This is an optimization exercise on Yosys and OpenROAD, whose aim is small area, not a production implementation. At most, simulation tests tie the RTL to the original design; equivalence was not proved. Not every run is shown, and edits may drop behaviour that the tests do not exercise. The RTL of run 11 was laid out without a check of its function. Power is estimated from default activity; no workload was simulated.

**design/flow/run.sh**
```bash
#!/bin/bash
# synth_recipe.tcl (not shown) runs the flow's synth.tcl, then flattens the netlist and writes it again
# the make line also repeats each setting of config.mk as NAME=value (left out here)
make -C /OpenROAD-flow-scripts/flow DESIGN_CONFIG=/design/flow/config.mk WORK_HOME=/design/flow/orfs CLKGATE_MAP_FILE= SYNTH_SCRIPT=/design/flow/synth_recipe.tcl finish
```
**design/flow/config.mk**
```make
export PLATFORM = sky130hd
export DESIGN_NAME = fpu
export DESIGN_NICKNAME = fpu
export VERILOG_FILES = /design/flow/design.v
export SDC_FILE = /design/flow/constraint.sdc
export NUM_CORES = 4
export LEC_CHECK = 0
export CAP_MARGIN = 20
export CORE_MARGIN = 2
export CORE_UTILIZATION = 40
export SLEW_MARGIN = 20
```
**design/flow/constraint.sdc**
```tcl
create_clock -name core_clock -period 10.0 [get_ports {clock100KHz}]
set_input_delay 2.0000 -clock core_clock [delete_from_list [all_inputs] [get_ports {clock100KHz}]]
set_output_delay 2.0000 -clock core_clock [all_outputs]
set_load 0.01 [all_outputs]
```
**design/flow/design.v**
```verilog
module fpu(
    input  logic [31:0] op_A_in, 
    input  logic [31:0] op_B_in,
    input  logic clock100KHz, 
    input  logic reset, 
    output logic [31:0] data_out, 
    output logic [3:0]  status_out
);
    typedef enum logic [2:0] { 
        MOD_EXPO, 
        OPERACAO, 
        AR_EXPO, 
        ARREDONDA, 
        PARA_STATUS 
    } state_t;
    state_t current_state;
    logic [5:0]   expA, expB, exp_result, exp_dif;
    assign exp_dif = (expA > expB) ? (expA - expB) : (expB - expA);
    logic [24:0]  mant_result;
    logic [25:0]  mantA, mantB, mantA_shifted, mantB_shifted;
    logic [26:0]  mant_result_temp;
    logic         sinalA, sinalB, sinal_result;
    logic         bit_overflow, bit_inexact, bit_underflow;
    assign sinalA = op_A_in[31]; 
    assign expA   = op_A_in[30:25]; 
    assign mantA  = (expA == 6'd0) ? {1'b0, op_A_in[24:0]} : {1'b1, op_A_in[24:0]};  
    assign sinalB = op_B_in[31]; 
    assign expB   = op_B_in[30:25]; 
    assign mantB  = (expB == 6'd0) ? {1'b0, op_B_in[24:0]} : {1'b1, op_B_in[24:0]};  
    always @(posedge clock100KHz or negedge reset) begin
        if (!reset) begin
            current_state     <= MOD_EXPO;
            bit_inexact       <= 1'b0;
            bit_overflow      <= 1'b0;
            bit_underflow     <= 1'b0;
            sinal_result      <= 1'b0;
            status_out        <= 4'b0;
            exp_result        <= 6'b0;
            mant_result       <= 25'b0;
            mantA_shifted     <= 26'b0;
            mantB_shifted     <= 26'b0;
            mant_result_temp  <= 27'b0;
            data_out          <= 32'b0;
        end else begin
            case (current_state)
                MOD_EXPO: begin  
                    if (op_A_in == 32'd0 && op_B_in == 32'd0) begin  
                        data_out     <= 32'd0;
                        status_out   <= 4'b0001;  
                        current_state <= MOD_EXPO;
                    end else begin 
                        bit_overflow  <= 1'b0;
                        bit_inexact   <= 1'b0;
                        bit_underflow <= 1'b0;
                        if (expA > expB) begin
                            if (exp_dif > 6'd26) begin  
                                mantB_shifted <= 26'd0;  
                                mantA_shifted <= mantA;
                                exp_result    <= expA;
                                if (mantB != 0) bit_inexact <= 1'b1;  
                            end else begin
                                mantB_shifted <= mantB >> exp_dif;
                                mantA_shifted <= mantA;
                                exp_result    <= expA;
                                for (int i = 0; i < 26; i++) begin
                                    if (i < exp_dif && mantB[i]) bit_inexact <= 1'b1;
                                end
                            end
                        end else if (expB > expA) begin
                            if (exp_dif > 6'd26) begin
                                mantA_shifted <= 26'd0;
                                mantB_shifted <= mantB;
                                exp_result    <= expB;
                                if (mantA != 0) bit_inexact <= 1'b1;
                            end else begin
                                mantA_shifted <= mantA >> exp_dif;
                                mantB_shifted <= mantB;
                                exp_result    <= expB;
                                for (int i = 0; i < 26; i++) begin
                                    if (i < exp_dif && mantA[i]) bit_inexact <= 1'b1;
                                end
                            end
                        end else begin  
                            mantA_shifted <= mantA;
                            mantB_shifted <= mantB;
                            exp_result    <= expA;
                        end
                        current_state <= OPERACAO;
                    end
                end
                OPERACAO: begin  
                    if (sinalA == sinalB) begin  
                        mant_result_temp <= mantA_shifted + mantB_shifted;
                        sinal_result      <= sinalA;
                    end else begin  
                        if (mantA_shifted >= mantB_shifted) begin  
                            mant_result_temp <= mantA_shifted - mantB_shifted;
                            sinal_result      <= sinalA;
                        end else begin  
                            mant_result_temp <= mantB_shifted - mantA_shifted;
                            sinal_result      <= sinalB;
                        end
                    end
                    current_state <= AR_EXPO;
                end
                AR_EXPO: begin  
                    if (mant_result_temp == 27'd0) begin  
                        mant_result <= 25'd0;
                        exp_result  <= 6'd0;
                        current_state <= PARA_STATUS;
                    end else if (exp_result >= 6'd63) begin  
                        bit_overflow     <= 1'b1;
                        mant_result_temp <= 27'd0;
                        current_state    <= PARA_STATUS;
                    end else if (mant_result_temp[26]) begin 
                        mant_result_temp <= mant_result_temp >> 1;
                        exp_result       <= exp_result + 1;
                        current_state    <= AR_EXPO;  
                    end else if (mant_result_temp[25] == 0) begin 
                        if (exp_result == 6'd0) begin  
                            mant_result_temp <= 27'd0;
                            bit_underflow    <= 1'b1; 
                            current_state    <= PARA_STATUS;
                        end else begin  
                            mant_result_temp <= mant_result_temp << 1;
                            exp_result       <= exp_result - 1;
                            current_state    <= AR_EXPO;
                        end
                    end else begin
                        mant_result   <= mant_result_temp[24:0];  
                        current_state <= ARREDONDA;
                    end
                end
                ARREDONDA: begin  
                    if (mant_result_temp[0]) begin  
                        bit_inexact <= 1'b1; 
                        mant_result <= mant_result + 1;
                        if (mant_result + 1 == 25'b1000000000000000000000000) begin  
                            mant_result <= (mant_result + 1) >> 1;
                            if (exp_result == 6'd63) begin
                                bit_overflow <= 1'b1; 
                            end else begin
                                exp_result <= exp_result + 1;
                            end
                        end else begin
                            mant_result <= mant_result + 1;
                        end
                    end
                    current_state <= PARA_STATUS;
                end
                PARA_STATUS: begin  
                    if (bit_overflow) begin
                        data_out   <= 32'd0;
                        status_out <= 4'b0100;
                    end else if (bit_underflow) begin
                        data_out   <= 32'd0;
                        status_out <= 4'b1000;
                    end else begin 
                        data_out   <= {sinal_result, exp_result, mant_result};
                        if (bit_inexact)
                            status_out <= 4'b0010;
                        else
                            status_out <= 4'b0001;
                    end
                    current_state <= MOD_EXPO;
                end
            endcase
        end
    end
endmodule
```
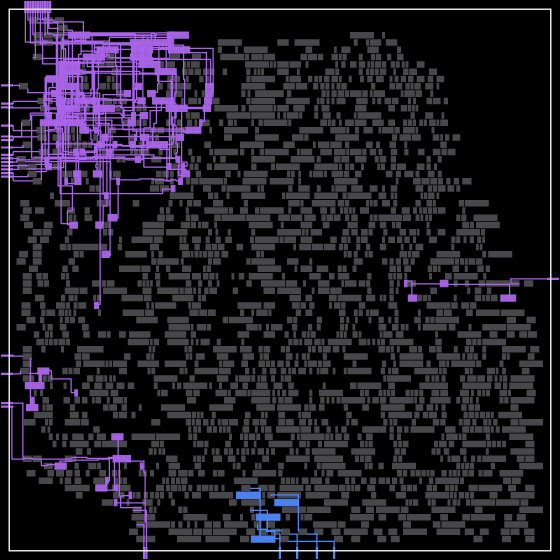
(run_1/io_fan.png)
| port | color | bits | direction | edge | end cells | buffers | wire |
|---|---|---|---|---|---|---|---|
| status_out | blue | 4 | output | bottom | 4 | 4 | 132 um |
| op_B_in | purple | 32 | input | 18 left, 11 top, 2 bottom, 1 right | 96 | 32 | 4120 um |

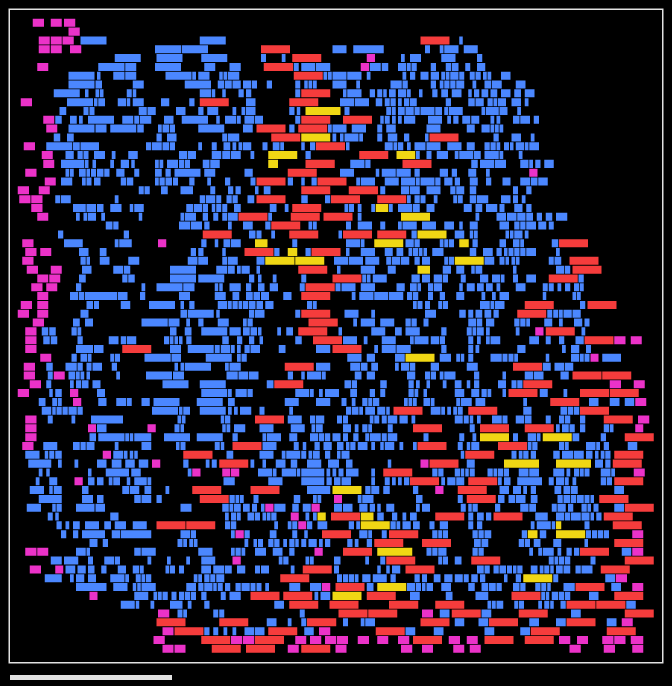
(run_1/placement_by_type.png)
Bar = 50 um.
| class | color | cells | share of their area |
|---|---|---|---|
| combinational and other logic | blue | 1653 | 66% |
| clock drivers and dummy loads | yellow | 32 | 3.9% |
| remaining buffers and delay cells | magenta | 131 | 7.3% |
| sequential cells | red | 153 | 23% |

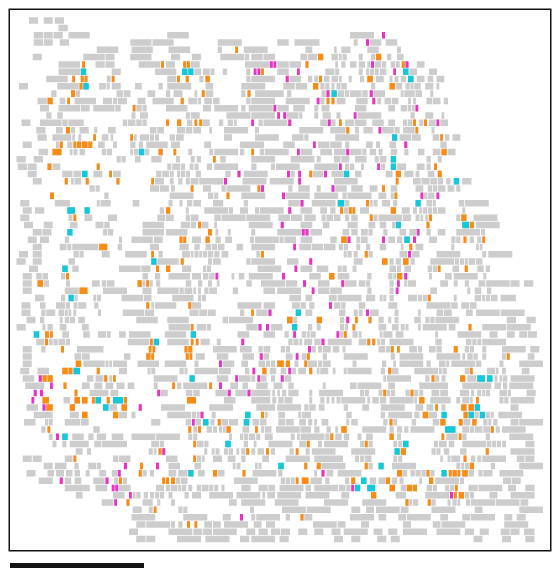
(run_1/logic_types.png)
Bar = 50 um.
| family | color | cells |
|---|---|---|
| and/or cells | cyan | 56 |
| inv cells | magenta | 110 |
| nand cells | orange | 254 |

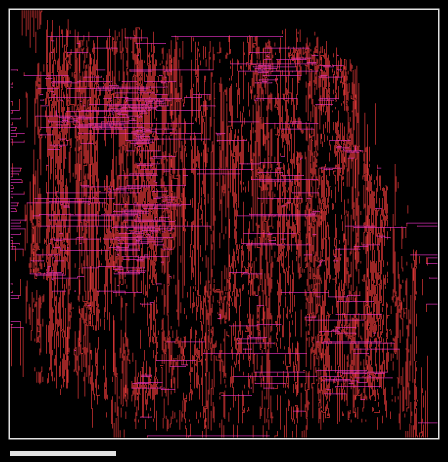
(run_1/wires.png)
Bar = 50 um. Only two layers are drawn.
| layer | color | wire length |
|---|---|---|
| metal 3 | magenta | 4220 um |
| metal 2 | red | 26.8 mm |

==> flow_metrics.tcl, run 1 <==
set metrics [dict create \
    synth_seq_cells 153 \
    mappedNetlistNets 2107 \
    cell_internal_pwr_mw 2.89 \
    worst_setup_path_end_kind "flip-flop" \
    placement.cell_area_um2 16900 \
    critical_path.n_buffers_inverters 3 \
    worst_ep_required_time_ps 10310 \
    final_net_count 2120 \
    skew_pair_late_insertion_delay_ps 450 \
    reg_to_reg_startpoint "mantA_shifted[1]$_DFFE_PN0P_" \
    seq_power_share_pct 21.4 \
    io-pin-count 102 \
    synthTopCellsByArea "sky130_fd_sc_hd__dfrtp_1 (25%), sky130_fd_sc_hd__ha_1 (7.5%), sky130_fd_sc_hd__a21oi_1 (6.8%), sky130_fd_sc_hd__mux4_2 (6.4%), sky130_fd_sc_hd__o21ai_0 (5.2%)" \
    proportion_of_netlist_area_held_by_the_largest_area_contributor_pct 24.6 \
    fp-row-count 72 \
    die_h_um 201 \
    grt_util_met3_pct 3.63 \
    timing.critical_path.arrival_ps 7180 \
    crit_path_start_kind "input pin" \
    max_stage_delay_ps 890 \
    tritoncts_clock_tree "yes" \
    postSynthAreaPerCell_um2 8.00 \
    pwr.group.sequential_mw 1.30 \
    power.density_nw_per_um2 348 \
    hp-class "reg2reg" \
    avgRoutedWirePerCell_um 23.6 \
    die_area_um2 40500 \
    postSynth.asyncResetShare_pct 100 \
    hold_slack_ps 484 \
    cts.sinks 153 \
    cts_buffers 17 \
    avgViaCountPerCell 6.43 \
    syn2layout_area_growth_pct 12.9 \
    vias 16000 \
    antenna_found_initial 1 \
    post_cts_hold_buffer_count 0 \
    critPathKind "in2reg" \
    p_sw_share_pct 52.7 \
    multi_input_area_share_pct 61.4 \
    register_area_um2 3830 \
    timing_max_transition_violations_final 0 \
    worst-path-stages 14 \
    power.share.clock_pct 12.2 \
    max_flop_register "data_out" \
    post-synth-top-area-cell "sky130_fd_sc_hd__dfrtp_1" \
    floorplan.initialDensity_pct 40.4 \
    buffer_area_share_pct 7.05 \
    post_synth_most_frequent_cells "sky130_fd_sc_hd__a21oi_1 (210), sky130_fd_sc_hd__nand2_1 (166), sky130_fd_sc_hd__nor2_1 (166)" \
    biggestCellCategory "multi-input combinational cells" \
    fin_setup_tns_ps 0 \
    synth_cell_types 100 \
    route.detailed.drc 0 \
    final_area_um2 17600 \
    hpwlAfterDp_mm 44.2 \
    design.core.area_um2 38500 \
    post_cts.repair.setup_buffers 0 \
    dr.pass1.iters 6 \
    clock_buffer_count 17 \
    met1_usage_pct 40.1 \
    drive_gt1_share_pct 8.08 \
    skew_ps 19.8 \
    period_needed_ps 6870 \
    powerClk_uw 744 \
    synth_flop_cell "sky130_fd_sc_hd__dfrtp_1" \
    totalWireLength_mm 58.8 \
    p_comb_mw 4.06 \
    slew-limit-headroom_pct 25.5 \
    final.period_utilization_pct 68.7 \
    share_comb_of_total_power_pct 66.4 \
    worst-path-max-fanout 18 \
    grt_remaining_overflow 0 \
    post_cts_resized 0 \
    max_cap_violations 0 \
    layout.cells.most_common "sky130_fd_sc_hd__a21oi_1" \
    synth-edff-count 0 \
    route.antenna.remaining_nets 0 \
    cpMaxStageDelayCell "sky130_fd_sc_hd__ha_1" \
    worst_r2r_path_depth 14 \
    worstHoldStart "data_out[26]$_DFFE_PN0P_" \
    layout.comb_gates.multi_input 1543 \
    grt_pass1_vias 15500 \
    p_leak_nw 7.22 \
    sequential_cell_area_fraction_in_the_yosys_report_pct 24.6 \
    synth.yosys.warnings 1 \
    cts.clk_slew.worst_paths_ps 80 \
    number_of_hold_violations_in_the_final_report 0 \
    num_antenna_cells 0 \
    post-synth-top-count-cell "sky130_fd_sc_hd__a21oi_1" \
    port-buffer-count 101 \
    setup_ws_ps 3130 \
    worst_ir_drop_vdd_uv 172 \
    nonClockBufferCount 131 \
    finalNonFillerCells 2487 \
    grt_usage_pct 28.8 \
    max_clock_freq_ghz 0.146 \
    num-fill-cells 3899 \
    rsz0062_at_grt "no" \
    timing.critical_path.cells "clkdlybuf4s50_1 > inv_1 > ha_1 > nand4_1 > o22ai_4 > nor2_8 > mux2i_4 > xor2_1 > nor2_1 > buf_4 > nand3_1 > o22ai_1 > a211oi_1 > a21oi_1" \
    power.switching_mw 3.22 \
    totalPowerFinal_mw 6.10 \
    seqAreaFraction_pct 21.8 \
    synthCells 1943 \
    final_core_util_pct 45.6 \
    timing.hold.worst_path_depth 2 \
    largest_register_ffs 32 \
    clock_cell_area_share_pct 3.73 \
    grtUsageMet2_pct 45.6 \
    dp_cells 2455 \
    first_iter_violations 1680 \
    die-width_um 201 \
    num_tap_cells 518 \
    grt_first_pass_wirelength_mm 92.5 \
    cp_top_family "simple AND/OR/NAND/NOR gates" \
    critPathLaunch "op_A_in[25]" \
    reg_top3 "data_out (32), mant_result_temp (27)" \
    worst_slew_pin_slew_ps 1110 \
    htreeDepth 4 \
    multi_input_area_um2 10800 \
    layout.cells.most_common_list "sky130_fd_sc_hd__a21oi_1 (210), sky130_fd_sc_hd__nor2_1 (166), sky130_fd_sc_hd__nand2_1 (166)" \
    place.gp.congestion 0.962 \
    power.largest_group "combinational cells" \
    status "complete, no violations" \
]
==> run 1: final timing paths <==
kind	endpoint	slack [ps]
max in group asynchronous	mantA_shifted[22]$_DFFE_PN0P_	6940
min reg2reg	data_out[26]$_DFFE_PN0P_	480
max	mantA_shifted[11]$_DFFE_PN0P_	3130
max reg2reg	mant_result_temp[24]$_DFFE_PN0P_	5360
min	data_out[26]$_DFFE_PN0P_	480
min in group asynchronous	data_out[12]$_DFFE_PN0P_	1650
==> run 1: cells by family (layout without fill, tap and decap cells) <==
group | Yosys count | count (layout) | synth area share (%)
AO/OA/AOI/OAI | 734 | 734 | 30.9
flip-flops | 153 | 153 | 24.6
adder cells (fa/ha/maj) | 98 | 98 | 8.13
XOR/XNOR | 27 | 27 | 1.64
multiplexers | 100 | 100 | 10.1
buffers and inverters | 247 | 273 | 6.46
AND/OR/NAND/NOR | 584 | 584 | 18.2
==> run 1: layer usage <==
| metal | share of wire [%] | wire, um |
|---|---|---|
| met2 | 46 | 26800 |
| met5 | 0.017 | 10 |
| met4 | 3.8 | 2220 |
| met3 | 7.2 | 4220 |
| met1 | 43 | 25500 |
==> run 2: a larger rewrite; changed files in full <==
removed: design/flow/run.sh
==> design/flow/design.v <==
module fpu(
    input  logic [31:0] op_A_in,
    input  logic [31:0] op_B_in,
    input  logic clock100KHz,
    input  logic reset,
    output logic [31:0] data_out,
    output logic [3:0]  status_out
);
    function automatic logic [6:0] add6(input logic [5:0] a, input logic [5:0] b, input logic ci);
        logic [6:0] s;
        logic       c;
        c = ci;
        for (int n = 0; n < 6; n++) begin
            s[n] = a[n] ^ b[n] ^ c;
            c    = (a[n] & b[n]) | (c & (a[n] ^ b[n]));
        end
        s[6] = c;
        add6 = s;
    endfunction
    function automatic logic [4:0] inc26(input logic [4:0] a);
        inc26 = (a == 5'd25) ? 5'd0 : a + 5'd1;
    endfunction
    logic        sA, sB;
    logic [5:0]  eA, eB;
    logic [31:0] mA, mB;
    assign sA = op_A_in[31];
    assign eA = op_A_in[30:25];
    assign mA = {6'd0, eA != 6'd0, op_A_in[24:0]};
    assign sB = op_B_in[31];
    assign eB = op_B_in[30:25];
    assign mB = {6'd0, eB != 6'd0, op_B_in[24:0]};
    logic [6:0] x;
    logic       bt, big;
    logic [5:0] y;
    assign x   = add6(eB, ~eA, 1'b0);
    assign bt  = x[6];
    assign y   = bt ? x[5:0] : ~x[5:0];
    assign big = y[5] | (y[4] & y[3] & (y[2] | y[1] | (y[0] & bt)));
    logic bl;
    always_ff @(posedge clock100KHz)
        bl <= bt;
    logic [5:0] eL;
    assign eL = bl ? eB : eA;
    logic sub;
    assign sub = sA ^ sB;
    logic [4:0] i;
    always_ff @(posedge clock100KHz or negedge reset)
        if (!reset) i <= 5'd0;
        else        i <= inc26(i);
    logic first, last;
    assign first = (i == 5'd0);
    assign last  = (i == 5'd25);
    logic [4:0] j;
    logic       jw, wrap;
    always_ff @(posedge clock100KHz) begin
        if ((bt && i == 5'd24) || (!bt && last)) j <= big ? 5'd0 : y[4:0];
        else                                     j <= inc26(j);
        jw <= ~last & (jw | (j == 5'd25));
    end
    assign wrap = jw | big;
    logic [4:0] iA, iB;
    logic       bA, bB, lb, sb, sbit, stk;
    assign iA = bl ? j : i;
    assign iB = bl ? i : j;
    assign bA = mA[iA];
    assign bB = mB[iB];
    assign lb = bl ? bB : bA;
    assign sb = bl ? bA : bB;
    assign sbit = sb & ~wrap;
    assign stk  = sb & wrap;
    logic cy, cin, s, cyn, t26;
    assign cin = first ? 1'b0 : cy;
    assign s   = lb ^ sbit ^ cin;
    assign cyn = (cin & ((lb ^ sub) | sbit)) | ((lb ^ sub) & sbit);
    assign t26 = ~sub & cyn;
    always_ff @(posedge clock100KHz)
        cy <= cyn;
    logic seen, sn, tn;
    assign sn = first ? 1'b0 : seen;
    assign tn = s ^ sn;
    always_ff @(posedge clock100KHz)
        seen <= sn | s;
    logic [4:0] p;
    logic       nz, st, ng, spc;
    logic t;
    assign t = ng ? tn : s;
    logic [5:0] pm;
    logic [6:0] er7;
    logic       ovf, unf, kill;
    assign pm   = {1'b0, p} - 6'd25;
    assign er7  = add6(eL, pm, spc);
    assign ovf  = nz & ((eL == 6'd63) | (p == 5'd26 & eL == 6'd62));
    assign unf  = nz & pm[5] & ~er7[6];
    assign kill = ovf | unf;
    logic [4:0] pp_acc, pp_nxt, pn_acc, pn_nxt, p_new;
    logic       nz_acc, nz_nxt, st_acc, st_nxt, k0;
    assign pp_nxt = (s  | first) ? i : pp_acc;
    assign pn_nxt = (tn | first) ? i : pn_acc;
    assign p_new  = t26 ? 5'd26 : (sub & cyn) ? pn_nxt : pp_nxt;
    assign nz_nxt = (first ? 1'b0 : nz_acc) | s | (last & t26);
    assign st_nxt = (first ? 1'b0 : st_acc) | stk | (k0 & t);
    always_ff @(posedge clock100KHz) begin
        pp_acc <= pp_nxt;
        pn_acc <= pn_nxt;
        nz_acc <= nz_nxt;
        st_acc <= st_nxt;
    end
    always_ff @(posedge clock100KHz)
        if (last) begin
            ng <= sub & cyn;
            p  <= p_new;
            nz <= nz_nxt;
            st <= st_nxt;
        end
    logic [4:0] k;
    assign k0 = (k == 5'd0);
    always_ff @(posedge clock100KHz)
        if (last) k <= t26 ? 5'd25 : 5'd25 - p_new;
        else      k <= inc26(k);
    logic rc, ceff;
    assign ceff = first ? 1'b0 : rc;
    always_ff @(posedge clock100KHz)
        rc <= k0 ? t : (ceff & t);
    logic [24:1] f;
    logic        spc_now, pend;
    assign spc_now = ceff & ~t;
    always_ff @(posedge clock100KHz) begin
        for (int n = 1; n < 23; n++)
            if (k == n) f[n] <= (t ^ ceff) & ~kill;
        if (k == 5'd23) pend <= t ^ ceff;
        if (k == 5'd24) begin
            f[23] <= (pend | spc_now) & ~kill;
            f[24] <= t & ~ceff & ~kill;
            spc   <= spc_now;
        end
    end
    logic sr;
    assign sr = (ng ^ bl) ? sB : sA;
    assign data_out   = {sr & ~kill, (nz & ~kill) ? er7[5:0] : 6'd0, f, 1'b0};
    assign status_out = ovf ? 4'b0100 : unf ? 4'b1000 : st ? 4'b0010 : 4'b0001;
endmodule
==> design/flow/flow/run.sh <==
#!/bin/bash
# The standard layout (standard synthesis included, unchanged), except
# that the buffer placed on every input and output port is the smallest one,
# sky130_fd_sc_hd__buf_1, instead of the one the resizer picks by default.
set -euo pipefail
export BUFFER_PORTS_ARGS="-buffer_cell sky130_fd_sc_hd__buf_1"
bash standard.sh > standard.log 2>&1
==> design/flow/standard.sh <==
#!/bin/bash
# synth_recipe.tcl (not shown) runs the flow's synth.tcl, then flattens the netlist and writes it again
# the make line also repeats each setting of config.mk as NAME=value (left out here)
make -C /OpenROAD-flow-scripts/flow DESIGN_CONFIG=/design/flow/config.mk WORK_HOME=/design/flow/orfs CLKGATE_MAP_FILE= SYNTH_SCRIPT=/design/flow/synth_recipe.tcl "${@:-finish}"
==> design/flow/config.mk <==
export PLATFORM = sky130hd
export DESIGN_NAME = fpu
export DESIGN_NICKNAME = fpu
export VERILOG_FILES = /design/flow/design.v
export SDC_FILE = /design/flow/constraint.sdc
export NUM_CORES = 4
export LEC_CHECK = 0
export ABC_AREA = 1
export CAP_MARGIN = 20
export CORE_MARGIN = 2
export CORE_UTILIZATION = 40
export SLEW_MARGIN = 20
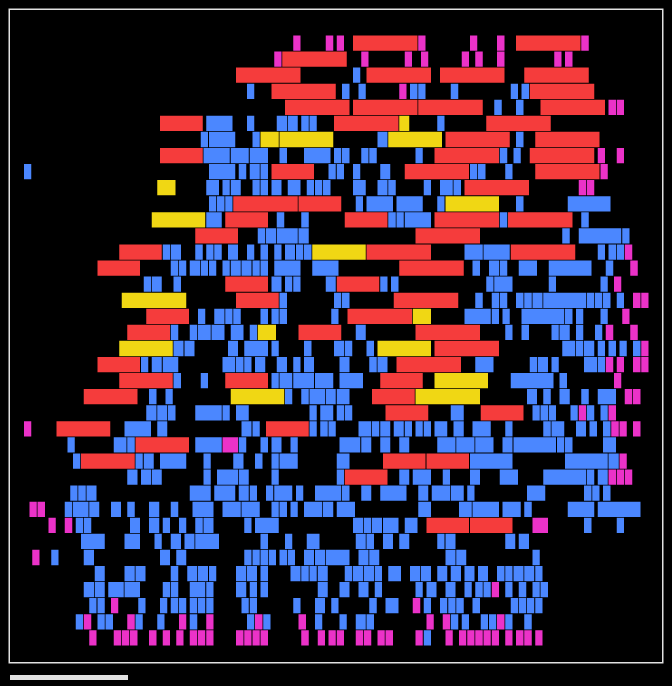
(run_2/placement_by_type.png)
Bar = 20 um.
| class | color | cells | share of their area |
|---|---|---|---|
| clock drivers and dummy loads | yellow | 16 | 6.3% |
| sequential cells | red | 66 | 33% |
| combinational and other logic | blue | 518 | 53% |
| remaining buffers and delay cells | magenta | 102 | 7.6% |

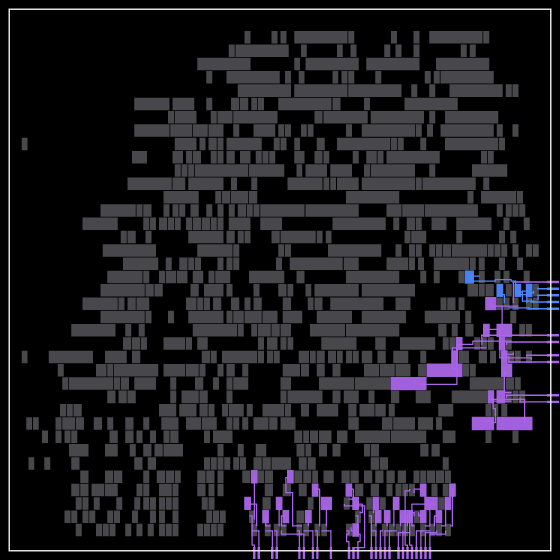
(run_2/io_fan.png)
| port | color | bits | direction | edge | end cells | buffers | wire |
|---|---|---|---|---|---|---|---|
| op_B_in | purple | 32 | input | 25 bottom, 7 right | 39 | 32 | 438 um |
| status_out | blue | 4 | output | right | 4 | 4 | 46.7 um |

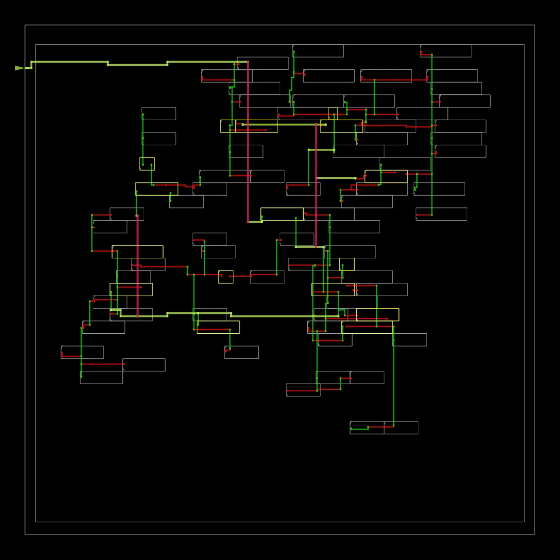
(run_2/clocks.png)
clock skew after layout: 9.50 ps
Skew-Pair Late Insertion Delay: 330 ps
TritonCTS Sinks: 66
number of sequential cells: 66

==> flow_metrics.tcl, run 2 <==
set metrics [dict create \
    status "complete, no violations" \
    n_all_inverters 126 \
    synthTopCellsByArea "sky130_fd_sc_hd__edfxtp_1 (23%), sky130_fd_sc_hd__dfxtp_1 (12%), sky130_fd_sc_hd__nand2_1 (10%), sky130_fd_sc_hd__inv_1 (9.7%), sky130_fd_sc_hd__nand3_1 (8.6%)" \
    critPathKind "in2out" \
    max_clock_freq_ghz 0.134 \
    power.density_nw_per_um2 242 \
    dr.pass1.iters 5 \
    biggestCellCategory "multi-input combinational cells" \
    detailroute.wirelength.met3_um 574 \
    route.detailed.drc 0 \
    post_cts_hold_buffer_count 0 \
    hpwlAfterDp_mm 8.30 \
    max_cap_violations 0 \
    largest_register_ffs 24 \
    period_needed_ps 7460 \
    grt_first_pass_wirelength_mm 17.3 \
    fp-row-count 38 \
    critical_path.most_common_cell "sky130_fd_sc_hd__fa_1" \
    worst_setup_path_end_kind "output port" \
    mappedNetlistNets 690 \
    grt_pass1_vias 3897 \
    die_h_um 110 \
    grtUsageMet2_pct 29.5 \
    die-width_um 110 \
    cpMaxStageDelayCell "sky130_fd_sc_hd__fa_1" \
    crit_path_start_kind "input pin" \
    proportion_of_netlist_area_held_by_the_largest_area_contributor_pct 22.6 \
    post-synth-top-area-cell "sky130_fd_sc_hd__edfxtp_1" \
    max_flop_register "f" \
    detailedPlace.worstSlack_ps 2350 \
    fin_setup_tns_ps 0 \
    synth_cell_types 37 \
    hp-class "reg2reg" \
    postSynthAreaPerCell_um2 7.61 \
    final_net_count 793 \
    design.core.area_um2 10900 \
    timing_max_transition_violations_final 0 \
    grt_remaining_overflow 0 \
    num-fill-cells 1137 \
    hold_slack_ps 452 \
    num_antenna_cells 0 \
    floorplan.initialDensity_pct 41.3 \
    avgViaCountPerCell 4.76 \
    p_leak_nw 2.53 \
    max_stage_delay_ps 390 \
    worst_slew_pin_slew_ps 709 \
    r2r_setup_slack_ps 5750 \
    sequential_cell_area_fraction_in_the_yosys_report_pct 37.3 \
    buffer_area_share_pct 7.32 \
    worst_ep_required_time_ps 8000 \
    timing.critical_path.arrival_ps 5460 \
    met1_usage_pct 25.4 \
    top_usage_layer "met2" \
    maximum_number_of_pins_on_one_net_before_global_route_repair 37 \
    vias 4012 \
    final.period_utilization_pct 74.6 \
    nonClockBufferCount 102 \
    clock_cell_area_share_pct 6.10 \
    synth.yosys.warnings 1 \
    multi_input_area_um2 2280 \
    first_iter_violations 214 \
    num_tap_cells 140 \
    postSynth.asyncResetShare_pct 7.58 \
    post-synth-top-count-cell "sky130_fd_sc_hd__nand2_1" \
    avgRoutedWirePerCell_um 12.3 \
    post_cts.repair.setup_buffers 0 \
    drive_gt1_share_pct 8.40 \
    synthCells 594 \
    top_layer_in_use "met4" \
    place.gp.congestion 0.870 \
    route.antenna.remaining_nets 0 \
    grt_util_met3_pct 3.59 \
    clock_buffer_count 9 \
    io-pin-count 102 \
    cts_buffer_depth 2 \
    multi_input_area_share_pct 42.7 \
    route.layer.met1.wl_mm 5.07 \
    rsz0062_at_grt "no" \
    htreeDepth 3 \
    post_synth_most_frequent_cells "sky130_fd_sc_hd__nand2_1 (121), sky130_fd_sc_hd__inv_1 (117), sky130_fd_sc_hd__nand3_1 (78)" \
    final_core_util_pct 48.8 \
    seqAreaFraction_pct 31.6 \
    synth_seq_cells 66 \
    post_cts_resized 0 \
    totalWireLength_mm 10.4 \
    worst-path-max-fanout 5 \
    setup_ws_ps 2540 \
    synth_flop_cell "sky130_fd_sc_hd__edfxtp_1" \
    slew-limit-headroom_pct 52.7 \
    placement.cell_area_um2 5010 \
    register_area_um2 1690 \
    port-buffer-count 100 \
    final_area_um2 5340 \
    timing.critical_path.cells "buf_1 > or2_2 > o21ai_0 > inv_1 > fa_1 > fa_1 > inv_1 > fa_1 > inv_1 > fa_1 > fa_1 > fa_1 > nor2_1 > nor2_1 > inv_1 > a21oi_1 > buf_1" \
    layout.cells.most_common "sky130_fd_sc_hd__nand2_1" \
    layout.comb_gates.multi_input 392 \
    wl_met2_mm 4.67 \
    tritoncts_clock_tree "yes" \
    synth-edff-count 34 \
    grt_usage_pct 18.3 \
    totalPowerFinal_mw 1.29 \
    number_of_hold_violations_in_the_final_report 0 \
    cts_root_buffer "sky130_fd_sc_hd__clkbuf_16" \
    worst_ir_drop_vdd_uv 91.9 \
    die_area_um2 12200 \
    cts_buffers 9 \
    cts.clk_slew.worst_paths_ps 60 \
    antenna_found_initial 0 \
    syn2layout_area_growth_pct 18.0 \
    setup_violations 0 \
    dp_cells 826 \
    layout.cells.most_common_list "sky130_fd_sc_hd__nand2_1 (121), sky130_fd_sc_hd__inv_1 (117), sky130_fd_sc_hd__buf_1 (100)" \
    finalNonFillerCells 842 \
]
-- run 2: path summary, 6_finish.rpt --
check / from / end / cells after the start
min: pn_acc[2]$_DFF_P_ / pn_acc[2]$_DFF_P_ / 2
min in group asynchronous: reset / i[2]$_DFF_PN0_ / 1
min reg2reg: pn_acc[2]$_DFF_P_ / pn_acc[2]$_DFF_P_ / 2
max reg2reg: bl$_DFF_P_ / f[17]$_DFFE_PN_ / 19
max: op_B_in[25] / data_out[31] / 17
max in group asynchronous: reset / i[4]$_DFF_PN0_ / 1
-- run 2: critical path: cells and delay by family --
| kind | cells | cell delay [ps] |
|---|---|---|
| buf+inv | 6 | 650 |
| fa+ha+maj | 6 | 2050 |
| compound gates | 2 | 230 |
| simple gates | 3 | 530 |
-- run 2: where the power goes --
part           switching (mW)  internal (mW)  total, mW
logic                   0.357          0.175      0.532
clock network           0.120          0.220      0.340
registers              0.0385          0.380      0.419
-- run 2: cells by family after synthesis --
kind of cell | synth area share [%]
flip-flops | 37.3
AO/OA/AOI/OAI | 6.78
XOR/XNOR | 2.91
adder cells (fa/ha/maj) | 10.1
buffers and inverters | 12.5
AND/OR/NAND/NOR | 30.3
other | 0.0830
==> run 3, diff against run 2 <==
==> design/flow/run.sh (new file) <==
#!/bin/bash
# synth_recipe.tcl (not shown) runs the flow's synth.tcl, then flattens the netlist and writes it again
# the make line also repeats each setting of config.mk as NAME=value (left out here)
make -C /OpenROAD-flow-scripts/flow DESIGN_CONFIG=/design/flow/config.mk WORK_HOME=/design/flow/orfs CLKGATE_MAP_FILE= SYNTH_SCRIPT=/design/flow/synth_recipe.tcl finish
removed: design/flow/flow/run.sh
removed: design/flow/standard.sh
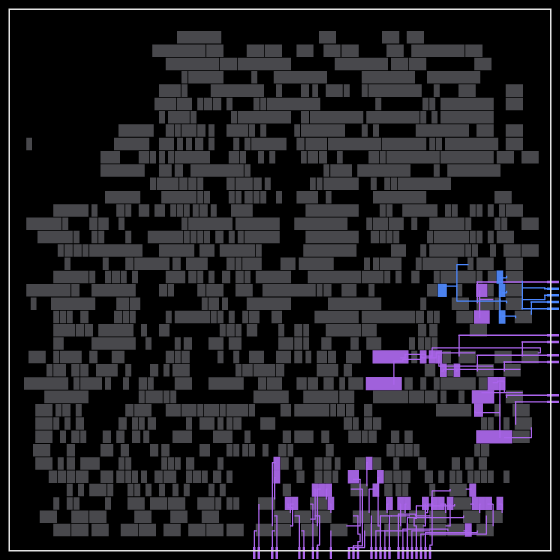
(run_3/io_fan.png)
| port | color | bits | direction | edge | end cells | buffers | wire |
|---|---|---|---|---|---|---|---|
| op_B_in | purple | 32 | input | 25 bottom, 7 right | 39 | 32 | 597 um |
| status_out | blue | 4 | output | right | 4 | 4 | 63.4 um |

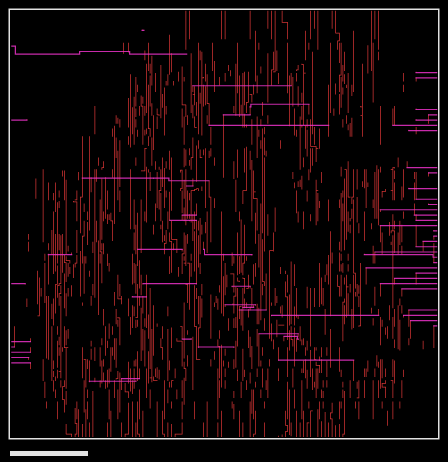
(run_3/wires.png)
Bar = 20 um. Only two layers are drawn.
| layer | color | wire length |
|---|---|---|
| metal 3 | magenta | 593 um |
| metal 2 | red | 4910 um |

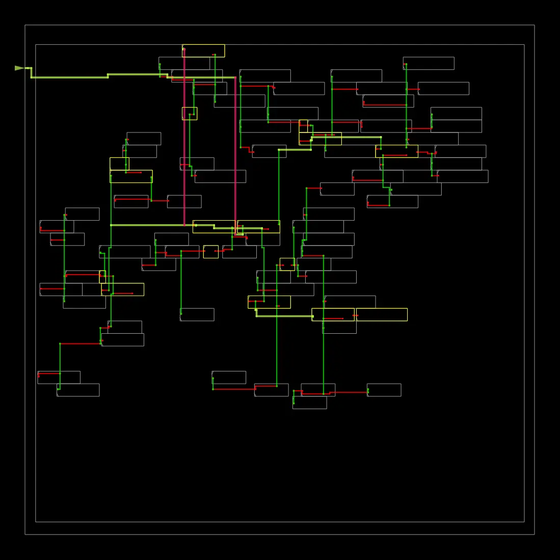
(run_3/clocks.png)
clock skew after layout: 7.29 ps
number of clock-tree buffers in the layout: 9
number of buffers inserted during clock tree synthesis: 9
clock network power: 314 uW

==> flow_metrics.tcl, run 3 <==
set metrics [dict create \
    dp_cells 826 \
    avgViaCountPerCell 4.85 \
    setup_ws_ps 1860 \
    post_cts_resized 0 \
    timing_max_transition_violations_final 0 \
    power.share.clock_pct 24.1 \
    dr.pass1.iters 5 \
    critPathKind "in2out" \
    worst_ep_required_time_ps 8000 \
    layout.cells.most_common_list "sky130_fd_sc_hd__nand2_1 (121), sky130_fd_sc_hd__inv_1 (117), sky130_fd_sc_hd__clkdlybuf4s50_1 (100)" \
    drive_gt1_share_pct 8.26 \
    io-pin-count 102 \
    post-synth-top-count-cell "sky130_fd_sc_hd__nand2_1" \
    grt_usage_pct 19.5 \
    die_area_um2 12200 \
    syn2layout_area_growth_pct 31.3 \
    synth_flop_cell "sky130_fd_sc_hd__edfxtp_1" \
    grt_pass1_vias 3852 \
    fin_setup_tns_ps 0 \
    fp-row-count 38 \
    floorplan.initialDensity_pct 41.3 \
    totalWireLength_mm 11.0 \
    r2r_setup_slack_ps 5720 \
    worstHoldStart "pn_acc[2]$_DFF_P_" \
    finalNonFillerCells 842 \
    max_clock_freq_ghz 0.123 \
    cpMaxStageDelayCell "sky130_fd_sc_hd__clkdlybuf4s50_1" \
    placement.cell_area_um2 5630 \
    cp_top_family "adder cells" \
    grt_first_pass_wirelength_mm 18.2 \
    syn-cell-area_um2 4520 \
    power.density_nw_per_um2 220 \
    grt_remaining_overflow 0 \
    skew_pair_late_insertion_delay_ps 330 \
    n_all_inverters 126 \
    cts_root_buffer "sky130_fd_sc_hd__clkbuf_16" \
    post_synth_most_frequent_cells "sky130_fd_sc_hd__nand2_1 (121), sky130_fd_sc_hd__inv_1 (117), sky130_fd_sc_hd__nand3_1 (78)" \
    post_cts.repair.setup_buffers 0 \
    vias 4084 \
    largest_register_ffs 24 \
    post_cts_hold_buffer_count 0 \
    avgRoutedWirePerCell_um 13.1 \
    status "complete, no violations" \
    worst_ir_drop_vdd_uv 141 \
    worst_slew_pin_slew_ps 720 \
    htreeDepth 3 \
    seq_power_share_pct 32.3 \
    antenna_found_initial 0 \
    slew-limit-headroom_pct 52.0 \
    synthTopCellsByArea "sky130_fd_sc_hd__edfxtp_1 (23%), sky130_fd_sc_hd__dfxtp_1 (12%), sky130_fd_sc_hd__nand2_1 (10%), sky130_fd_sc_hd__inv_1 (9.7%), sky130_fd_sc_hd__nand3_1 (8.6%)" \
    p_sw_share_pct 39.7 \
    rsz0062_at_grt "no" \
    critical_path.most_common_cell "sky130_fd_sc_hd__fa_1" \
    critical_path.n_buffers_inverters 6 \
    final_area_um2 5940 \
    seqAreaFraction_pct 28.4 \
    multi_input_area_share_pct 38.4 \
    cts.clk_slew.worst_paths_ps 50 \
    synth.yosys.warnings 1 \
    cell_internal_pwr_uw 786 \
    layout.comb_gates.multi_input 392 \
    tritoncts_clock_tree "yes" \
    route.detailed.drc 0 \
    postSynthAreaPerCell_um2 7.61 \
    reg_to_reg_startpoint "bl$_DFF_P_" \
    final_core_util_pct 54.3 \
    share_comb_of_total_power_pct 43.7 \
    proportion_of_netlist_area_held_by_the_largest_area_contributor_pct 22.6 \
    first_iter_violations 229 \
    design.core.area_um2 10900 \
    cts_buffer_depth 2 \
    layout.cells.most_common "sky130_fd_sc_hd__nand2_1" \
    power.switching_uw 518 \
    synth_seq_cells 66 \
    worst_setup_path_end_kind "output port" \
    cts.sinks 66 \
    setup_violations 0 \
    timing.hold.worst_path_depth 2 \
    max_stage_delay_ps 480 \
    period_needed_ps 8140 \
    biggestCellCategory "multi-input combinational cells" \
    register_area_um2 1690 \
    n_sequential_cell 66 \
    place.gp.congestion 0.855 \
    hp-class "reg2reg" \
    multi_input_area_um2 2280 \
    max_flop_register "f" \
    mappedNetlistNets 690 \
    route.antenna.remaining_nets 0 \
    synthCells 594 \
    synth_top_family_by_area "simple AND/OR/NAND/NOR gates" \
    arithmetic_cell_share_of_the_synthesized_area_counting_full_adders_half_adders_and_majority_gates_pct 10.1 \
    num-fill-cells 1058 \
    hpwlAfterDp_mm 8.91 \
    crit_path_start_kind "input pin" \
    final.period_utilization_pct 81.4 \
    buffer_area_share_pct 17.1 \
    die-width_um 110 \
    detailedPlace.worstSlack_ps 1890 \
    num_tap_cells 140 \
    postSynth.asyncResetShare_pct 7.58 \
    synth_cell_types 37 \
    synth-edff-count 34 \
    nonClockBufferCount 102 \
    final_net_count 793 \
    port-buffer-count 100 \
    worst_r2r_path_depth 19 \
    p_leak_nw 2.79 \
    clock_cell_area_share_pct 5.08 \
    timing.critical_path.arrival_ps 6140 \
    synth_compound_gate_area_share_pct 6.78 \
    number_of_hold_violations_in_the_final_report 0 \
    worst-path-max-fanout 5 \
    max_cap_violations 0 \
    totalPowerFinal_mw 1.30 \
    hold_slack_ps 451 \
    r2r-end "f[18]$_DFFE_PN_" \
    post-synth-top-area-cell "sky130_fd_sc_hd__edfxtp_1" \
    die_h_um 110 \
    holdPathEnd "pn_acc[2]$_DFF_P_" \
    post_synth_mux_area_share_pct 0 \
    num_antenna_cells 0 \
    maximum_number_of_pins_on_one_net_before_global_route_repair 37 \
    sequential_cell_area_fraction_in_the_yosys_report_pct 37.3 \
    timing.critical_path.cells "clkdlybuf4s50_1 > or2_2 > o21ai_0 > inv_1 > fa_1 > fa_1 > inv_1 > fa_1 > inv_1 > fa_1 > fa_1 > fa_1 > nor2_1 > nor2_1 > inv_1 > a21oi_1 > clkdlybuf4s50_1" \
    synth_xor_area_share_pct 2.91 \
    synth_simple_gate_area_share_pct 30.3 \
]
run 3: layer usage:
layer  global-route usage (%)  vias to the layer above  share of wire, %
met5                        0                        -                 0
met4                     4.11                        0              0.65
met3                     4.23                        4               5.4
met2                     30.1                       93                45
met1                     28.1                     1897                49
li1                         -                     2090                 -
run 3: power by group through the flow:
stage	logic, mW	clock network [mW]	registers [mW]
global route	0.652	0.334	0.427
floorplan	0.398	0	0.421
finish	0.569	0.314	0.420
CTS	0.573	0.321	0.421
detailed placement	0.569	0	0.425
global placement	0.554	0	0.424
run 3: worst max-delay path by stage:
| stage | from | to | slack (ps) | cells after the start |
|---|---|---|---|---|
| global placement | op_B_in[25] | data_out[31] | 1960 | 17 |
| global route | op_B_in[25] | data_out[28] | 1610 | 17 |
| floorplan | op_B_in[25] | data_out[25] | 3060 | 15 |
| finish | op_B_in[25] | data_out[31] | 1860 | 17 |
| CTS | op_B_in[25] | data_out[28] | 1870 | 17 |
| detailed placement | op_B_in[25] | data_out[28] | 1890 | 17 |
==> run 4, diff against run 3 <==
==> design/flow/flow/run.sh (new file) <==
#!/bin/bash
set -euo pipefail
rm -rf scripts
cp -r "$FLOW_HOME/scripts" scripts
cp flow/abc_area.script scripts/abc_area.script
export SCRIPTS_DIR="$PWD/scripts"
export BUFFER_PORTS_ARGS="-buffer_cell sky130_fd_sc_hd__buf_1"
export CTS_ARGS="-sink_clustering_enable -repair_clock_nets -buf_list sky130_fd_sc_hd__clkbuf_4 -root_buf sky130_fd_sc_hd__clkbuf_4 -dont_use_dummy_load"
bash standard.sh > standard.log 2>&1
==> design/flow/flow/abc_area.script (new file) <==
strash; dc2; dch -f; amap -m; topo
==> design/flow/standard.sh (new file) <==
#!/bin/bash
# synth_recipe.tcl (not shown) runs the flow's synth.tcl, then flattens the netlist and writes it again
# the make line also repeats each setting of config.mk as NAME=value (left out here)
make -C /OpenROAD-flow-scripts/flow DESIGN_CONFIG=/design/flow/config.mk WORK_HOME=/design/flow/orfs CLKGATE_MAP_FILE= SYNTH_SCRIPT=/design/flow/synth_recipe.tcl "${@:-finish}"
removed: design/flow/run.sh
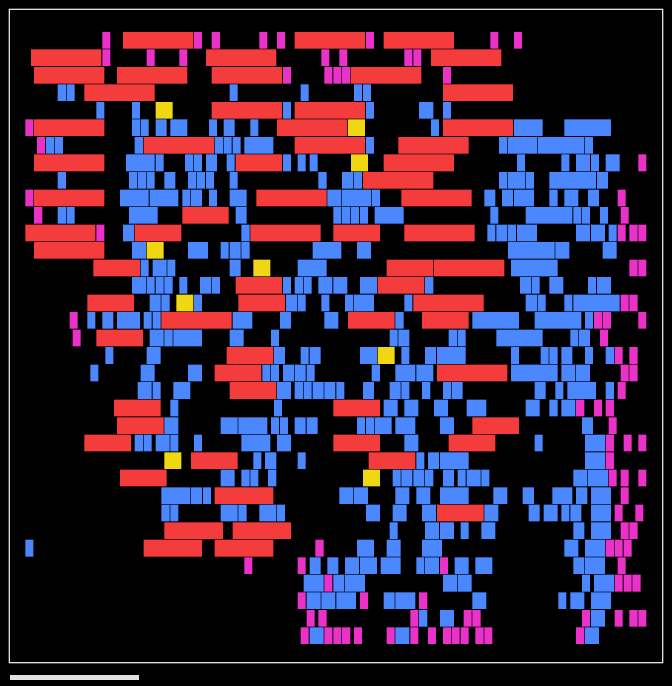
(run_4/placement_by_type.png)
Bar = 20 um.
| class | color | cells | share of their area |
|---|---|---|---|
| remaining buffers and delay cells | magenta | 100 | 8.9% |
| sequential cells | red | 66 | 40% |
| clock drivers | yellow | 9 | 1.6% |
| combinational and other logic | blue | 350 | 49% |

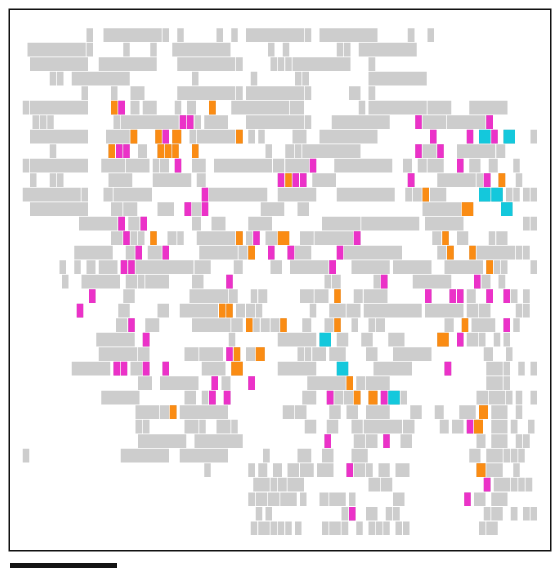
(run_4/logic_types.png)
Bar = 20 um.
| family | color | cells |
|---|---|---|
| and/or cells | cyan | 8 |
| nand cells | orange | 41 |
| inv cells | magenta | 70 |

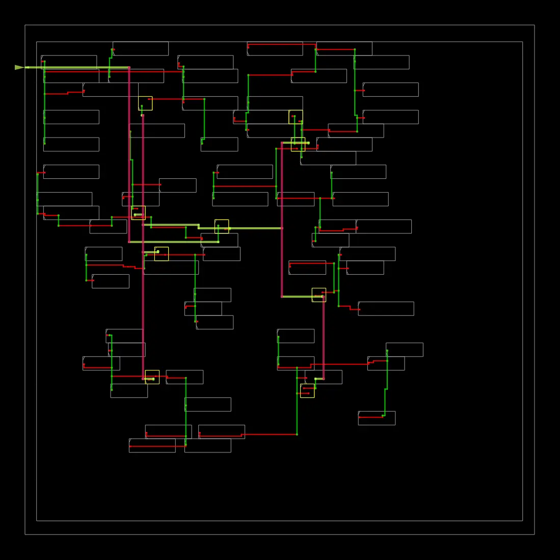
(run_4/clocks.png)
clock skew after layout: 52.6 ps
Skew-Pair Late Insertion Delay: 420 ps
clock network power: 124 uW

==> flow_metrics.tcl, run 4 <==
set metrics [dict create \
    num_antenna_cells 0 \
    buffer_area_share_pct 8.62 \
    synth_top_family_by_area "compound AO/OA/AOI/OAI gates" \
    design.core.area_um2 9200 \
    cts_buffer_depth 2 \
    post_cts_resized 0 \
    route.detailed.drc 0 \
    totalPowerFinal_mw 1.04 \
    max_clock_freq_ghz 0.136 \
    hp-class "reg2reg" \
    avgRoutedWirePerCell_um 14.2 \
    n_sequential_cell 66 \
    fp-row-count 35 \
    io-pin-count 102 \
    power.density_nw_per_um2 239 \
    largest_register_ffs 24 \
    finalNonFillerCells 636 \
    p_leak_nw 1.51 \
    postSynthAreaPerCell_um2 9.05 \
    holdPathEnd "pn_acc[0]$_DFF_P_" \
    final_core_util_pct 47.3 \
    top_usage_layer "met2" \
    grt_pass1_vias 3125 \
    worstHoldStart "pn_acc[0]$_DFF_P_" \
    synth_simple_gate_area_share_pct 14.1 \
    max_flop_register "f" \
    worst_ep_required_time_ps 8000 \
    critPathLaunch "op_B_in[25]" \
    placement.cell_area_um2 4280 \
    multi_input_area_um2 1820 \
    slew-limit-headroom_pct 32.2 \
    cp_top_family "adder cells" \
    nonClockBufferCount 100 \
    synth_cell_types 37 \
    period_needed_ps 7370 \
    drive_gt1_share_pct 1.90 \
    worst-path-stages 16 \
    grtUsageMet2_pct 29.3 \
    sequential_cell_area_fraction_in_the_yosys_report_pct 44.6 \
    cts_root_buffer "sky130_fd_sc_hd__clkbuf_4" \
    post_cts_hold_buffer_count 0 \
    timing_max_transition_violations_final 0 \
    grt_util_met3_pct 2.42 \
    fin_setup_tns_ps 0 \
    top_layer_in_use "met4" \
    dp_cells 627 \
    n_all_inverters 70 \
    post-synth-top-count-cell "sky130_fd_sc_hd__clkinv_1" \
    max_stage_delay_ps 460 \
    post_synth_most_frequent_cells "sky130_fd_sc_hd__clkinv_1 (70), sky130_fd_sc_hd__nor2_1 (55), sky130_fd_sc_hd__o22ai_1 (44)" \
    cpMaxStageDelayCell "sky130_fd_sc_hd__fa_1" \
    cts_buffers 9 \
    seqAreaFraction_pct 38.7 \
    worst_ir_drop_vdd_uv 122 \
    post_cts.repair.setup_buffers 0 \
    die_h_um 101 \
    grt_remaining_overflow 0 \
    synth-edff-count 34 \
    synth_flop_cell "sky130_fd_sc_hd__edfxtp_1" \
    port-buffer-count 100 \
    timing.hold.worst_path_depth 2 \
    layout.cells.most_common "sky130_fd_sc_hd__buf_1" \
    first_iter_violations 106 \
    floorplan.initialDensity_pct 41.1 \
    route.antenna.remaining_nets 0 \
    number_of_hold_violations_in_the_final_report 0 \
    synthCells 418 \
    worstSetupEndpoint "data_out[31]" \
    die_area_um2 10300 \
    layout.cells.most_common_list "sky130_fd_sc_hd__buf_1 (100), sky130_fd_sc_hd__clkinv_1 (70), sky130_fd_sc_hd__nor2_1 (54)" \
    post-synth-top-area-cell "sky130_fd_sc_hd__edfxtp_1" \
    final_net_count 623 \
    synthTopCellsByArea "sky130_fd_sc_hd__edfxtp_1 (27%), sky130_fd_sc_hd__dfxtp_1 (14%), sky130_fd_sc_hd__o22ai_1 (7.3%), sky130_fd_sc_hd__clkinv_1 (6.9%), sky130_fd_sc_hd__ha_1 (6.3%)" \
    timing.critical_path.arrival_ps 5370 \
    arithmetic_cell_share_of_the_synthesized_area_counting_full_adders_half_adders_and_majority_gates_pct 12.1 \
    grt_first_pass_wirelength_mm 14.7 \
    reg_to_reg_startpoint "bl$_DFF_P_" \
    status "complete, no violations" \
    antenna_found_initial 0 \
    detailroute.wirelength.met3_um 470 \
    cts.clk_slew.worst_paths_ps 80 \
    synth.yosys.warnings 1 \
    multi_input_area_share_pct 41.9 \
    totalWireLength_mm 9.04 \
    htreeDepth 3 \
    met1_usage_pct 25.0 \
    setup_violations 0 \
    setup_ws_ps 2630 \
    final.period_utilization_pct 73.7 \
    post_synth_mux_area_share_pct 0.265 \
    critical_path.most_common_cell "sky130_fd_sc_hd__fa_1" \
    biggestCellCategory "multi-input combinational cells" \
    layout.comb_gates.multi_input 280 \
    hpwlAfterDp_mm 7.26 \
    mappedNetlistNets 514 \
    maximum_number_of_pins_on_one_net_before_global_route_repair 24 \
    route.layer.met1.wl_mm 4.28 \
    dr.pass1.iters 4 \
    worst_r2r_path_depth 22 \
    clock_cell_area_share_pct 1.55 \
    r2r-end "k[4]$_DFF_P_" \
    tritoncts_clock_tree "yes" \
    avgViaCountPerCell 5.35 \
    num_tap_cells 111 \
    vias 3400 \
    clock_buffer_count 9 \
    place.gp.congestion 0.891 \
    hold_slack_ps 471 \
    die-width_um 101 \
    wl_met2_mm 4.11 \
    syn2layout_area_growth_pct 15.0 \
    rsz0062_at_grt "no" \
    timing.critical_path.cells "buf_1 > nand2_1 > o21ai_0 > fa_1 > fa_1 > clkinv_1 > fa_1 > clkinv_1 > fa_1 > fa_1 > fa_1 > nor2_1 > a21oi_1 > clkinv_1 > nor2_1 > buf_1" \
    cts.sinks 66 \
    critical_path.n_buffers_inverters 5 \
    worst_slew_pin_slew_ps 1020 \
    worst_setup_path_end_kind "output port" \
    max_cap_violations 0 \
    postSynth.asyncResetShare_pct 7.58 \
    num-fill-cells 946 \
    worst-path-max-fanout 7 \
    syn-cell-area_um2 3780 \
    grt_usage_pct 18.2 \
    crit_path_start_kind "input pin" \
    register_area_um2 1690 \
    synth_compound_gate_area_share_pct 21.3 \
    synth_xor_area_share_pct 0.231 \
    r2r_setup_slack_ps 3080 \
    critPathKind "in2out" \
    proportion_of_netlist_area_held_by_the_largest_area_contributor_pct 27.0 \
    synth_seq_cells 66 \
    final_area_um2 4350 \
    detailedPlace.worstSlack_ps 2030 \
]
run 4: changes by cell type after synthesis, moves of 7 or more:
cell | before | now
sky130_fd_sc_hd__nand2_1 | 121 | 31
sky130_fd_sc_hd__o22ai_1 | 6 | 44
sky130_fd_sc_hd__nand3_2 | 7 | 0
sky130_fd_sc_hd__nor2_1 | 47 | 55
sky130_fd_sc_hd__xor2_1 | 8 | 0
sky130_fd_sc_hd__nand2_2 | 8 | 0
sky130_fd_sc_hd__o21ai_2 | 7 | 0
sky130_fd_sc_hd__nand3_1 | 78 | 6
sky130_fd_sc_hd__o221ai_1 | 0 | 18
sky130_fd_sc_hd__inv_1 | 117 | 0
sky130_fd_sc_hd__clkinv_1 | 2 | 70
run 4: power by group:
| group | switching, mW | leakage [nW] | internal (mW) | total (mW) |
|---|---|---|---|---|
| logic | 0.329 | 0.881 | 0.166 | 0.496 |
| registers | 0.0375 | 0.585 | 0.382 | 0.419 |
| clock network | 0.0822 | 0.0414 | 0.0417 | 0.124 |
| total | 0.449 | 1.51 | 0.590 | 1.04 |
==> run 5, diff against run 4 <==
==> design/flow/flow/run.sh (replaced) <==
#!/bin/bash
set -euo pipefail
rm -rf scripts
cp -r "$FLOW_HOME/scripts" scripts
cp flow/abc_area.script scripts/abc_area.script
export SCRIPTS_DIR="$PWD/scripts"
export BUFFER_PORTS_ARGS="-buffer_cell sky130_fd_sc_hd__buf_1"
bash standard.sh > standard.log 2>&1
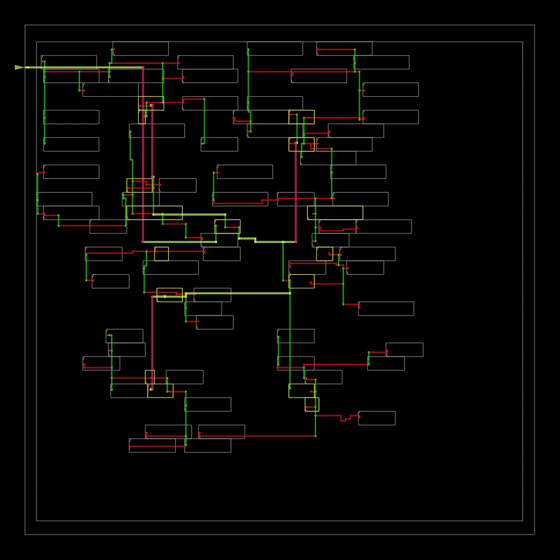
(run_5/clocks.png)
clock network power: 245 uW
Skew-Pair Late Insertion Delay: 340 ps
clock skew after layout: 12.2 ps
number of clock-tree buffers in the layout: 10

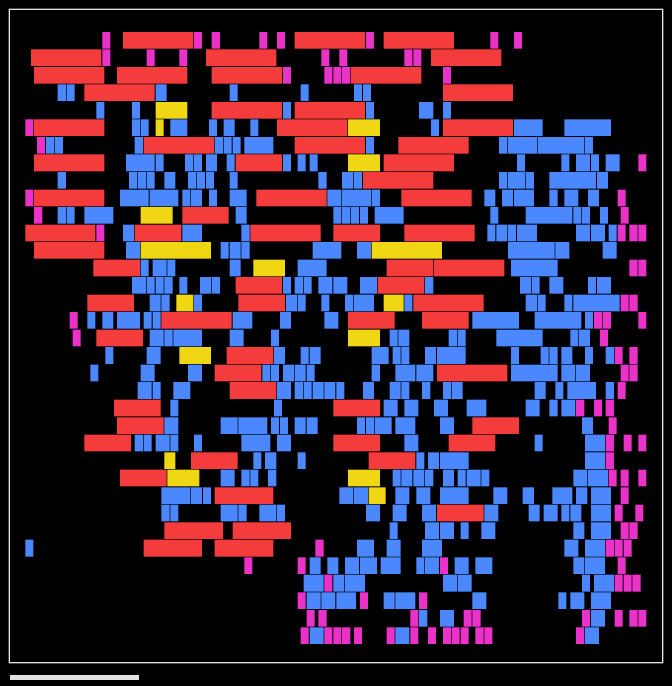
(run_5/placement_by_type.png)
Bar = 20 um.
| class | color | cells | share of their area |
|---|---|---|---|
| remaining buffers and delay cells | magenta | 100 | 8.6% |
| sequential cells | red | 66 | 39% |
| combinational and other logic | blue | 350 | 48% |
| clock drivers and dummy loads | yellow | 16 | 5.0% |

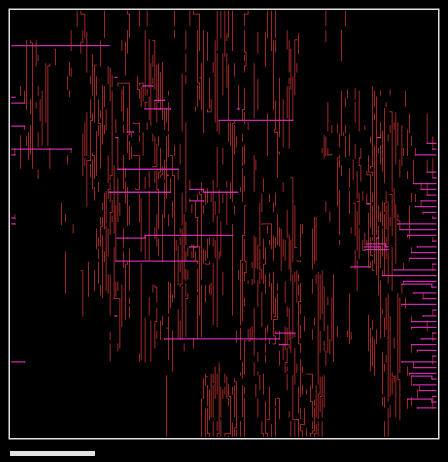
(run_5/wires.png)
Bar = 20 um. Only two layers are drawn.
| layer | color | wire length |
|---|---|---|
| metal 2 | red | 4190 um |
| metal 3 | magenta | 435 um |

==> flow_metrics.tcl, run 5 <==
set metrics [dict create \
    share_comb_of_total_power_pct 42.7 \
    layout.cells.most_common_list "sky130_fd_sc_hd__buf_1 (100), sky130_fd_sc_hd__clkinv_1 (70), sky130_fd_sc_hd__nor2_1 (54)" \
    period_needed_ps 7390 \
    post_cts.repair.setup_buffers 0 \
    die_area_um2 10300 \
    dr.pass1.iters 4 \
    antenna_found_initial 0 \
    worst-path-stages 27 \
    detailedPlace.worstSlack_ps 2030 \
    synth_xor_area_share_pct 0.231 \
    num_antenna_cells 0 \
    cts.sinks 66 \
    cts_buffers 9 \
    proportion_of_netlist_area_held_by_the_largest_area_contributor_pct 27.0 \
    rsz0062_at_grt "no" \
    route.detailed.drc 0 \
    fin_setup_tns_ps 0 \
    cts.clk_slew.worst_paths_ps 80 \
    power.largest_group "combinational cells" \
    timing_max_transition_violations_final 0 \
    layout.cells.most_common "sky130_fd_sc_hd__buf_1" \
    port-buffer-count 100 \
    max_cap_violations 0 \
    worst-path-max-fanout 10 \
    synth_flop_cell "sky130_fd_sc_hd__edfxtp_1" \
    grt_first_pass_wirelength_mm 14.7 \
    post_cts_resized 0 \
    largest_register_ffs 24 \
    number_of_hold_violations_in_the_final_report 0 \
    p_sw_share_pct 40.6 \
    totalWireLength_mm 9.09 \
    power.switching_uw 472 \
    drive_gt1_share_pct 3.01 \
    vias 3407 \
    synthCells 418 \
    synth-edff-count 34 \
    avgRoutedWirePerCell_um 14.1 \
    hpwlAfterDp_mm 7.26 \
    syn2layout_area_growth_pct 19.0 \
    timing.hold.worst_path_depth 2 \
    finalNonFillerCells 643 \
    worst_setup_path_end_kind "flip-flop" \
    worst_ep_required_time_ps 10270 \
    worst_slew_pin_slew_ps 1020 \
    worstHoldStart "pn_acc[0]$_DFF_P_" \
    power.density_nw_per_um2 258 \
    num-fill-cells 927 \
    critical_path.n_buffers_inverters 6 \
    post-synth-top-count-cell "sky130_fd_sc_hd__clkinv_1" \
    route.antenna.remaining_nets 0 \
    final_area_um2 4500 \
    seq_power_share_pct 36.2 \
    cell_internal_pwr_uw 689 \
    worst_r2r_path_depth 23 \
    die_h_um 101 \
    status "complete, no violations" \
    synth_seq_cells 66 \
    post_cts_hold_buffer_count 0 \
    worst_ir_drop_vdd_uv 134 \
    first_iter_violations 109 \
    arithmetic_cell_share_of_the_synthesized_area_counting_full_adders_half_adders_and_majority_gates_pct 12.1 \
    slew-limit-headroom_pct 32.2 \
    p_comb_uw 496 \
    io-pin-count 102 \
    critPathKind "in2reg" \
    floorplan.initialDensity_pct 41.1 \
    p_leak_nw 1.57 \
    grt_pass1_vias 3147 \
    mappedNetlistNets 514 \
    final.period_utilization_pct 73.9 \
    cts_root_buffer "sky130_fd_sc_hd__clkbuf_8" \
    cts_buffer_depth 2 \
    postSynth.asyncResetShare_pct 7.58 \
    hp-class "reg2reg" \
    final_net_count 623 \
    grt_remaining_overflow 0 \
    postSynthAreaPerCell_um2 9.05 \
    timing.critical_path.arrival_ps 7660 \
    post_synth_mux_area_share_pct 0.265 \
    post_synth_most_frequent_cells "sky130_fd_sc_hd__clkinv_1 (70), sky130_fd_sc_hd__nor2_1 (55), sky130_fd_sc_hd__o22ai_1 (44)" \
    critPathLaunch "op_A_in[25]" \
    sequential_cell_area_fraction_in_the_yosys_report_pct 44.6 \
    syn-cell-area_um2 3780 \
    avgViaCountPerCell 5.30 \
    power.share.clock_pct 21.1 \
    synthTopCellsByArea "sky130_fd_sc_hd__edfxtp_1 (27%), sky130_fd_sc_hd__dfxtp_1 (14%), sky130_fd_sc_hd__o22ai_1 (7.3%), sky130_fd_sc_hd__clkinv_1 (6.9%), sky130_fd_sc_hd__ha_1 (6.3%)" \
    totalPowerFinal_mw 1.16 \
    pwr.group.sequential_uw 420 \
    final_core_util_pct 49.0 \
    place.gp.congestion 0.891 \
    maximum_number_of_pins_on_one_net_before_global_route_repair 24 \
    synth_simple_gate_area_share_pct 14.1 \
    htreeDepth 3 \
    dp_cells 627 \
    max_flop_register "f" \
    synth_cell_types 37 \
    placement.cell_area_um2 4280 \
    fp-row-count 35 \
    cpMaxStageDelayCell "sky130_fd_sc_hd__o21ai_0" \
    crit_path_start_kind "input pin" \
    hold_slack_ps 469 \
    setup_ws_ps 2610 \
    synth.yosys.warnings 1 \
    max_clock_freq_ghz 0.135 \
    setup_violations 0 \
    design.core.area_um2 9200 \
    reg_to_reg_startpoint "bl$_DFF_P_" \
    post-synth-top-area-cell "sky130_fd_sc_hd__edfxtp_1" \
    die-width_um 101 \
    synth_compound_gate_area_share_pct 21.3 \
    synth_top_family_by_area "compound AO/OA/AOI/OAI gates" \
    max_stage_delay_ps 550 \
    grt_usage_pct 18.2 \
    cp_top_family "adder cells" \
    tritoncts_clock_tree "yes" \
]
[run 5: final timing paths]
kind	to	slack, ps
setup / recovery	k[4]$_DFF_P_	2610
hold / removal	pn_acc[0]$_DFF_P_	470
setup reg to reg	k[4]$_DFF_P_	3120
hold reg to reg	pn_acc[0]$_DFF_P_	470
max in group asynchronous	i[0]$_DFF_PN0_	8310
min in group asynchronous	i[3]$_DFF_PN0_	1480
[run 5: layer usage]
metal / wire length, um / track usage, %
met1: 4340 / 25.1
met2: 4190 / 29.2
met3: 434 / 2.35
met4: 125 / 7.48
met5: 0 / 0
[run 5: logic make-up after synthesis]
logic type / after synthesis
AO/OA/AOI/OAI: 124
multiplexers: 1
other: 1
flip-flops: 66
adder cells (fa/ha/maj): 30
buffers and inverters: 72
AND/OR/NAND/NOR: 123
XOR/XNOR: 1
[run 5: area by class of cell]
class | count | area (um2) | share of cell area (%)
Clock inverter | 6 | 88.8 | 1.97
Inverter | 70 | 263 | 5.84
Clock buffer | 10 | 128 | 2.83
Timing Repair Buffer | 100 | 375 | 8.34
Multi-Input combinational cell | 280 | 1820 | 40.5
Tap cell | 111 | 139 | 3.09
Sequential cell | 66 | 1690 | 37.5
==> run 6, diff against run 5 <==
--- a/design/flow/flow/run.sh
+++ b/design/flow/flow/run.sh
@@ -6,3 +6,4 @@
 export SCRIPTS_DIR="$PWD/scripts"
 export BUFFER_PORTS_ARGS="-buffer_cell sky130_fd_sc_hd__buf_1"
+export CTS_ARGS="-sink_clustering_enable -repair_clock_nets -buf_list sky130_fd_sc_hd__clkbuf_4 -root_buf sky130_fd_sc_hd__clkbuf_4 -sink_clustering_size 6 -dont_use_dummy_load"
 bash standard.sh > standard.log 2>&1
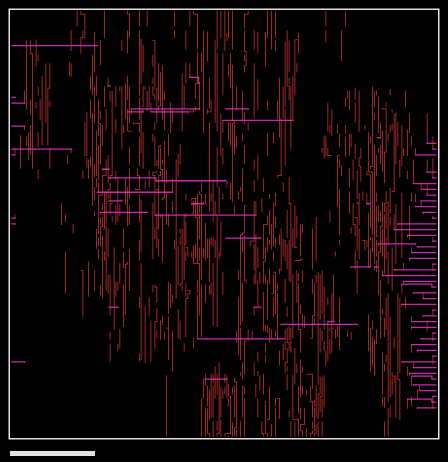
(run_6/wires.png)
Bar = 20 um. Only two layers are drawn.
| layer | color | wire length |
|---|---|---|
| metal 2 | red | 4110 um |
| metal 3 | magenta | 470 um |

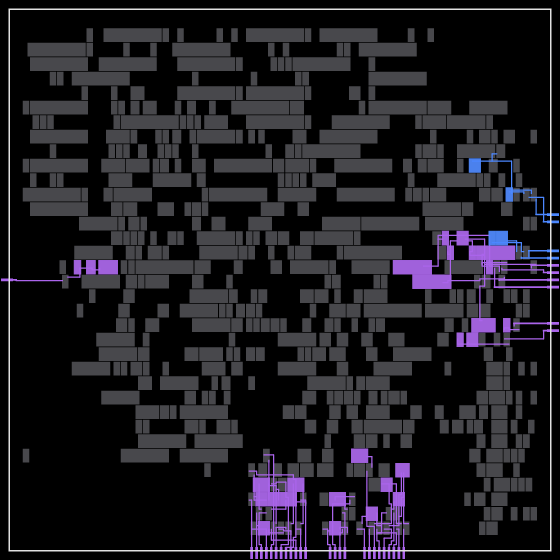
(run_6/io_fan.png)
| port | color | bits | direction | edge | end cells | buffers | wire |
|---|---|---|---|---|---|---|---|
| status_out | blue | 4 | output | right | 4 | 4 | 57.4 um |
| op_B_in | purple | 32 | input | 25 bottom, 6 right, 1 left | 28 | 32 | 526 um |

==> flow_metrics.tcl, run 6 <==
set metrics [dict create \
    post_cts_resized 0 \
    synth_top_family_by_area "compound AO/OA/AOI/OAI gates" \
    die-width_um 101 \
    cts.clk_slew.worst_paths_ps 80 \
    critical_path.n_buffers_inverters 5 \
    arithmetic_cell_share_of_the_synthesized_area_counting_full_adders_half_adders_and_majority_gates_pct 12.1 \
    fin_setup_tns_ps 0 \
    synthTopCellsByArea "sky130_fd_sc_hd__edfxtp_1 (27%), sky130_fd_sc_hd__dfxtp_1 (14%), sky130_fd_sc_hd__o22ai_1 (7.3%), sky130_fd_sc_hd__clkinv_1 (6.9%), sky130_fd_sc_hd__ha_1 (6.3%)" \
    setup_ws_ps 2630 \
    synth-edff-count 34 \
    p_comb_uw 496 \
    worst_ep_required_time_ps 8000 \
    post-synth-top-area-cell "sky130_fd_sc_hd__edfxtp_1" \
    final.period_utilization_pct 73.7 \
    timing.critical_path.arrival_ps 5370 \
    grt_usage_pct 18.2 \
    cell_internal_pwr_uw 590 \
    synth_cell_types 37 \
    setup_violations 0 \
    totalWireLength_mm 9.04 \
    detailedPlace.worstSlack_ps 2030 \
    design.core.area_um2 9200 \
    largest_register_ffs 24 \
    hpwlAfterDp_mm 7.26 \
    mappedNetlistNets 514 \
    drive_gt1_share_pct 1.90 \
    timing.critical_path.cells "buf_1 > nand2_1 > o21ai_0 > fa_1 > fa_1 > clkinv_1 > fa_1 > clkinv_1 > fa_1 > fa_1 > fa_1 > nor2_1 > a21oi_1 > clkinv_1 > nor2_1 > buf_1" \
    power.largest_group "combinational cells" \
    power.density_nw_per_um2 239 \
    synth_flop_cell "sky130_fd_sc_hd__edfxtp_1" \
    totalPowerFinal_mw 1.04 \
    final_area_um2 4350 \
    synth_seq_cells 66 \
    post_synth_mux_area_share_pct 0.265 \
    tritoncts_clock_tree "yes" \
    avgRoutedWirePerCell_um 14.2 \
    share_comb_of_total_power_pct 47.7 \
    layout.cells.most_common "sky130_fd_sc_hd__buf_1" \
    status "complete, no violations" \
    timing_max_transition_violations_final 0 \
    post_cts_hold_buffer_count 0 \
    worst_ir_drop_vdd_uv 122 \
    avgViaCountPerCell 5.35 \
    power.share.clock_pct 11.9 \
    grt_pass1_vias 3125 \
    critPathKind "in2out" \
    cp_top_family "adder cells" \
    route.antenna.remaining_nets 0 \
    worst_setup_path_end_kind "output port" \
    post_cts.repair.setup_buffers 0 \
    cts_buffer_depth 2 \
    num-fill-cells 946 \
    grt_first_pass_wirelength_mm 14.7 \
    htreeDepth 3 \
    postSynthAreaPerCell_um2 9.05 \
    sequential_cell_area_fraction_in_the_yosys_report_pct 44.6 \
    die_area_um2 10300 \
    synthCells 418 \
    dr.pass1.iters 4 \
    vias 3400 \
    post-synth-top-count-cell "sky130_fd_sc_hd__clkinv_1" \
    syn-cell-area_um2 3780 \
    final_core_util_pct 47.3 \
    synth.yosys.warnings 1 \
    critical_path.most_common_cell "sky130_fd_sc_hd__fa_1" \
    die_h_um 101 \
    pwr.group.sequential_uw 419 \
    place.gp.congestion 0.891 \
    io-pin-count 102 \
    number_of_hold_violations_in_the_final_report 0 \
    max_stage_delay_ps 460 \
    crit_path_start_kind "input pin" \
    final_net_count 623 \
    dp_cells 627 \
    skew_pair_late_insertion_delay_ps 420 \
    rsz0062_at_grt "no" \
    floorplan.initialDensity_pct 41.1 \
    synth_simple_gate_area_share_pct 14.1 \
    power.switching_uw 449 \
    register_area_um2 1690 \
    period_needed_ps 7370 \
    syn2layout_area_growth_pct 15.0 \
    worst_slew_pin_slew_ps 1020 \
    postSynth.asyncResetShare_pct 7.58 \
    first_iter_violations 106 \
    cts.sinks 66 \
    fp-row-count 35 \
    placement.cell_area_um2 4280 \
    num_antenna_cells 0 \
    layout.cells.most_common_list "sky130_fd_sc_hd__buf_1 (100), sky130_fd_sc_hd__clkinv_1 (70), sky130_fd_sc_hd__nor2_1 (54)" \
    maximum_number_of_pins_on_one_net_before_global_route_repair 24 \
    hold_slack_ps 471 \
    seq_power_share_pct 40.4 \
    skew_ps 52.6 \
    multi_input_area_um2 1820 \
    post_synth_most_frequent_cells "sky130_fd_sc_hd__clkinv_1 (70), sky130_fd_sc_hd__nor2_1 (55), sky130_fd_sc_hd__o22ai_1 (44)" \
    finalNonFillerCells 636 \
    cts_buffers 9 \
    max_clock_freq_ghz 0.136 \
    worst-path-max-fanout 7 \
    route.detailed.drc 0 \
    p_sw_share_pct 43.2 \
    max_flop_register "f" \
]
==> run 6: layer usage <==
metal	global-route usage [%]	wire, um	part of all wire [%]
met1	25.0	4280	47
met2	29.3	4110	45
met3	2.42	470	5.2
met4	7.38	179	2.0
met5	0	0	0
==> run 6: path summary, 6_finish.rpt <==
path                                     endpoint         startpoint  depth (start not counted)  slack, ps
max in group asynchronous          i[4]$_DFF_PN0_              reset                          1       8380
worst min-delay path            pn_acc[0]$_DFF_P_  pn_acc[0]$_DFF_P_                          2        470
min in group asynchronous          i[3]$_DFF_PN0_              reset                          1       1420
worst max-delay path                 data_out[31]        op_B_in[25]                         16       2630
worst min register to register  pn_acc[0]$_DFF_P_  pn_acc[0]$_DFF_P_                          2        470
worst max register to register       k[4]$_DFF_P_         bl$_DFF_P_                         22       3080
==> run 6: cell type report <==
class	count	area share [%]
flip-flops and latches	66	38.7
multi-input cells	280	41.9
well taps	111	3.19
inverters	70	6.04
clock buffers	9	1.55
repair buffers	100	8.62
==> run 6: worst reg2reg max path, delay by kind of cell, from the launching register on <==
family                     cells  cell delay (ps)
AOI/OAI and AO/OA             15             3740
buffers and inverters          4             1470
and+or+nand+nor                2              550
DFF                            1              810
adders and majority gates      1              360
==> run 7, diff against run 6 <==
==> design/flow/flow/run.sh (replaced) <==
#!/bin/bash
set -euo pipefail
rm -rf scripts
cp -r "$FLOW_HOME/scripts" scripts
cp flow/abc_area.script scripts/abc_area.script
export SCRIPTS_DIR="$PWD/scripts"
export BUFFER_PORTS_ARGS="-buffer_cell sky130_fd_sc_hd__buf_1"
export CTS_ARGS="-sink_clustering_enable -repair_clock_nets -buf_list sky130_fd_sc_hd__clkbuf_8 -root_buf sky130_fd_sc_hd__clkbuf_8 -dont_use_dummy_load"
bash standard.sh > standard.log 2>&1
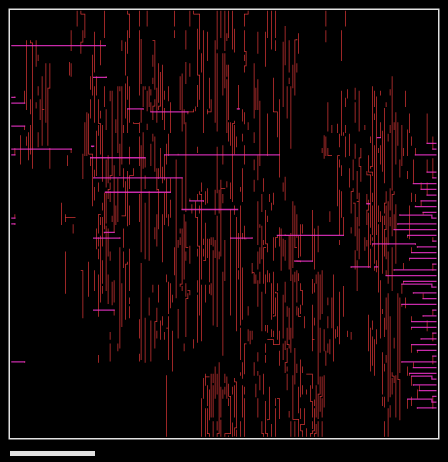
(run_7/wires.png)
Bar = 20 um. Only two layers are drawn.
| layer | color | wire length |
|---|---|---|
| metal 3 | magenta | 428 um |
| metal 2 | red | 4170 um |

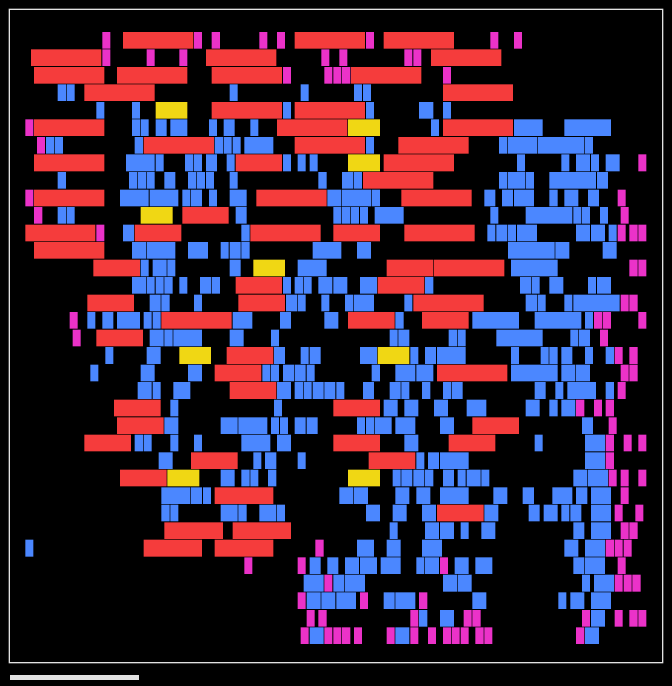
(run_7/placement_by_type.png)
Bar = 20 um.
| class | color | cells | share of their area |
|---|---|---|---|
| combinational and other logic | blue | 350 | 49% |
| remaining buffers and delay cells | magenta | 100 | 8.8% |
| clock drivers | yellow | 9 | 2.9% |
| sequential cells | red | 66 | 39% |

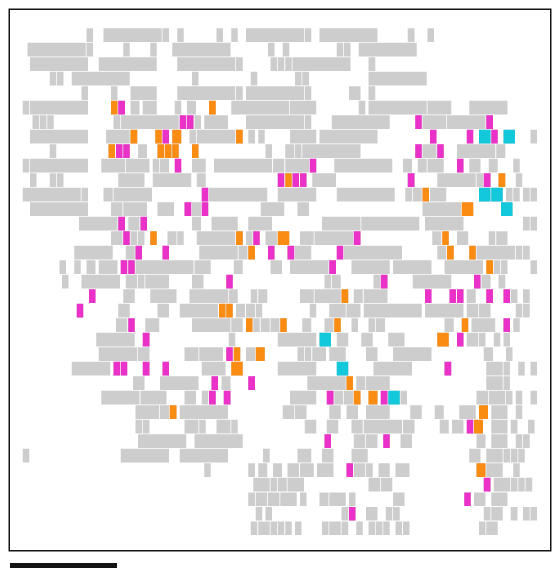
(run_7/logic_types.png)
Bar = 20 um.
| family | color | cells |
|---|---|---|
| and/or cells | cyan | 8 |
| nand cells | orange | 41 |
| inv cells | magenta | 70 |

==> flow_metrics.tcl, run 7 <==
set metrics [dict create \
    avgRoutedWirePerCell_um 14.2 \
    proportion_of_netlist_area_held_by_the_largest_area_contributor_pct 27.0 \
    sequential_cell_area_fraction_in_the_yosys_report_pct 44.6 \
    grt_first_pass_wirelength_mm 14.7 \
    totalPowerFinal_mw 1.08 \
    syn2layout_area_growth_pct 16.5 \
    mappedNetlistNets 514 \
    dr.pass1.iters 4 \
    synth.yosys.warnings 1 \
    route.antenna.remaining_nets 0 \
    cts_buffers 9 \
    top_layer_in_use "met4" \
    p_sw_share_pct 41.8 \
    setup_violations 0 \
    num-fill-cells 937 \
    tritoncts_clock_tree "yes" \
    critPathKind "in2reg" \
    layout.cells.most_common "sky130_fd_sc_hd__buf_1" \
    totalWireLength_mm 9.02 \
    r2r-end "k[4]$_DFF_P_" \
    hpwlAfterDp_mm 7.26 \
    die_area_um2 10300 \
    num_antenna_cells 0 \
    share_comb_of_total_power_pct 45.8 \
    worst_setup_path_end_kind "flip-flop" \
    timing.hold.worst_path_depth 2 \
    cts.clk_slew.worst_paths_ps 70 \
    skew_pair_late_insertion_delay_ps 350 \
    cell_internal_pwr_uw 629 \
    critPathLaunch "op_A_in[25]" \
    post_synth_most_frequent_cells "sky130_fd_sc_hd__clkinv_1 (70), sky130_fd_sc_hd__nor2_1 (55), sky130_fd_sc_hd__o22ai_1 (44)" \
    max_flop_register "f" \
    grt_pass1_vias 3136 \
    powerClk_uw 165 \
    crit_path_start_kind "input pin" \
    postSynth.asyncResetShare_pct 7.58 \
    cp_top_family "adder cells" \
    io-pin-count 102 \
    grt_usage_pct 18.3 \
    htreeDepth 3 \
    seq_power_share_pct 38.9 \
    layout.cells.most_common_list "sky130_fd_sc_hd__buf_1 (100), sky130_fd_sc_hd__clkinv_1 (70), sky130_fd_sc_hd__nor2_1 (54)" \
    max_cap_violations 0 \
    route.layer.met1.wl_mm 4.26 \
    first_iter_violations 110 \
    die-width_um 101 \
    design.core.area_um2 9200 \
    power.share.clock_pct 15.3 \
    floorplan.initialDensity_pct 41.1 \
    worstHoldStart "pn_acc[0]$_DFF_P_" \
    worst_slew_pin_slew_ps 1020 \
    die_h_um 101 \
    cts_buffer_depth 2 \
    timing_max_transition_violations_final 0 \
    post_cts.repair.setup_buffers 0 \
    period_needed_ps 7410 \
    p_leak_nw 1.53 \
    worst_r2r_path_depth 23 \
    postSynthAreaPerCell_um2 9.05 \
    worst-path-max-fanout 10 \
    max_stage_delay_ps 580 \
    synthCells 418 \
    detailroute.wirelength.met3_um 427 \
    cpMaxStageDelayCell "sky130_fd_sc_hd__o21ai_0" \
    place.gp.congestion 0.891 \
    post-synth-top-count-cell "sky130_fd_sc_hd__clkinv_1" \
    antenna_found_initial 0 \
    hold_slack_ps 467 \
    fin_setup_tns_ps 0 \
    reg_to_reg_startpoint "bl$_DFF_P_" \
    timing.critical_path.arrival_ps 7680 \
    cts_root_buffer "sky130_fd_sc_hd__clkbuf_8" \
    fp-row-count 35 \
    status "complete, no violations" \
    met1_usage_pct 24.9 \
    synthTopCellsByArea "sky130_fd_sc_hd__edfxtp_1 (27%), sky130_fd_sc_hd__dfxtp_1 (14%), sky130_fd_sc_hd__o22ai_1 (7.3%), sky130_fd_sc_hd__clkinv_1 (6.9%), sky130_fd_sc_hd__ha_1 (6.3%)" \
    grt_util_met3_pct 2.62 \
    port-buffer-count 100 \
    slew-limit-headroom_pct 32.2 \
    cts.sinks 66 \
    final_net_count 623 \
    synth-edff-count 34 \
    grtUsageMet2_pct 29.3 \
    post_cts_resized 0 \
    post_cts_hold_buffer_count 0 \
    grt_remaining_overflow 0 \
    skew_ps 32.0 \
    pwr.group.sequential_uw 420 \
    largest_register_ffs 24 \
    number_of_hold_violations_in_the_final_report 0 \
    avgViaCountPerCell 5.29 \
    route.detailed.drc 0 \
    holdPathEnd "pn_acc[0]$_DFF_P_" \
    synth_flop_cell "sky130_fd_sc_hd__edfxtp_1" \
    rsz0062_at_grt "no" \
    worstSetupEndpoint "k[4]$_DFF_P_" \
    power.density_nw_per_um2 245 \
    vias 3363 \
    post-synth-top-area-cell "sky130_fd_sc_hd__edfxtp_1" \
    dp_cells 627 \
]
-- run 7: cell families after synthesis --
kind of cell / count (synthesis) / synth area share, %
xor+xnor: 1 / 0.232
simple gates: 123 / 14.1
compound gates: 124 / 21.3
fa+ha+maj: 30 / 12.1
buf+inv: 72 / 7.34
flops: 66 / 44.6
mux: 1 / 0.265
other cells: 1 / 0.0991
-- run 7: area by class of cell --
type / count / area [um2] / area share (%)
inverter: 70 / 263 / 5.96
timing repair buffer: 100 / 375 / 8.51
multi-input combinational: 280 / 1820 / 41.3
tap: 111 / 139 / 3.15
clock buffer: 9 / 124 / 2.81
sequential: 66 / 1690 / 38.3
-- run 7: tightest hold or removal path, stage by stage, from the launching register on --
cell,delay [ps]
sky130_fd_sc_hd__dfxtp_1,300
sky130_fd_sc_hd__o22ai_1,90
sky130_fd_sc_hd__clkinv_1,50
-- run 7: metrics by stage --
step	area [um2]	util [%]	worst slack [ps]
4_1_cts	4410	47.9	2420
3_5_place_dp	4280	46.6	2030
3_3_place_gp	4280	46.6	2380
6_report	4410	47.9	2590
5_1_grt	4410	47.9	1850
2_1_floorplan	3780	-	3050
==> run 8, diff against run 7 <==
==> design/flow/flow/run.sh (replaced) <==
#!/bin/bash
set -euo pipefail
rm -rf scripts
cp -r "$FLOW_HOME/scripts" scripts
cp flow/abc_area.script scripts/abc_area.script
export SCRIPTS_DIR="$PWD/scripts"
export BUFFER_PORTS_ARGS="-buffer_cell sky130_fd_sc_hd__buf_1"
export CTS_ARGS="-sink_clustering_enable -repair_clock_nets -buf_list {sky130_fd_sc_hd__clkbuf_4 sky130_fd_sc_hd__clkbuf_8} -dont_use_dummy_load"
bash standard.sh > standard.log 2>&1
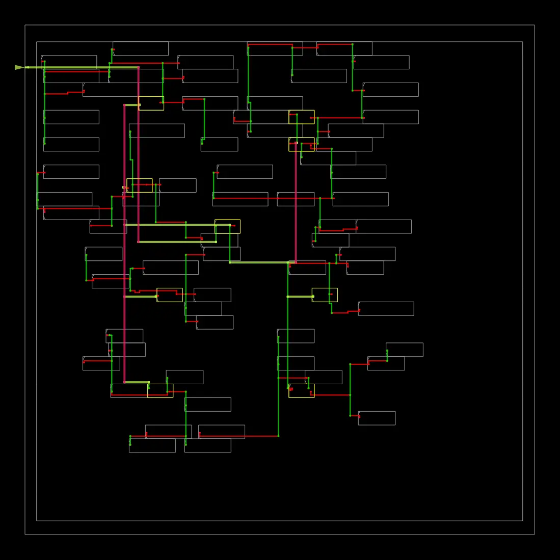
(run_8/clocks.png)
clock network power: 165 uW
clock skew after layout: 32.0 ps
number of clock-tree buffers in the layout: 9
Skew-Pair Late Insertion Delay: 350 ps

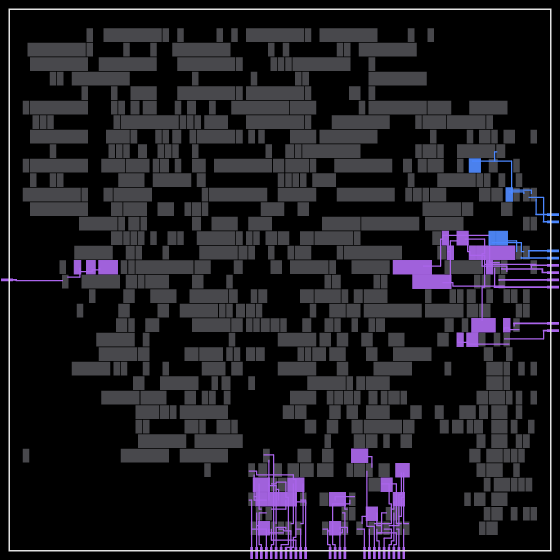
(run_8/io_fan.png)
| port | color | bits | direction | edge | end cells | buffers | wire |
|---|---|---|---|---|---|---|---|
| op_B_in | purple | 32 | input | 25 bottom, 6 right, 1 left | 28 | 32 | 520 um |
| status_out | blue | 4 | output | right | 4 | 4 | 57.3 um |

==> flow_metrics.tcl, run 8 <==
set metrics [dict create \
    status "complete, no violations" \
    post_cts.repair.setup_buffers 0 \
    max_clock_freq_ghz 0.135 \
    worstHoldStart "pn_acc[0]$_DFF_P_" \
    timing.critical_path.arrival_ps 7680 \
    port-buffer-count 100 \
    synth-edff-count 34 \
    avgRoutedWirePerCell_um 14.2 \
    totalPowerFinal_mw 1.08 \
    syn2layout_area_growth_pct 16.5 \
    worst_ir_drop_vdd_uv 115 \
    synthCells 418 \
    critPathKind "in2reg" \
    timing.hold.worst_path_depth 2 \
    totalWireLength_mm 9.02 \
    worst_slew_pin_slew_ps 1020 \
    max_flop_register "f" \
    postSynthAreaPerCell_um2 9.05 \
    reg_to_reg_startpoint "bl$_DFF_P_" \
    slew-limit-headroom_pct 32.2 \
    worst_ep_required_time_ps 10270 \
    worst_setup_path_end_kind "flip-flop" \
    worst-path-stages 27 \
    r2r_setup_slack_ps 3070 \
    synthTopCellsByArea "sky130_fd_sc_hd__edfxtp_1 (27%), sky130_fd_sc_hd__dfxtp_1 (14%), sky130_fd_sc_hd__o22ai_1 (7.3%), sky130_fd_sc_hd__clkinv_1 (6.9%), sky130_fd_sc_hd__ha_1 (6.3%)" \
    critical_path.n_buffers_inverters 6 \
    syn-cell-area_um2 3780 \
    mappedNetlistNets 514 \
    p_leak_nw 1.53 \
    maximum_number_of_pins_on_one_net_before_global_route_repair 24 \
    fp-row-count 35 \
    worst_r2r_path_depth 23 \
    cts.sinks 66 \
    largest_register_ffs 24 \
    worstSetupEndpoint "k[4]$_DFF_P_" \
    final_net_count 623 \
    avgViaCountPerCell 5.29 \
    post_cts_resized 0 \
    cts_buffers 9 \
    grt_usage_pct 18.3 \
    hold_slack_ps 467 \
    cts_buffer_depth 2 \
    holdPathEnd "pn_acc[0]$_DFF_P_" \
    tritoncts_clock_tree "yes" \
    setup_violations 0 \
    post_synth_most_frequent_cells "sky130_fd_sc_hd__clkinv_1 (70), sky130_fd_sc_hd__nor2_1 (55), sky130_fd_sc_hd__o22ai_1 (44)" \
    grt_remaining_overflow 0 \
    io-pin-count 102 \
    r2r-end "k[4]$_DFF_P_" \
    drive_gt1_share_pct 1.90 \
    rsz0062_at_grt "no" \
    fin_setup_tns_ps 0 \
    layout.cells.most_common_list "sky130_fd_sc_hd__buf_1 (100), sky130_fd_sc_hd__clkinv_1 (70), sky130_fd_sc_hd__nor2_1 (54)" \
    power.density_nw_per_um2 245 \
    post-synth-top-count-cell "sky130_fd_sc_hd__clkinv_1" \
    hp-class "reg2reg" \
    proportion_of_netlist_area_held_by_the_largest_area_contributor_pct 27.0 \
    detailedPlace.worstSlack_ps 2030 \
    sequential_cell_area_fraction_in_the_yosys_report_pct 44.6 \
    layout.cells.most_common "sky130_fd_sc_hd__buf_1" \
    grt_first_pass_wirelength_mm 14.7 \
    place.gp.congestion 0.891 \
    cpMaxStageDelayCell "sky130_fd_sc_hd__o21ai_0" \
    placement.cell_area_um2 4280 \
    num-fill-cells 937 \
    dp_cells 627 \
    vias 3363 \
    post-synth-top-area-cell "sky130_fd_sc_hd__edfxtp_1" \
    synth.yosys.warnings 1 \
    post_cts_hold_buffer_count 0 \
    first_iter_violations 110 \
    setup_ws_ps 2590 \
    final.period_utilization_pct 74.1 \
    timing_max_transition_violations_final 0 \
    design.core.area_um2 9200 \
    route.detailed.drc 0 \
    die_h_um 101 \
    die-width_um 101 \
    grt_pass1_vias 3136 \
    floorplan.initialDensity_pct 41.1 \
    synth_cell_types 37 \
    cp_top_family "adder cells" \
    final_core_util_pct 47.9 \
    postSynth.asyncResetShare_pct 7.58 \
    die_area_um2 10300 \
    number_of_hold_violations_in_the_final_report 0 \
    num_antenna_cells 0 \
    antenna_found_initial 0 \
    synth_seq_cells 66 \
    finalNonFillerCells 636 \
    route.antenna.remaining_nets 0 \
    worst-path-max-fanout 10 \
    cts.clk_slew.worst_paths_ps 70 \
    period_needed_ps 7410 \
    htreeDepth 3 \
    crit_path_start_kind "input pin" \
    synth_flop_cell "sky130_fd_sc_hd__edfxtp_1" \
    max_stage_delay_ps 580 \
    final_area_um2 4410 \
    dr.pass1.iters 4 \
    cts_root_buffer "sky130_fd_sc_hd__clkbuf_8" \
    max_cap_violations 0 \
    critPathLaunch "op_A_in[25]" \
    hpwlAfterDp_mm 7.26 \
]
-- run 8: layout make-up --
class                   count  area [um2]  share of cell area (%)
clock buffers               9         124                    2.81
inverters                  70         263                    5.96
multi-input cells         280        1820                    41.3
flip-flops and latches     66        1690                    38.3
well taps                 111         139                    3.15
repair buffers            100         375                    8.51
-- run 8: cell families (layout without fill, tap and decap cells) --
logic type	count (synthesis)	in the layout	synth area share, %
AO/OA/AOI/OAI	124	124	21.3
XOR/XNOR	1	1	0.232
adder cells (fa/ha/maj)	30	30	12.1
buffers and inverters	72	179	7.34
flip-flops	66	66	44.6
multiplexers	1	1	0.265
other	1	1	0.0991
AND/OR/NAND/NOR	123	123	14.1
-- run 8: per-layer routing --
metal  wire [um]  global-route usage (%)
met1        4260                    24.9
met2        4170                    29.3
met3         427                    2.62
met4         159                    7.38
met5           0                       0
-- run 8: where the power goes --
group          switching (mW)  leakage (nW)  total (mW)  internal [mW]
clock network          0.0853        0.0647       0.165         0.0799
registers              0.0375         0.585       0.420          0.383
logic                   0.328         0.881       0.494          0.166
total                   0.451          1.53        1.08          0.629
==> run 9, diff against run 8 <==
==> design/flow/flow/run.sh (replaced) <==
#!/bin/bash
set -euo pipefail
rm -rf scripts
cp -r "$FLOW_HOME/scripts" scripts
cp flow/abc_area.script scripts/abc_area.script
export SCRIPTS_DIR="$PWD/scripts"
export BUFFER_PORTS_ARGS="-buffer_cell sky130_fd_sc_hd__buf_1"
export CTS_ARGS="-sink_clustering_enable -repair_clock_nets -buf_list sky130_fd_sc_hd__clkbuf_4 -root_buf sky130_fd_sc_hd__clkbuf_4 -sink_clustering_size 8 -sink_clustering_max_diameter 30 -dont_use_dummy_load"
bash standard.sh > standard.log 2>&1
==> flow_metrics.tcl, run 9 <==
set metrics [dict create \
    synth_flop_cell "sky130_fd_sc_hd__edfxtp_1" \
    cts_root_buffer "sky130_fd_sc_hd__clkbuf_4" \
    max_flop_register "f" \
    hpwlAfterDp_mm 7.26 \
    skew_ps 52.6 \
    synth-edff-count 34 \
    cts.clk_slew.worst_paths_ps 80 \
    synthCells 418 \
    synth_simple_gate_area_share_pct 14.1 \
    biggestCellCategory "multi-input combinational cells" \
    period_needed_ps 7370 \
    synth_cell_types 37 \
    setup_violations 0 \
    detailedPlace.worstSlack_ps 2030 \
    totalPowerFinal_mw 1.04 \
    cpMaxStageDelayCell "sky130_fd_sc_hd__fa_1" \
    maximum_number_of_pins_on_one_net_before_global_route_repair 24 \
    timing.critical_path.arrival_ps 5370 \
    skew_pair_late_insertion_delay_ps 420 \
    first_iter_violations 106 \
    worst_r2r_path_depth 22 \
    post_cts_resized 0 \
    totalWireLength_mm 9.04 \
    final.period_utilization_pct 73.7 \
    syn-cell-area_um2 3780 \
    avgRoutedWirePerCell_um 14.2 \
    timing.critical_path.cells "buf_1 > nand2_1 > o21ai_0 > fa_1 > fa_1 > clkinv_1 > fa_1 > clkinv_1 > fa_1 > fa_1 > fa_1 > nor2_1 > a21oi_1 > clkinv_1 > nor2_1 > buf_1" \
    die-width_um 101 \
    finalNonFillerCells 636 \
    dp_cells 627 \
    cts_buffer_depth 2 \
    buffer_area_share_pct 8.62 \
    final_core_util_pct 47.3 \
    slew-limit-headroom_pct 32.2 \
    worst_ir_drop_vdd_uv 122 \
    num_antenna_cells 0 \
    floorplan.initialDensity_pct 41.1 \
    post_cts_hold_buffer_count 0 \
    post_synth_mux_area_share_pct 0.265 \
    grt_remaining_overflow 0 \
    mappedNetlistNets 514 \
    avgViaCountPerCell 5.35 \
    cts_buffers 9 \
    max_clock_freq_ghz 0.136 \
    multi_input_area_um2 1820 \
    synth_seq_cells 66 \
    synth_xor_area_share_pct 0.231 \
    grt_usage_pct 18.2 \
    postSynthAreaPerCell_um2 9.05 \
    die_area_um2 10300 \
    num_tap_cells 111 \
    timing_max_transition_violations_final 0 \
    dr.pass1.iters 4 \
    post-synth-top-count-cell "sky130_fd_sc_hd__clkinv_1" \
    clock_buffer_count 9 \
    worst_ep_required_time_ps 8000 \
    die_h_um 101 \
    layout.comb_gates.multi_input 280 \
    max_cap_violations 0 \
    critPathLaunch "op_B_in[25]" \
    worst_slew_pin_slew_ps 1020 \
    status "complete, no violations" \
    synthTopCellsByArea "sky130_fd_sc_hd__edfxtp_1 (27%), sky130_fd_sc_hd__dfxtp_1 (14%), sky130_fd_sc_hd__o22ai_1 (7.3%), sky130_fd_sc_hd__clkinv_1 (6.9%), sky130_fd_sc_hd__ha_1 (6.3%)" \
    power.density_nw_per_um2 239 \
    design.core.area_um2 9200 \
    register_area_um2 1690 \
    sequential_cell_area_fraction_in_the_yosys_report_pct 44.6 \
    n_all_inverters 70 \
    clock_cell_area_share_pct 1.55 \
    post-synth-top-area-cell "sky130_fd_sc_hd__edfxtp_1" \
    route.antenna.remaining_nets 0 \
    hold_slack_ps 471 \
    setup_ws_ps 2630 \
    layout.cells.most_common "sky130_fd_sc_hd__buf_1" \
    critical_path.n_buffers_inverters 5 \
    nonClockBufferCount 100 \
    p_leak_nw 1.51 \
    vias 3400 \
    route.detailed.drc 0 \
    timing.hold.worst_path_depth 2 \
    fin_setup_tns_ps 0 \
    synth_compound_gate_area_share_pct 21.3 \
    proportion_of_netlist_area_held_by_the_largest_area_contributor_pct 27.0 \
    place.gp.congestion 0.891 \
    max_stage_delay_ps 460 \
    cp_top_family "adder cells" \
    synth.yosys.warnings 1 \
    worst_setup_path_end_kind "output port" \
    postSynth.asyncResetShare_pct 7.58 \
    hp-class "reg2reg" \
    critPathKind "in2out" \
    r2r_setup_slack_ps 3080 \
    worstHoldStart "pn_acc[0]$_DFF_P_" \
    post_cts.repair.setup_buffers 0 \
    critical_path.most_common_cell "sky130_fd_sc_hd__fa_1" \
]
## run 9: cell types whose count changed in the layout (fill, tap and decap cells not counted)
cell / previous run / this run
sky130_fd_sc_hd__clkbuf_8: 9 / 0
sky130_fd_sc_hd__clkbuf_4: 0 / 9
## run 9: how the worst max path moves through the flow
| stage | to | slack, ps | depth (start not counted) |
|---|---|---|---|
| finish | data_out[31] | 2630 | 16 |
| floorplan | f[10]$_DFFE_PN_ | 3050 | 20 |
| global route | k[4]$_DFF_P_ | 1930 | 27 |
| CTS | f[7]$_DFFE_PN_ | 2500 | 22 |
| detailed placement | f[17]$_DFFE_PN_ | 2030 | 21 |
| global placement | f[17]$_DFFE_PN_ | 2380 | 21 |
## run 9: per-layer routing
layer / wire (um) / track usage (%) / vias up / share of wire [%]
met5: 0 / 0 / - / 0
met4: 179 / 7.38 / 0 / 2.0
met3: 470 / 2.42 / 16 / 5.2
met2: 4110 / 29.3 / 94 / 45
met1: 4280 / 25.0 / 1561 / 47
li1: - / - / 1729 / -
## run 9: power by group
| part | internal, mW | switching, mW | leakage (nW) |
|---|---|---|---|
| sequential | 0.382 | 0.0375 | 0.585 |
| clock | 0.0417 | 0.0822 | 0.0414 |
| combinational | 0.166 | 0.329 | 0.881 |
==> run 10, diff against run 9 <==
--- a/design/flow/design.v
+++ b/design/flow/design.v
@@ -38,6 +38,5 @@
     assign big = y[5] | (y[4] & y[3] & (y[2] | y[1] | (y[0] & bt)));
     logic bl;
-    always_ff @(posedge clock100KHz)
-        bl <= bt;
+    assign bl = bt;
     logic [5:0] eL;
     assign eL = bl ? eB : eA;
@@ -83,4 +82,5 @@
     logic [4:0] p;
     logic       nz, st, ng, spc;
+    assign nz = ~(p == 5'd31);           
     logic t;
     assign t = ng ? tn : s;
@@ -94,14 +94,12 @@
     assign kill = ovf | unf;
     logic [4:0] pp_acc, pp_nxt, pn_acc, pn_nxt, p_new;
-    logic       nz_acc, nz_nxt, st_acc, st_nxt, k0;
-    assign pp_nxt = (s  | first) ? i : pp_acc;
-    assign pn_nxt = (tn | first) ? i : pn_acc;
+    logic       st_acc, st_nxt, k0;
+    assign pp_nxt = s  ? i : first ? 5'd31 : pp_acc;
+    assign pn_nxt = tn ? i : first ? 5'd31 : pn_acc;
     assign p_new  = t26 ? 5'd26 : (sub & cyn) ? pn_nxt : pp_nxt;
-    assign nz_nxt = (first ? 1'b0 : nz_acc) | s | (last & t26);
     assign st_nxt = (first ? 1'b0 : st_acc) | stk | (k0 & t);
     always_ff @(posedge clock100KHz) begin
         pp_acc <= pp_nxt;
         pn_acc <= pn_nxt;
-        nz_acc <= nz_nxt;
         st_acc <= st_nxt;
     end
@@ -110,5 +108,4 @@
             ng <= sub & cyn;
             p  <= p_new;
-            nz <= nz_nxt;
             st <= st_nxt;
         end
@@ -116,5 +113,5 @@
     assign k0 = (k == 5'd0);
     always_ff @(posedge clock100KHz)
-        if (last) k <= t26 ? 5'd25 : 5'd25 - p_new;
+        if (last) k <= (p_new[4] & p_new[3] & p_new[1]) ? 5'd25 : 5'd25 - p_new;    
         else      k <= inc26(k);
     logic rc, ceff;
==> design/flow/flow/run.sh (replaced) <==
#!/bin/bash
set -euo pipefail
rm -rf scripts
cp -r "$FLOW_HOME/scripts" scripts
cp flow/abc_area.script scripts/abc_area.script
export SCRIPTS_DIR="$PWD/scripts"
export BUFFER_PORTS_ARGS="-buffer_cell sky130_fd_sc_hd__buf_1"
export CTS_ARGS="-sink_clustering_enable -repair_clock_nets -buf_list sky130_fd_sc_hd__clkbuf_8 -root_buf sky130_fd_sc_hd__clkbuf_8 -dont_use_dummy_load"
bash standard.sh > standard.log 2>&1
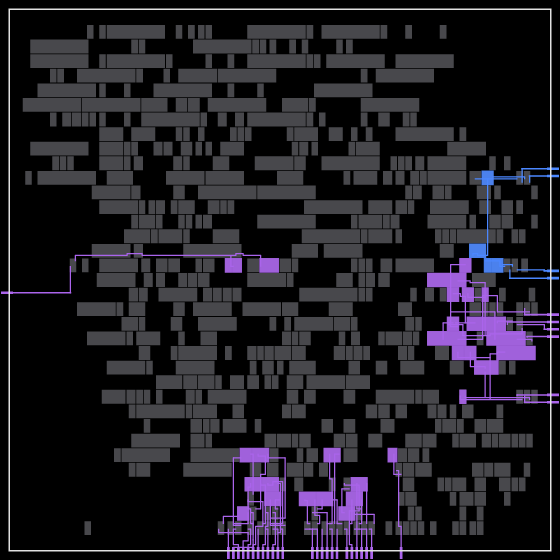
(run_10/io_fan.png)
| port | color | bits | direction | edge | end cells | buffers | wire |
|---|---|---|---|---|---|---|---|
| op_B_in | purple | 32 | input | 25 bottom, 6 right, 1 left | 30 | 32 | 629 um |
| status_out | blue | 4 | output | right | 4 | 4 | 65.2 um |

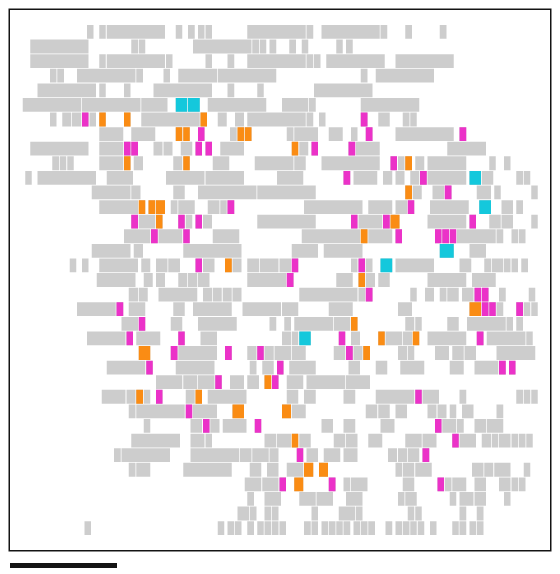
(run_10/logic_types.png)
Bar = 20 um.
| family | color | cells |
|---|---|---|
| and/or cells | cyan | 7 |
| inv cells | magenta | 67 |
| nand cells | orange | 35 |

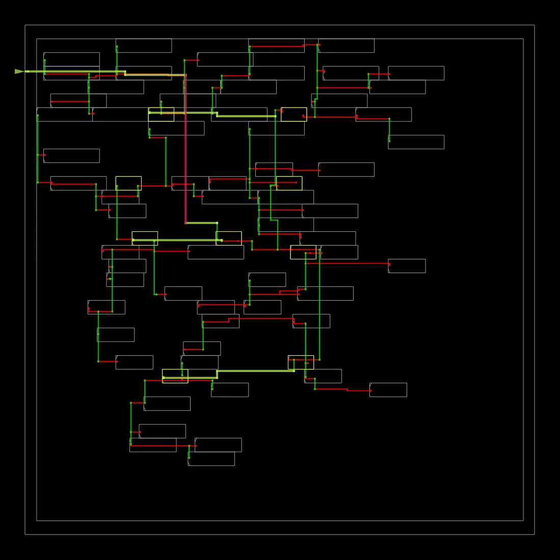
(run_10/clocks.png)
clock skew after layout: 18.2 ps
number of sequential cells: 63
Skew-Pair Late Insertion Delay: 330 ps

==> flow_metrics.tcl, run 10 <==
set metrics [dict create \
    powerClk_uw 161 \
    final.period_utilization_pct 94.0 \
    number_of_hold_violations_in_the_final_report 0 \
    synth_cell_types 37 \
    dp_cells 628 \
    power.share.clock_pct 15.4 \
    post_cts_hold_buffer_count 0 \
    worst_ep_required_time_ps 8000 \
    maximum_number_of_pins_on_one_net_before_global_route_repair 25 \
    post-synth-top-count-cell "sky130_fd_sc_hd__clkinv_1" \
    worst_r2r_path_depth 21 \
    timing.critical_path.arrival_ps 7400 \
    port-buffer-count 100 \
    largest_register_ffs 24 \
    crit_path_start_kind "input pin" \
    grt_remaining_overflow 0 \
    r2r_setup_slack_ps 4930 \
    top_layer_in_use "met4" \
    cts_buffer_depth 2 \
    postSynthAreaPerCell_um2 9.11 \
    max_flop_register "f" \
    totalPowerFinal_mw 1.04 \
    grt_usage_pct 18.5 \
    worstSetupEndpoint "data_out[27]" \
    hpwlAfterDp_mm 6.99 \
    die_h_um 101 \
    route.detailed.drc 0 \
    hp-class "reg2reg" \
    cts_buffers 9 \
    first_iter_violations 169 \
    grt_first_pass_wirelength_mm 14.9 \
    num_antenna_cells 0 \
    power.switching_uw 427 \
    post_synth_most_frequent_cells "sky130_fd_sc_hd__clkinv_1 (67), sky130_fd_sc_hd__nor2_1 (51), sky130_fd_sc_hd__o22ai_1 (42)" \
    final_area_um2 4430 \
    setup_violations 0 \
    worst-path-max-fanout 6 \
    worst_ir_drop_vdd_uv 113 \
    postSynth.asyncResetShare_pct 7.94 \
    cts.clk_slew.worst_paths_ps 50 \
    synth_seq_cells 63 \
    dr.pass1.iters 5 \
    drive_gt1_share_pct 3.42 \
    status "complete, no violations" \
    period_needed_ps 9400 \
    r2r-end "k[4]$_DFF_P_" \
    vias 3366 \
    die-width_um 101 \
    worst-path-stages 23 \
    route.layer.met1.wl_mm 4.33 \
    grt_pass1_vias 3276 \
    p_leak_nw 1.53 \
    setup_ws_ps 600 \
    hold_slack_ps 484 \
    reg_to_reg_startpoint "i[0]$_DFF_PN0_" \
    final_core_util_pct 48.4 \
    route.antenna.remaining_nets 0 \
    detailedPlace.worstSlack_ps 571 \
    critical_path.most_common_cell "sky130_fd_sc_hd__fa_1" \
    io-pin-count 102 \
    cpMaxStageDelayCell "sky130_fd_sc_hd__fa_1" \
    cts.sinks 63 \
    p_comb_uw 483 \
    cts_root_buffer "sky130_fd_sc_hd__clkbuf_8" \
    timing.critical_path.cells "buf_1 > clkinv_1 > ha_1 > fa_1 > fa_1 > fa_1 > fa_1 > fa_1 > clkinv_1 > o22ai_1 > fa_1 > clkinv_1 > fa_1 > fa_1 > fa_1 > clkinv_1 > fa_1 > fa_1 > nor2b_1 > or2_0 > or2_0 > nor2b_1 > buf_1" \
    fp-row-count 35 \
    layout.cells.most_common "sky130_fd_sc_hd__buf_1" \
    mappedNetlistNets 508 \
    worst_slew_pin_slew_ps 782 \
    avgRoutedWirePerCell_um 13.9 \
    timing.hold.worst_path_depth 2 \
    post_cts.repair.setup_buffers 0 \
    synth.yosys.warnings 1 \
    floorplan.initialDensity_pct 40.8 \
    pwr.group.sequential_uw 398 \
    critical_path.n_buffers_inverters 6 \
    worst_setup_path_end_kind "output port" \
    place.gp.congestion 0.844 \
    critPathLaunch "op_A_in[25]" \
    synth_flop_cell "sky130_fd_sc_hd__edfxtp_1" \
    holdPathEnd "pp_acc[0]$_DFF_P_" \
    design.core.area_um2 9150 \
    p_sw_share_pct 41.0 \
]
==> run 10: cell types whose count changed after synthesis, moves of 5 or more <==
| cell | before | now |
|---|---|---|
| sky130_fd_sc_hd__and3_1 | 6 | 1 |
| sky130_fd_sc_hd__nor2b_1 | 5 | 12 |
| sky130_fd_sc_hd__a21oi_1 | 14 | 6 |
| sky130_fd_sc_hd__o32ai_1 | 2 | 9 |
| sky130_fd_sc_hd__nand2_1 | 31 | 26 |
| sky130_fd_sc_hd__o21ai_0 | 25 | 30 |
==> run 10: area by class of cell <==
cell class	instances	area [um2]
Sequential cell	63	1620
Timing Repair Buffer	109	443
Multi-Input combinational cell	278	1850
Inverter	67	251
Tap cell	111	139
Clock buffer	9	124
Fill cell	883	4730
==> run 10: cell families after synthesis <==
logic type	share of synthesized area, %
AOI/OAI and AO/OA	21.8
and+or+nand+nor	14.5
buffers and inverters	7.13
DFF	43.3
adders and majority gates	12.9
muxes	0.268
other	0.100
==> run 10: metal layers <==
metal,track usage (%),up-vias
met5,0,-
met4,6.74,0
met3,3.74,6
met2,29.6,67
met1,24.9,1550
li1,-,1743
==> run 11, diff against run 10 <==
--- a/design/flow/design.v
+++ b/design/flow/design.v
@@ -19,5 +19,5 @@
     endfunction
     function automatic logic [4:0] inc26(input logic [4:0] a);
-        inc26 = (a == 5'd25) ? 5'd0 : a + 5'd1;
+        inc26 = (a[4] & a[3] & a[0]) ? 5'd0 : a + 5'd1;
     endfunction
     logic        sA, sB;
@@ -49,5 +49,5 @@
     logic first, last;
     assign first = (i == 5'd0);
-    assign last  = (i == 5'd25);
+    assign last  = i[4] & i[3] & i[0];    
     logic [4:0] j;
     logic       jw, wrap;
@@ -55,5 +55,5 @@
         if ((bt && i == 5'd24) || (!bt && last)) j <= big ? 5'd0 : y[4:0];
         else                                     j <= inc26(j);
-        jw <= ~last & (jw | (j == 5'd25));
+        jw <= ~last & (jw | (j[4] & j[3] & j[0]));
     end
     assign wrap = jw | big;
@@ -125,5 +125,5 @@
         for (int n = 1; n < 23; n++)
             if (k == n) f[n] <= (t ^ ceff) & ~kill;
-        if (k == 5'd23) pend <= t ^ ceff;
+        pend <= t ^ ceff;
         if (k == 5'd24) begin
             f[23] <= (pend | spc_now) & ~kill;
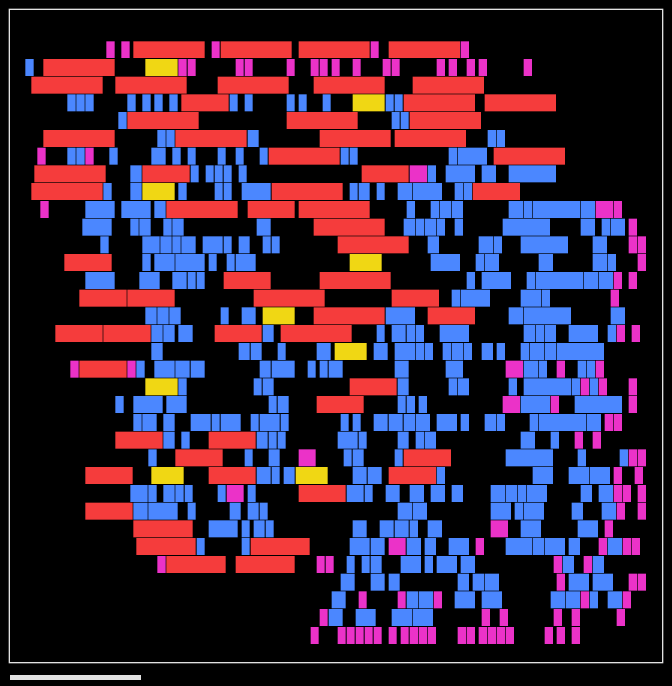
(run_11/placement_by_type.png)
Bar = 20 um.
| class | color | cells | share of their area |
|---|---|---|---|
| sequential cells | red | 63 | 38% |
| combinational and other logic | blue | 340 | 49% |
| clock drivers | yellow | 9 | 2.9% |
| remaining buffers and delay cells | magenta | 108 | 10% |

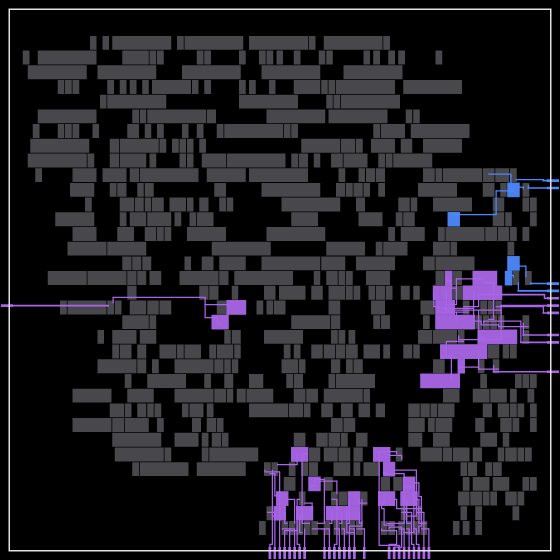
(run_11/io_fan.png)
| port | color | bits | direction | edge | end cells | buffers | wire |
|---|---|---|---|---|---|---|---|
| op_B_in | purple | 32 | input | 25 bottom, 6 right, 1 left | 29 | 32 | 598 um |
| status_out | blue | 4 | output | right | 4 | 4 | 49.9 um |

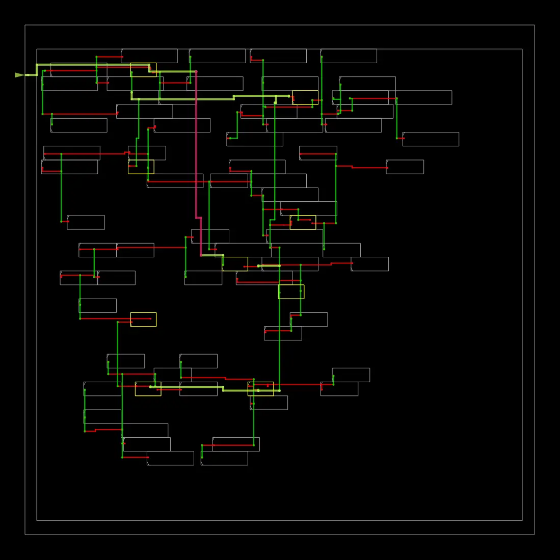
(run_11/clocks.png)
clock skew after layout: 27.2 ps
clock network power: 163 uW

==> flow_metrics.tcl, run 11 <==
set metrics [dict create \
    status "complete, no violations" \
    avgViaCountPerCell 5.22 \
    cpMaxStageDelayCell "sky130_fd_sc_hd__fa_1" \
    p_sw_share_pct 40.8 \
    layout.cells.most_common_list "sky130_fd_sc_hd__buf_1 (100), sky130_fd_sc_hd__clkinv_1 (66), sky130_fd_sc_hd__nor2_1 (55)" \
    detailroute.wirelength.met3_um 452 \
    cell_internal_pwr_uw 600 \
    pwr.group.sequential_uw 394 \
    tritoncts_clock_tree "yes" \
    fin_setup_tns_ps 0 \
    final.period_utilization_pct 94.1 \
    die_area_um2 9980 \
    route.detailed.drc 0 \
    critical_path.most_common_cell "sky130_fd_sc_hd__fa_1" \
    max_stage_delay_ps 400 \
    cts_buffer_depth 2 \
    period_needed_ps 9410 \
    p_comb_uw 456 \
    avgRoutedWirePerCell_um 14.2 \
    port-buffer-count 100 \
    worst_slew_pin_slew_ps 809 \
    synth_cell_types 34 \
    post_cts_hold_buffer_count 0 \
    worst_ir_drop_vdd_uv 118 \
    syn-cell-area_um2 3680 \
    floorplan.initialDensity_pct 41.8 \
    setup_violations 0 \
    post_synth_mux_area_share_pct 0.272 \
    synth_simple_gate_area_share_pct 13.8 \
    route.antenna.remaining_nets 0 \
    critPathKind "in2out" \
    layout.cells.most_common "sky130_fd_sc_hd__buf_1" \
    route.layer.met1.wl_mm 4.37 \
    drive_gt1_share_pct 3.27 \
    postSynthAreaPerCell_um2 9.06 \
    die_h_um 99.9 \
    fp-row-count 34 \
    synth.yosys.warnings 1 \
    wl_met2_mm 4.06 \
    timing_max_transition_violations_final 0 \
    max_clock_freq_ghz 0.106 \
    sequential_cell_area_fraction_in_the_yosys_report_pct 43.7 \
    place.gp.congestion 0.883 \
    seq_power_share_pct 38.9 \
    proportion_of_netlist_area_held_by_the_largest_area_contributor_pct 26.1 \
    multi_input_area_um2 1810 \
    power.switching_uw 413 \
    timing.critical_path.cells "buf_1 > clkinv_1 > ha_1 > fa_1 > fa_1 > fa_1 > fa_1 > fa_1 > clkinv_1 > a21oi_1 > fa_1 > clkinv_1 > fa_1 > clkinv_1 > fa_1 > fa_1 > fa_1 > clkinv_1 > fa_1 > nor2b_1 > or2_0 > or2_0 > nor2b_1 > buf_1" \
    cts_root_buffer "sky130_fd_sc_hd__clkbuf_8" \
    cts.sinks 63 \
    rsz0062_at_grt "no" \
    post-synth-top-area-cell "sky130_fd_sc_hd__edfxtp_1" \
    cts.clk_slew.worst_paths_ps 50 \
    final_area_um2 4360 \
    max_cap_violations 0 \
    post_cts.repair.setup_buffers 0 \
    detailedPlace.worstSlack_ps 562 \
    synth_compound_gate_area_share_pct 22.5 \
    setup_ws_ps 586 \
    synthTopCellsByArea "sky130_fd_sc_hd__edfxtp_1 (26%), sky130_fd_sc_hd__dfxtp_1 (14%), sky130_fd_sc_hd__o22ai_1 (6.8%), sky130_fd_sc_hd__clkinv_1 (6.7%), sky130_fd_sc_hd__ha_1 (6.5%)" \
    postSynth.asyncResetShare_pct 7.94 \
    dr.pass1.iters 4 \
    cts_buffers 9 \
    post_synth_most_frequent_cells "sky130_fd_sc_hd__clkinv_1 (66), sky130_fd_sc_hd__nor2_1 (55), sky130_fd_sc_hd__o22ai_1 (40)" \
    synth_flop_cell "sky130_fd_sc_hd__edfxtp_1" \
    register_area_um2 1610 \
]
==> run 11: cell count changes after synthesis, sizes merged, moves of 3 or more <==
cell   before  now
nand2      26   23
a22oi       3    0
nor2       51   55
a21oi       6   14
==> run 11: path summary, 6_finish.rpt <==
path	start	depth (start not counted)	endpoint	slack (ps)
max	op_A_in[25]	24	data_out[27]	590
min	pp_acc[2]$_DFF_P_	2	pp_acc[2]$_DFF_P_	490
max reg2reg	j[0]$_DFF_P_	21	k[4]$_DFF_P_	4800
min reg2reg	pp_acc[2]$_DFF_P_	2	pp_acc[2]$_DFF_P_	490
max in group asynchronous	reset	1	i[2]$_DFF_PN0_	8300
min in group asynchronous	reset	1	i[3]$_DFF_PN0_	1510
==> run 11: cell type report <==
class / count / area share (%)
inverter: 66 / 5.69
timing repair buffer: 108 / 10.0
sequential: 63 / 36.9
multi-input combinational: 274 / 41.5
clock buffer: 9 / 2.84
tap: 108 / 3.10
==> run 11: critical path: cells and delay by family <==
family	cells	cell delay, ps
AO/OA/AOI/OAI	1	100
buffers and inverters	7	630
AND/OR/NAND/NOR	4	660
adder cells (fa/ha/maj)	12	4040
==> run 12, diff against run 11 <==
--- a/design/flow/design.v
+++ b/design/flow/design.v
@@ -38,5 +38,6 @@
     assign big = y[5] | (y[4] & y[3] & (y[2] | y[1] | (y[0] & bt)));
     logic bl;
-    assign bl = bt;
+    always_ff @(posedge clock100KHz)
+        bl <= bt;
     logic [5:0] eL;
     assign eL = bl ? eB : eA;
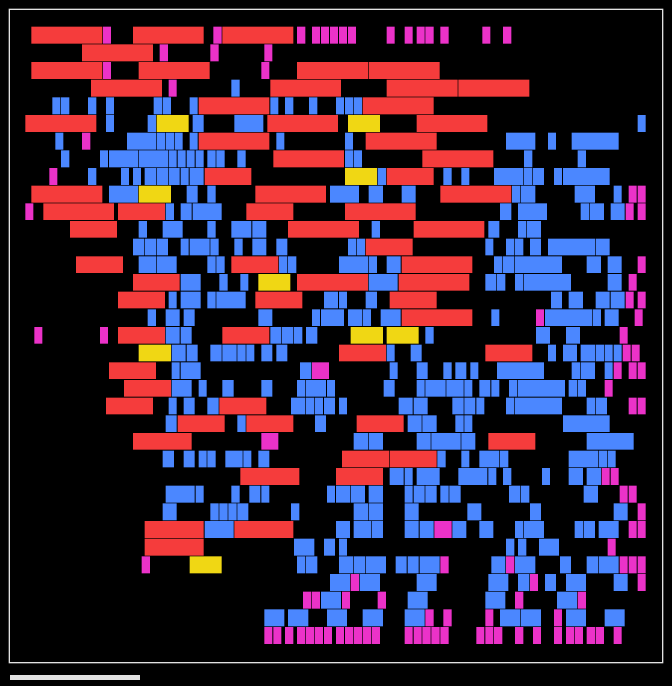
(run_12/placement_by_type.png)
Bar = 20 um.
| class | color | cells | share of their area |
|---|---|---|---|
| combinational and other logic | blue | 343 | 49% |
| remaining buffers and delay cells | magenta | 103 | 9.4% |
| clock drivers | yellow | 9 | 2.9% |
| sequential cells | red | 64 | 38% |

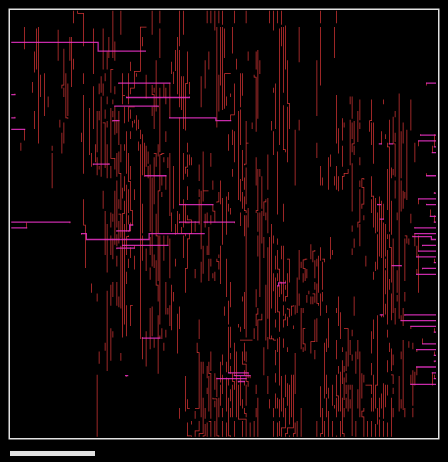
(run_12/wires.png)
Bar = 20 um. Only two layers are drawn.
| layer | color | wire length |
|---|---|---|
| metal 3 | magenta | 310 um |
| metal 2 | red | 4020 um |

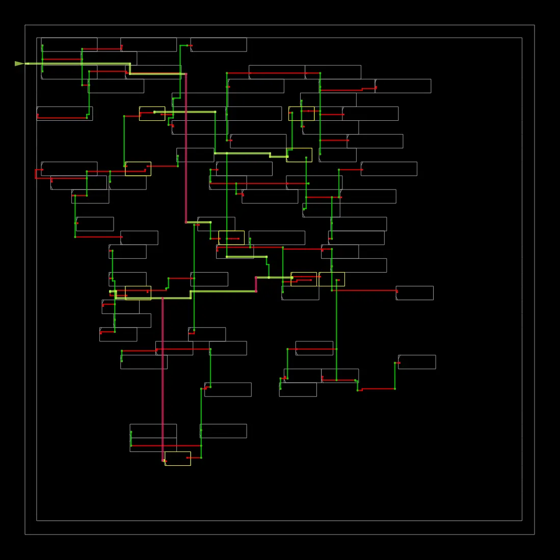
(run_12/clocks.png)
Skew-Pair Late Insertion Delay: 340 ps
clock skew after layout: 18.9 ps

==> flow_metrics.tcl, run 12 <==
set metrics [dict create \
    reg_to_reg_startpoint "bl$_DFF_P_" \
    post_cts_resized 0 \
    io-pin-count 102 \
    fin_setup_tns_ps 0 \
    post_cts.repair.setup_buffers 0 \
    drive_gt1_share_pct 2.50 \
    route.antenna.remaining_nets 0 \
    number_of_hold_violations_in_the_final_report 0 \
    floorplan.initialDensity_pct 40.8 \
    proportion_of_netlist_area_held_by_the_largest_area_contributor_pct 25.8 \
    post_cts_hold_buffer_count 0 \
    dp_cells 621 \
    design.core.area_um2 9110 \
    synth-edff-count 32 \
    timing.hold.worst_path_depth 2 \
    critical_path.most_common_cell "sky130_fd_sc_hd__fa_1" \
    n_all_inverters 71 \
    power.share.clock_pct 16.7 \
    critical_path.n_buffers_inverters 3 \
    clock_buffer_count 9 \
    worst_ir_drop_vdd_uv 141 \
    num_tap_cells 111 \
    slew-limit-headroom_pct 32.6 \
    final_area_um2 4360 \
    top_layer_in_use "met4" \
    worst_ep_required_time_ps 8000 \
    synth_compound_gate_area_share_pct 22.0 \
    avgViaCountPerCell 5.35 \
    synth_cell_types 35 \
    die-width_um 100 \
    die_area_um2 10100 \
    power.density_nw_per_um2 224 \
    detailroute.wirelength.met3_um 309 \
    post-synth-top-area-cell "sky130_fd_sc_hd__edfxtp_1" \
    buffer_area_share_pct 9.12 \
    first_iter_violations 233 \
    cp_top_family "adder cells" \
    placement.cell_area_um2 4240 \
    setup_violations 0 \
    worst_slew_pin_slew_ps 1010 \
    fp-row-count 35 \
    status "complete, no violations" \
    worst-path-max-fanout 7 \
    grt_remaining_overflow 0 \
    r2r-end "f[19]$_DFFE_PN_" \
    post_synth_mux_area_share_pct 0.269 \
    cts_root_buffer "sky130_fd_sc_hd__clkbuf_8" \
    clock_cell_area_share_pct 2.84 \
    sequential_cell_area_fraction_in_the_yosys_report_pct 43.7 \
    seq_power_share_pct 40.1 \
    route.detailed.drc 0 \
    synth_xor_area_share_pct 0 \
    biggestCellCategory "multi-input combinational cells" \
    synthTopCellsByArea "sky130_fd_sc_hd__edfxtp_1 (26%), sky130_fd_sc_hd__dfxtp_1 (15%), sky130_fd_sc_hd__clkinv_1 (7.2%), sky130_fd_sc_hd__o221ai_1 (6.1%), sky130_fd_sc_hd__ha_1 (6.1%)" \
    synth_top_family_by_area "compound AO/OA/AOI/OAI gates" \
    tritoncts_clock_tree "yes" \
    hp-class "reg2reg" \
    met1_usage_pct 26.4 \
    p_sw_share_pct 40.4 \
    largest_register_ffs 24 \
    seqAreaFraction_pct 37.3 \
    post_synth_most_frequent_cells "sky130_fd_sc_hd__clkinv_1 (71), sky130_fd_sc_hd__nor2_1 (48), sky130_fd_sc_hd__o22ai_1 (33)" \
    grt_util_met3_pct 3.76 \
    holdPathEnd "pn_acc[0]$_DFF_P_" \
    max_cap_violations 0 \
    crit_path_start_kind "input pin" \
    cts.clk_slew.worst_paths_ps 60 \
    totalPowerFinal_uw 977 \
    grt_usage_pct 18.7 \
    layout.cells.most_common_list "sky130_fd_sc_hd__buf_1 (100), sky130_fd_sc_hd__clkinv_1 (71), sky130_fd_sc_hd__nor2_1 (47)" \
    setup_ws_ps 2230 \
    antenna_found_initial 0 \
    critPathKind "in2out" \
]
run 12: worst max path at each step:
stage,from,endpoint,slack [ps],cells after the start
2_1_floorplan,op_A_in[25],f[10]$_DFFE_PN_,2530,22
3_5_place_dp,op_A_in[25],f[18]$_DFFE_PN_,1660,23
4_1_cts,op_A_in[25],f[19]$_DFFE_PN_,2090,23
6_report,op_A_in[25],data_out[29],2230,14
3_3_place_gp,op_A_in[25],f[19]$_DFFE_PN_,2040,22
5_1_grt,op_A_in[25],f[19]$_DFFE_PN_,1820,23
run 12: power by group through the flow:
stage / Combinational, mW / Sequential [mW] / Clock (mW)
floorplan: 0.297 / 0.395 / 0
global placement: 0.409 / 0.397 / 0
detailed placement: 0.417 / 0.398 / 0
CTS: 0.419 / 0.392 / 0.168
global route: 0.489 / 0.399 / 0.182
finish: 0.422 / 0.392 / 0.164
run 12: cells by family after synthesis:
| logic type | after synthesis |
|---|---|
| AND/OR/NAND/NOR | 119 |
| multiplexers | 1 |
| adder cells (fa/ha/maj) | 29 |
| flip-flops | 64 |
| buffers and inverters | 74 |
| AO/OA/AOI/OAI | 122 |
| other | 1 |

==> screenshots <==
Gate families picked out.
Bar = 20 um.
panel A
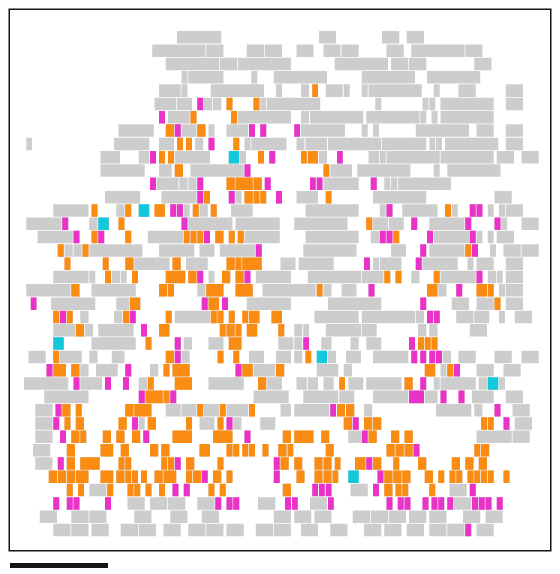
panel B
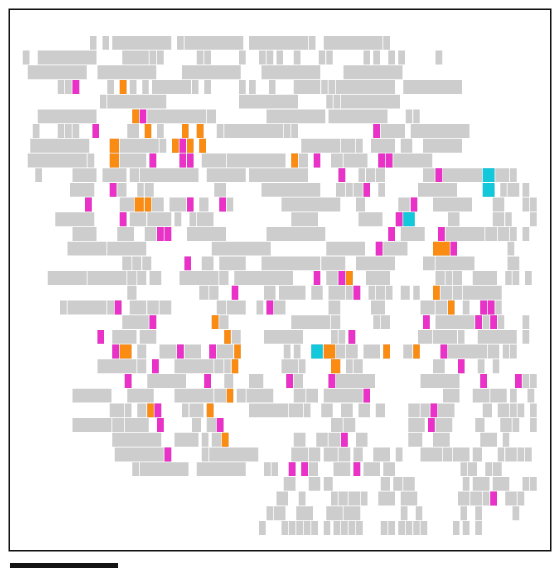
Panel A is run 3.
Panel B is run 11.

Key to panel B:
| family | color | cells |
|---|---|---|
| nand cells | orange | 30 |
| and/or cells | cyan | 4 |
| inv cells | magenta | 66 |

-- port drivers added, routing unchanged --
The flow's constraints put no driver on any port. The routed layouts listed below were extracted and timed again, unchanged, in two steps. Step 1: set_driving_cell puts a clkbuf_16 on clock100KHz and a buf_2 on each other input, an assumption about the parent block. Step 2 times the ports against the registers' clock, not the clock port: input delays grow and output delays shrink by t, the midpoint of the rising clock arrivals with the driver on. Slacks: ideal / step 1 / step 2; pairs: ideal / step 1.
run	t (ns)	setup slack, ns	clock arrival spread, ns	worst register clock-pin slew, ns	pins driven straight from the clock port
run 1	0.492	3.128 / 3.148 / 2.655	0.020 / 0.021	0.09 / 0.09	1
run 2	0.361	2.545 / 2.521 / 2.521	0.010 / 0.010	0.06 / 0.06	1
run 3	0.361	1.862 / 1.838 / 1.838	0.007 / 0.007	0.06 / 0.06	1
run 4	0.424	2.634 / 2.614 / 2.228	0.052 / 0.052	0.12 / 0.12	1
run 5	0.366	2.609 / 2.613 / 2.246	0.012 / 0.013	0.08 / 0.08	1
run 6	0.424	2.634 / 2.614 / 2.228	0.052 / 0.052	0.12 / 0.12	1
run 7	0.359	2.591 / 2.595 / 2.236	0.032 / 0.032	0.08 / 0.08	1
run 8	0.359	2.591 / 2.595 / 2.236	0.032 / 0.032	0.08 / 0.08	1
run 9	0.424	2.634 / 2.614 / 2.228	0.052 / 0.052	0.12 / 0.12	1
run 10	0.355	0.600 / 0.574 / 0.574	0.018 / 0.018	0.07 / 0.07	1
run 11	0.358	0.586 / 0.560 / 0.560	0.027 / 0.027	0.08 / 0.08	1
run 12	0.362	2.229 / 2.206 / 2.135	0.019 / 0.019	0.07 / 0.07	1
After both steps setup and hold are still met in every run listed. For run 1, which loses most, drivers alone change the setup slack by +0.020 ns; drivers and shift together by -0.473 ns.
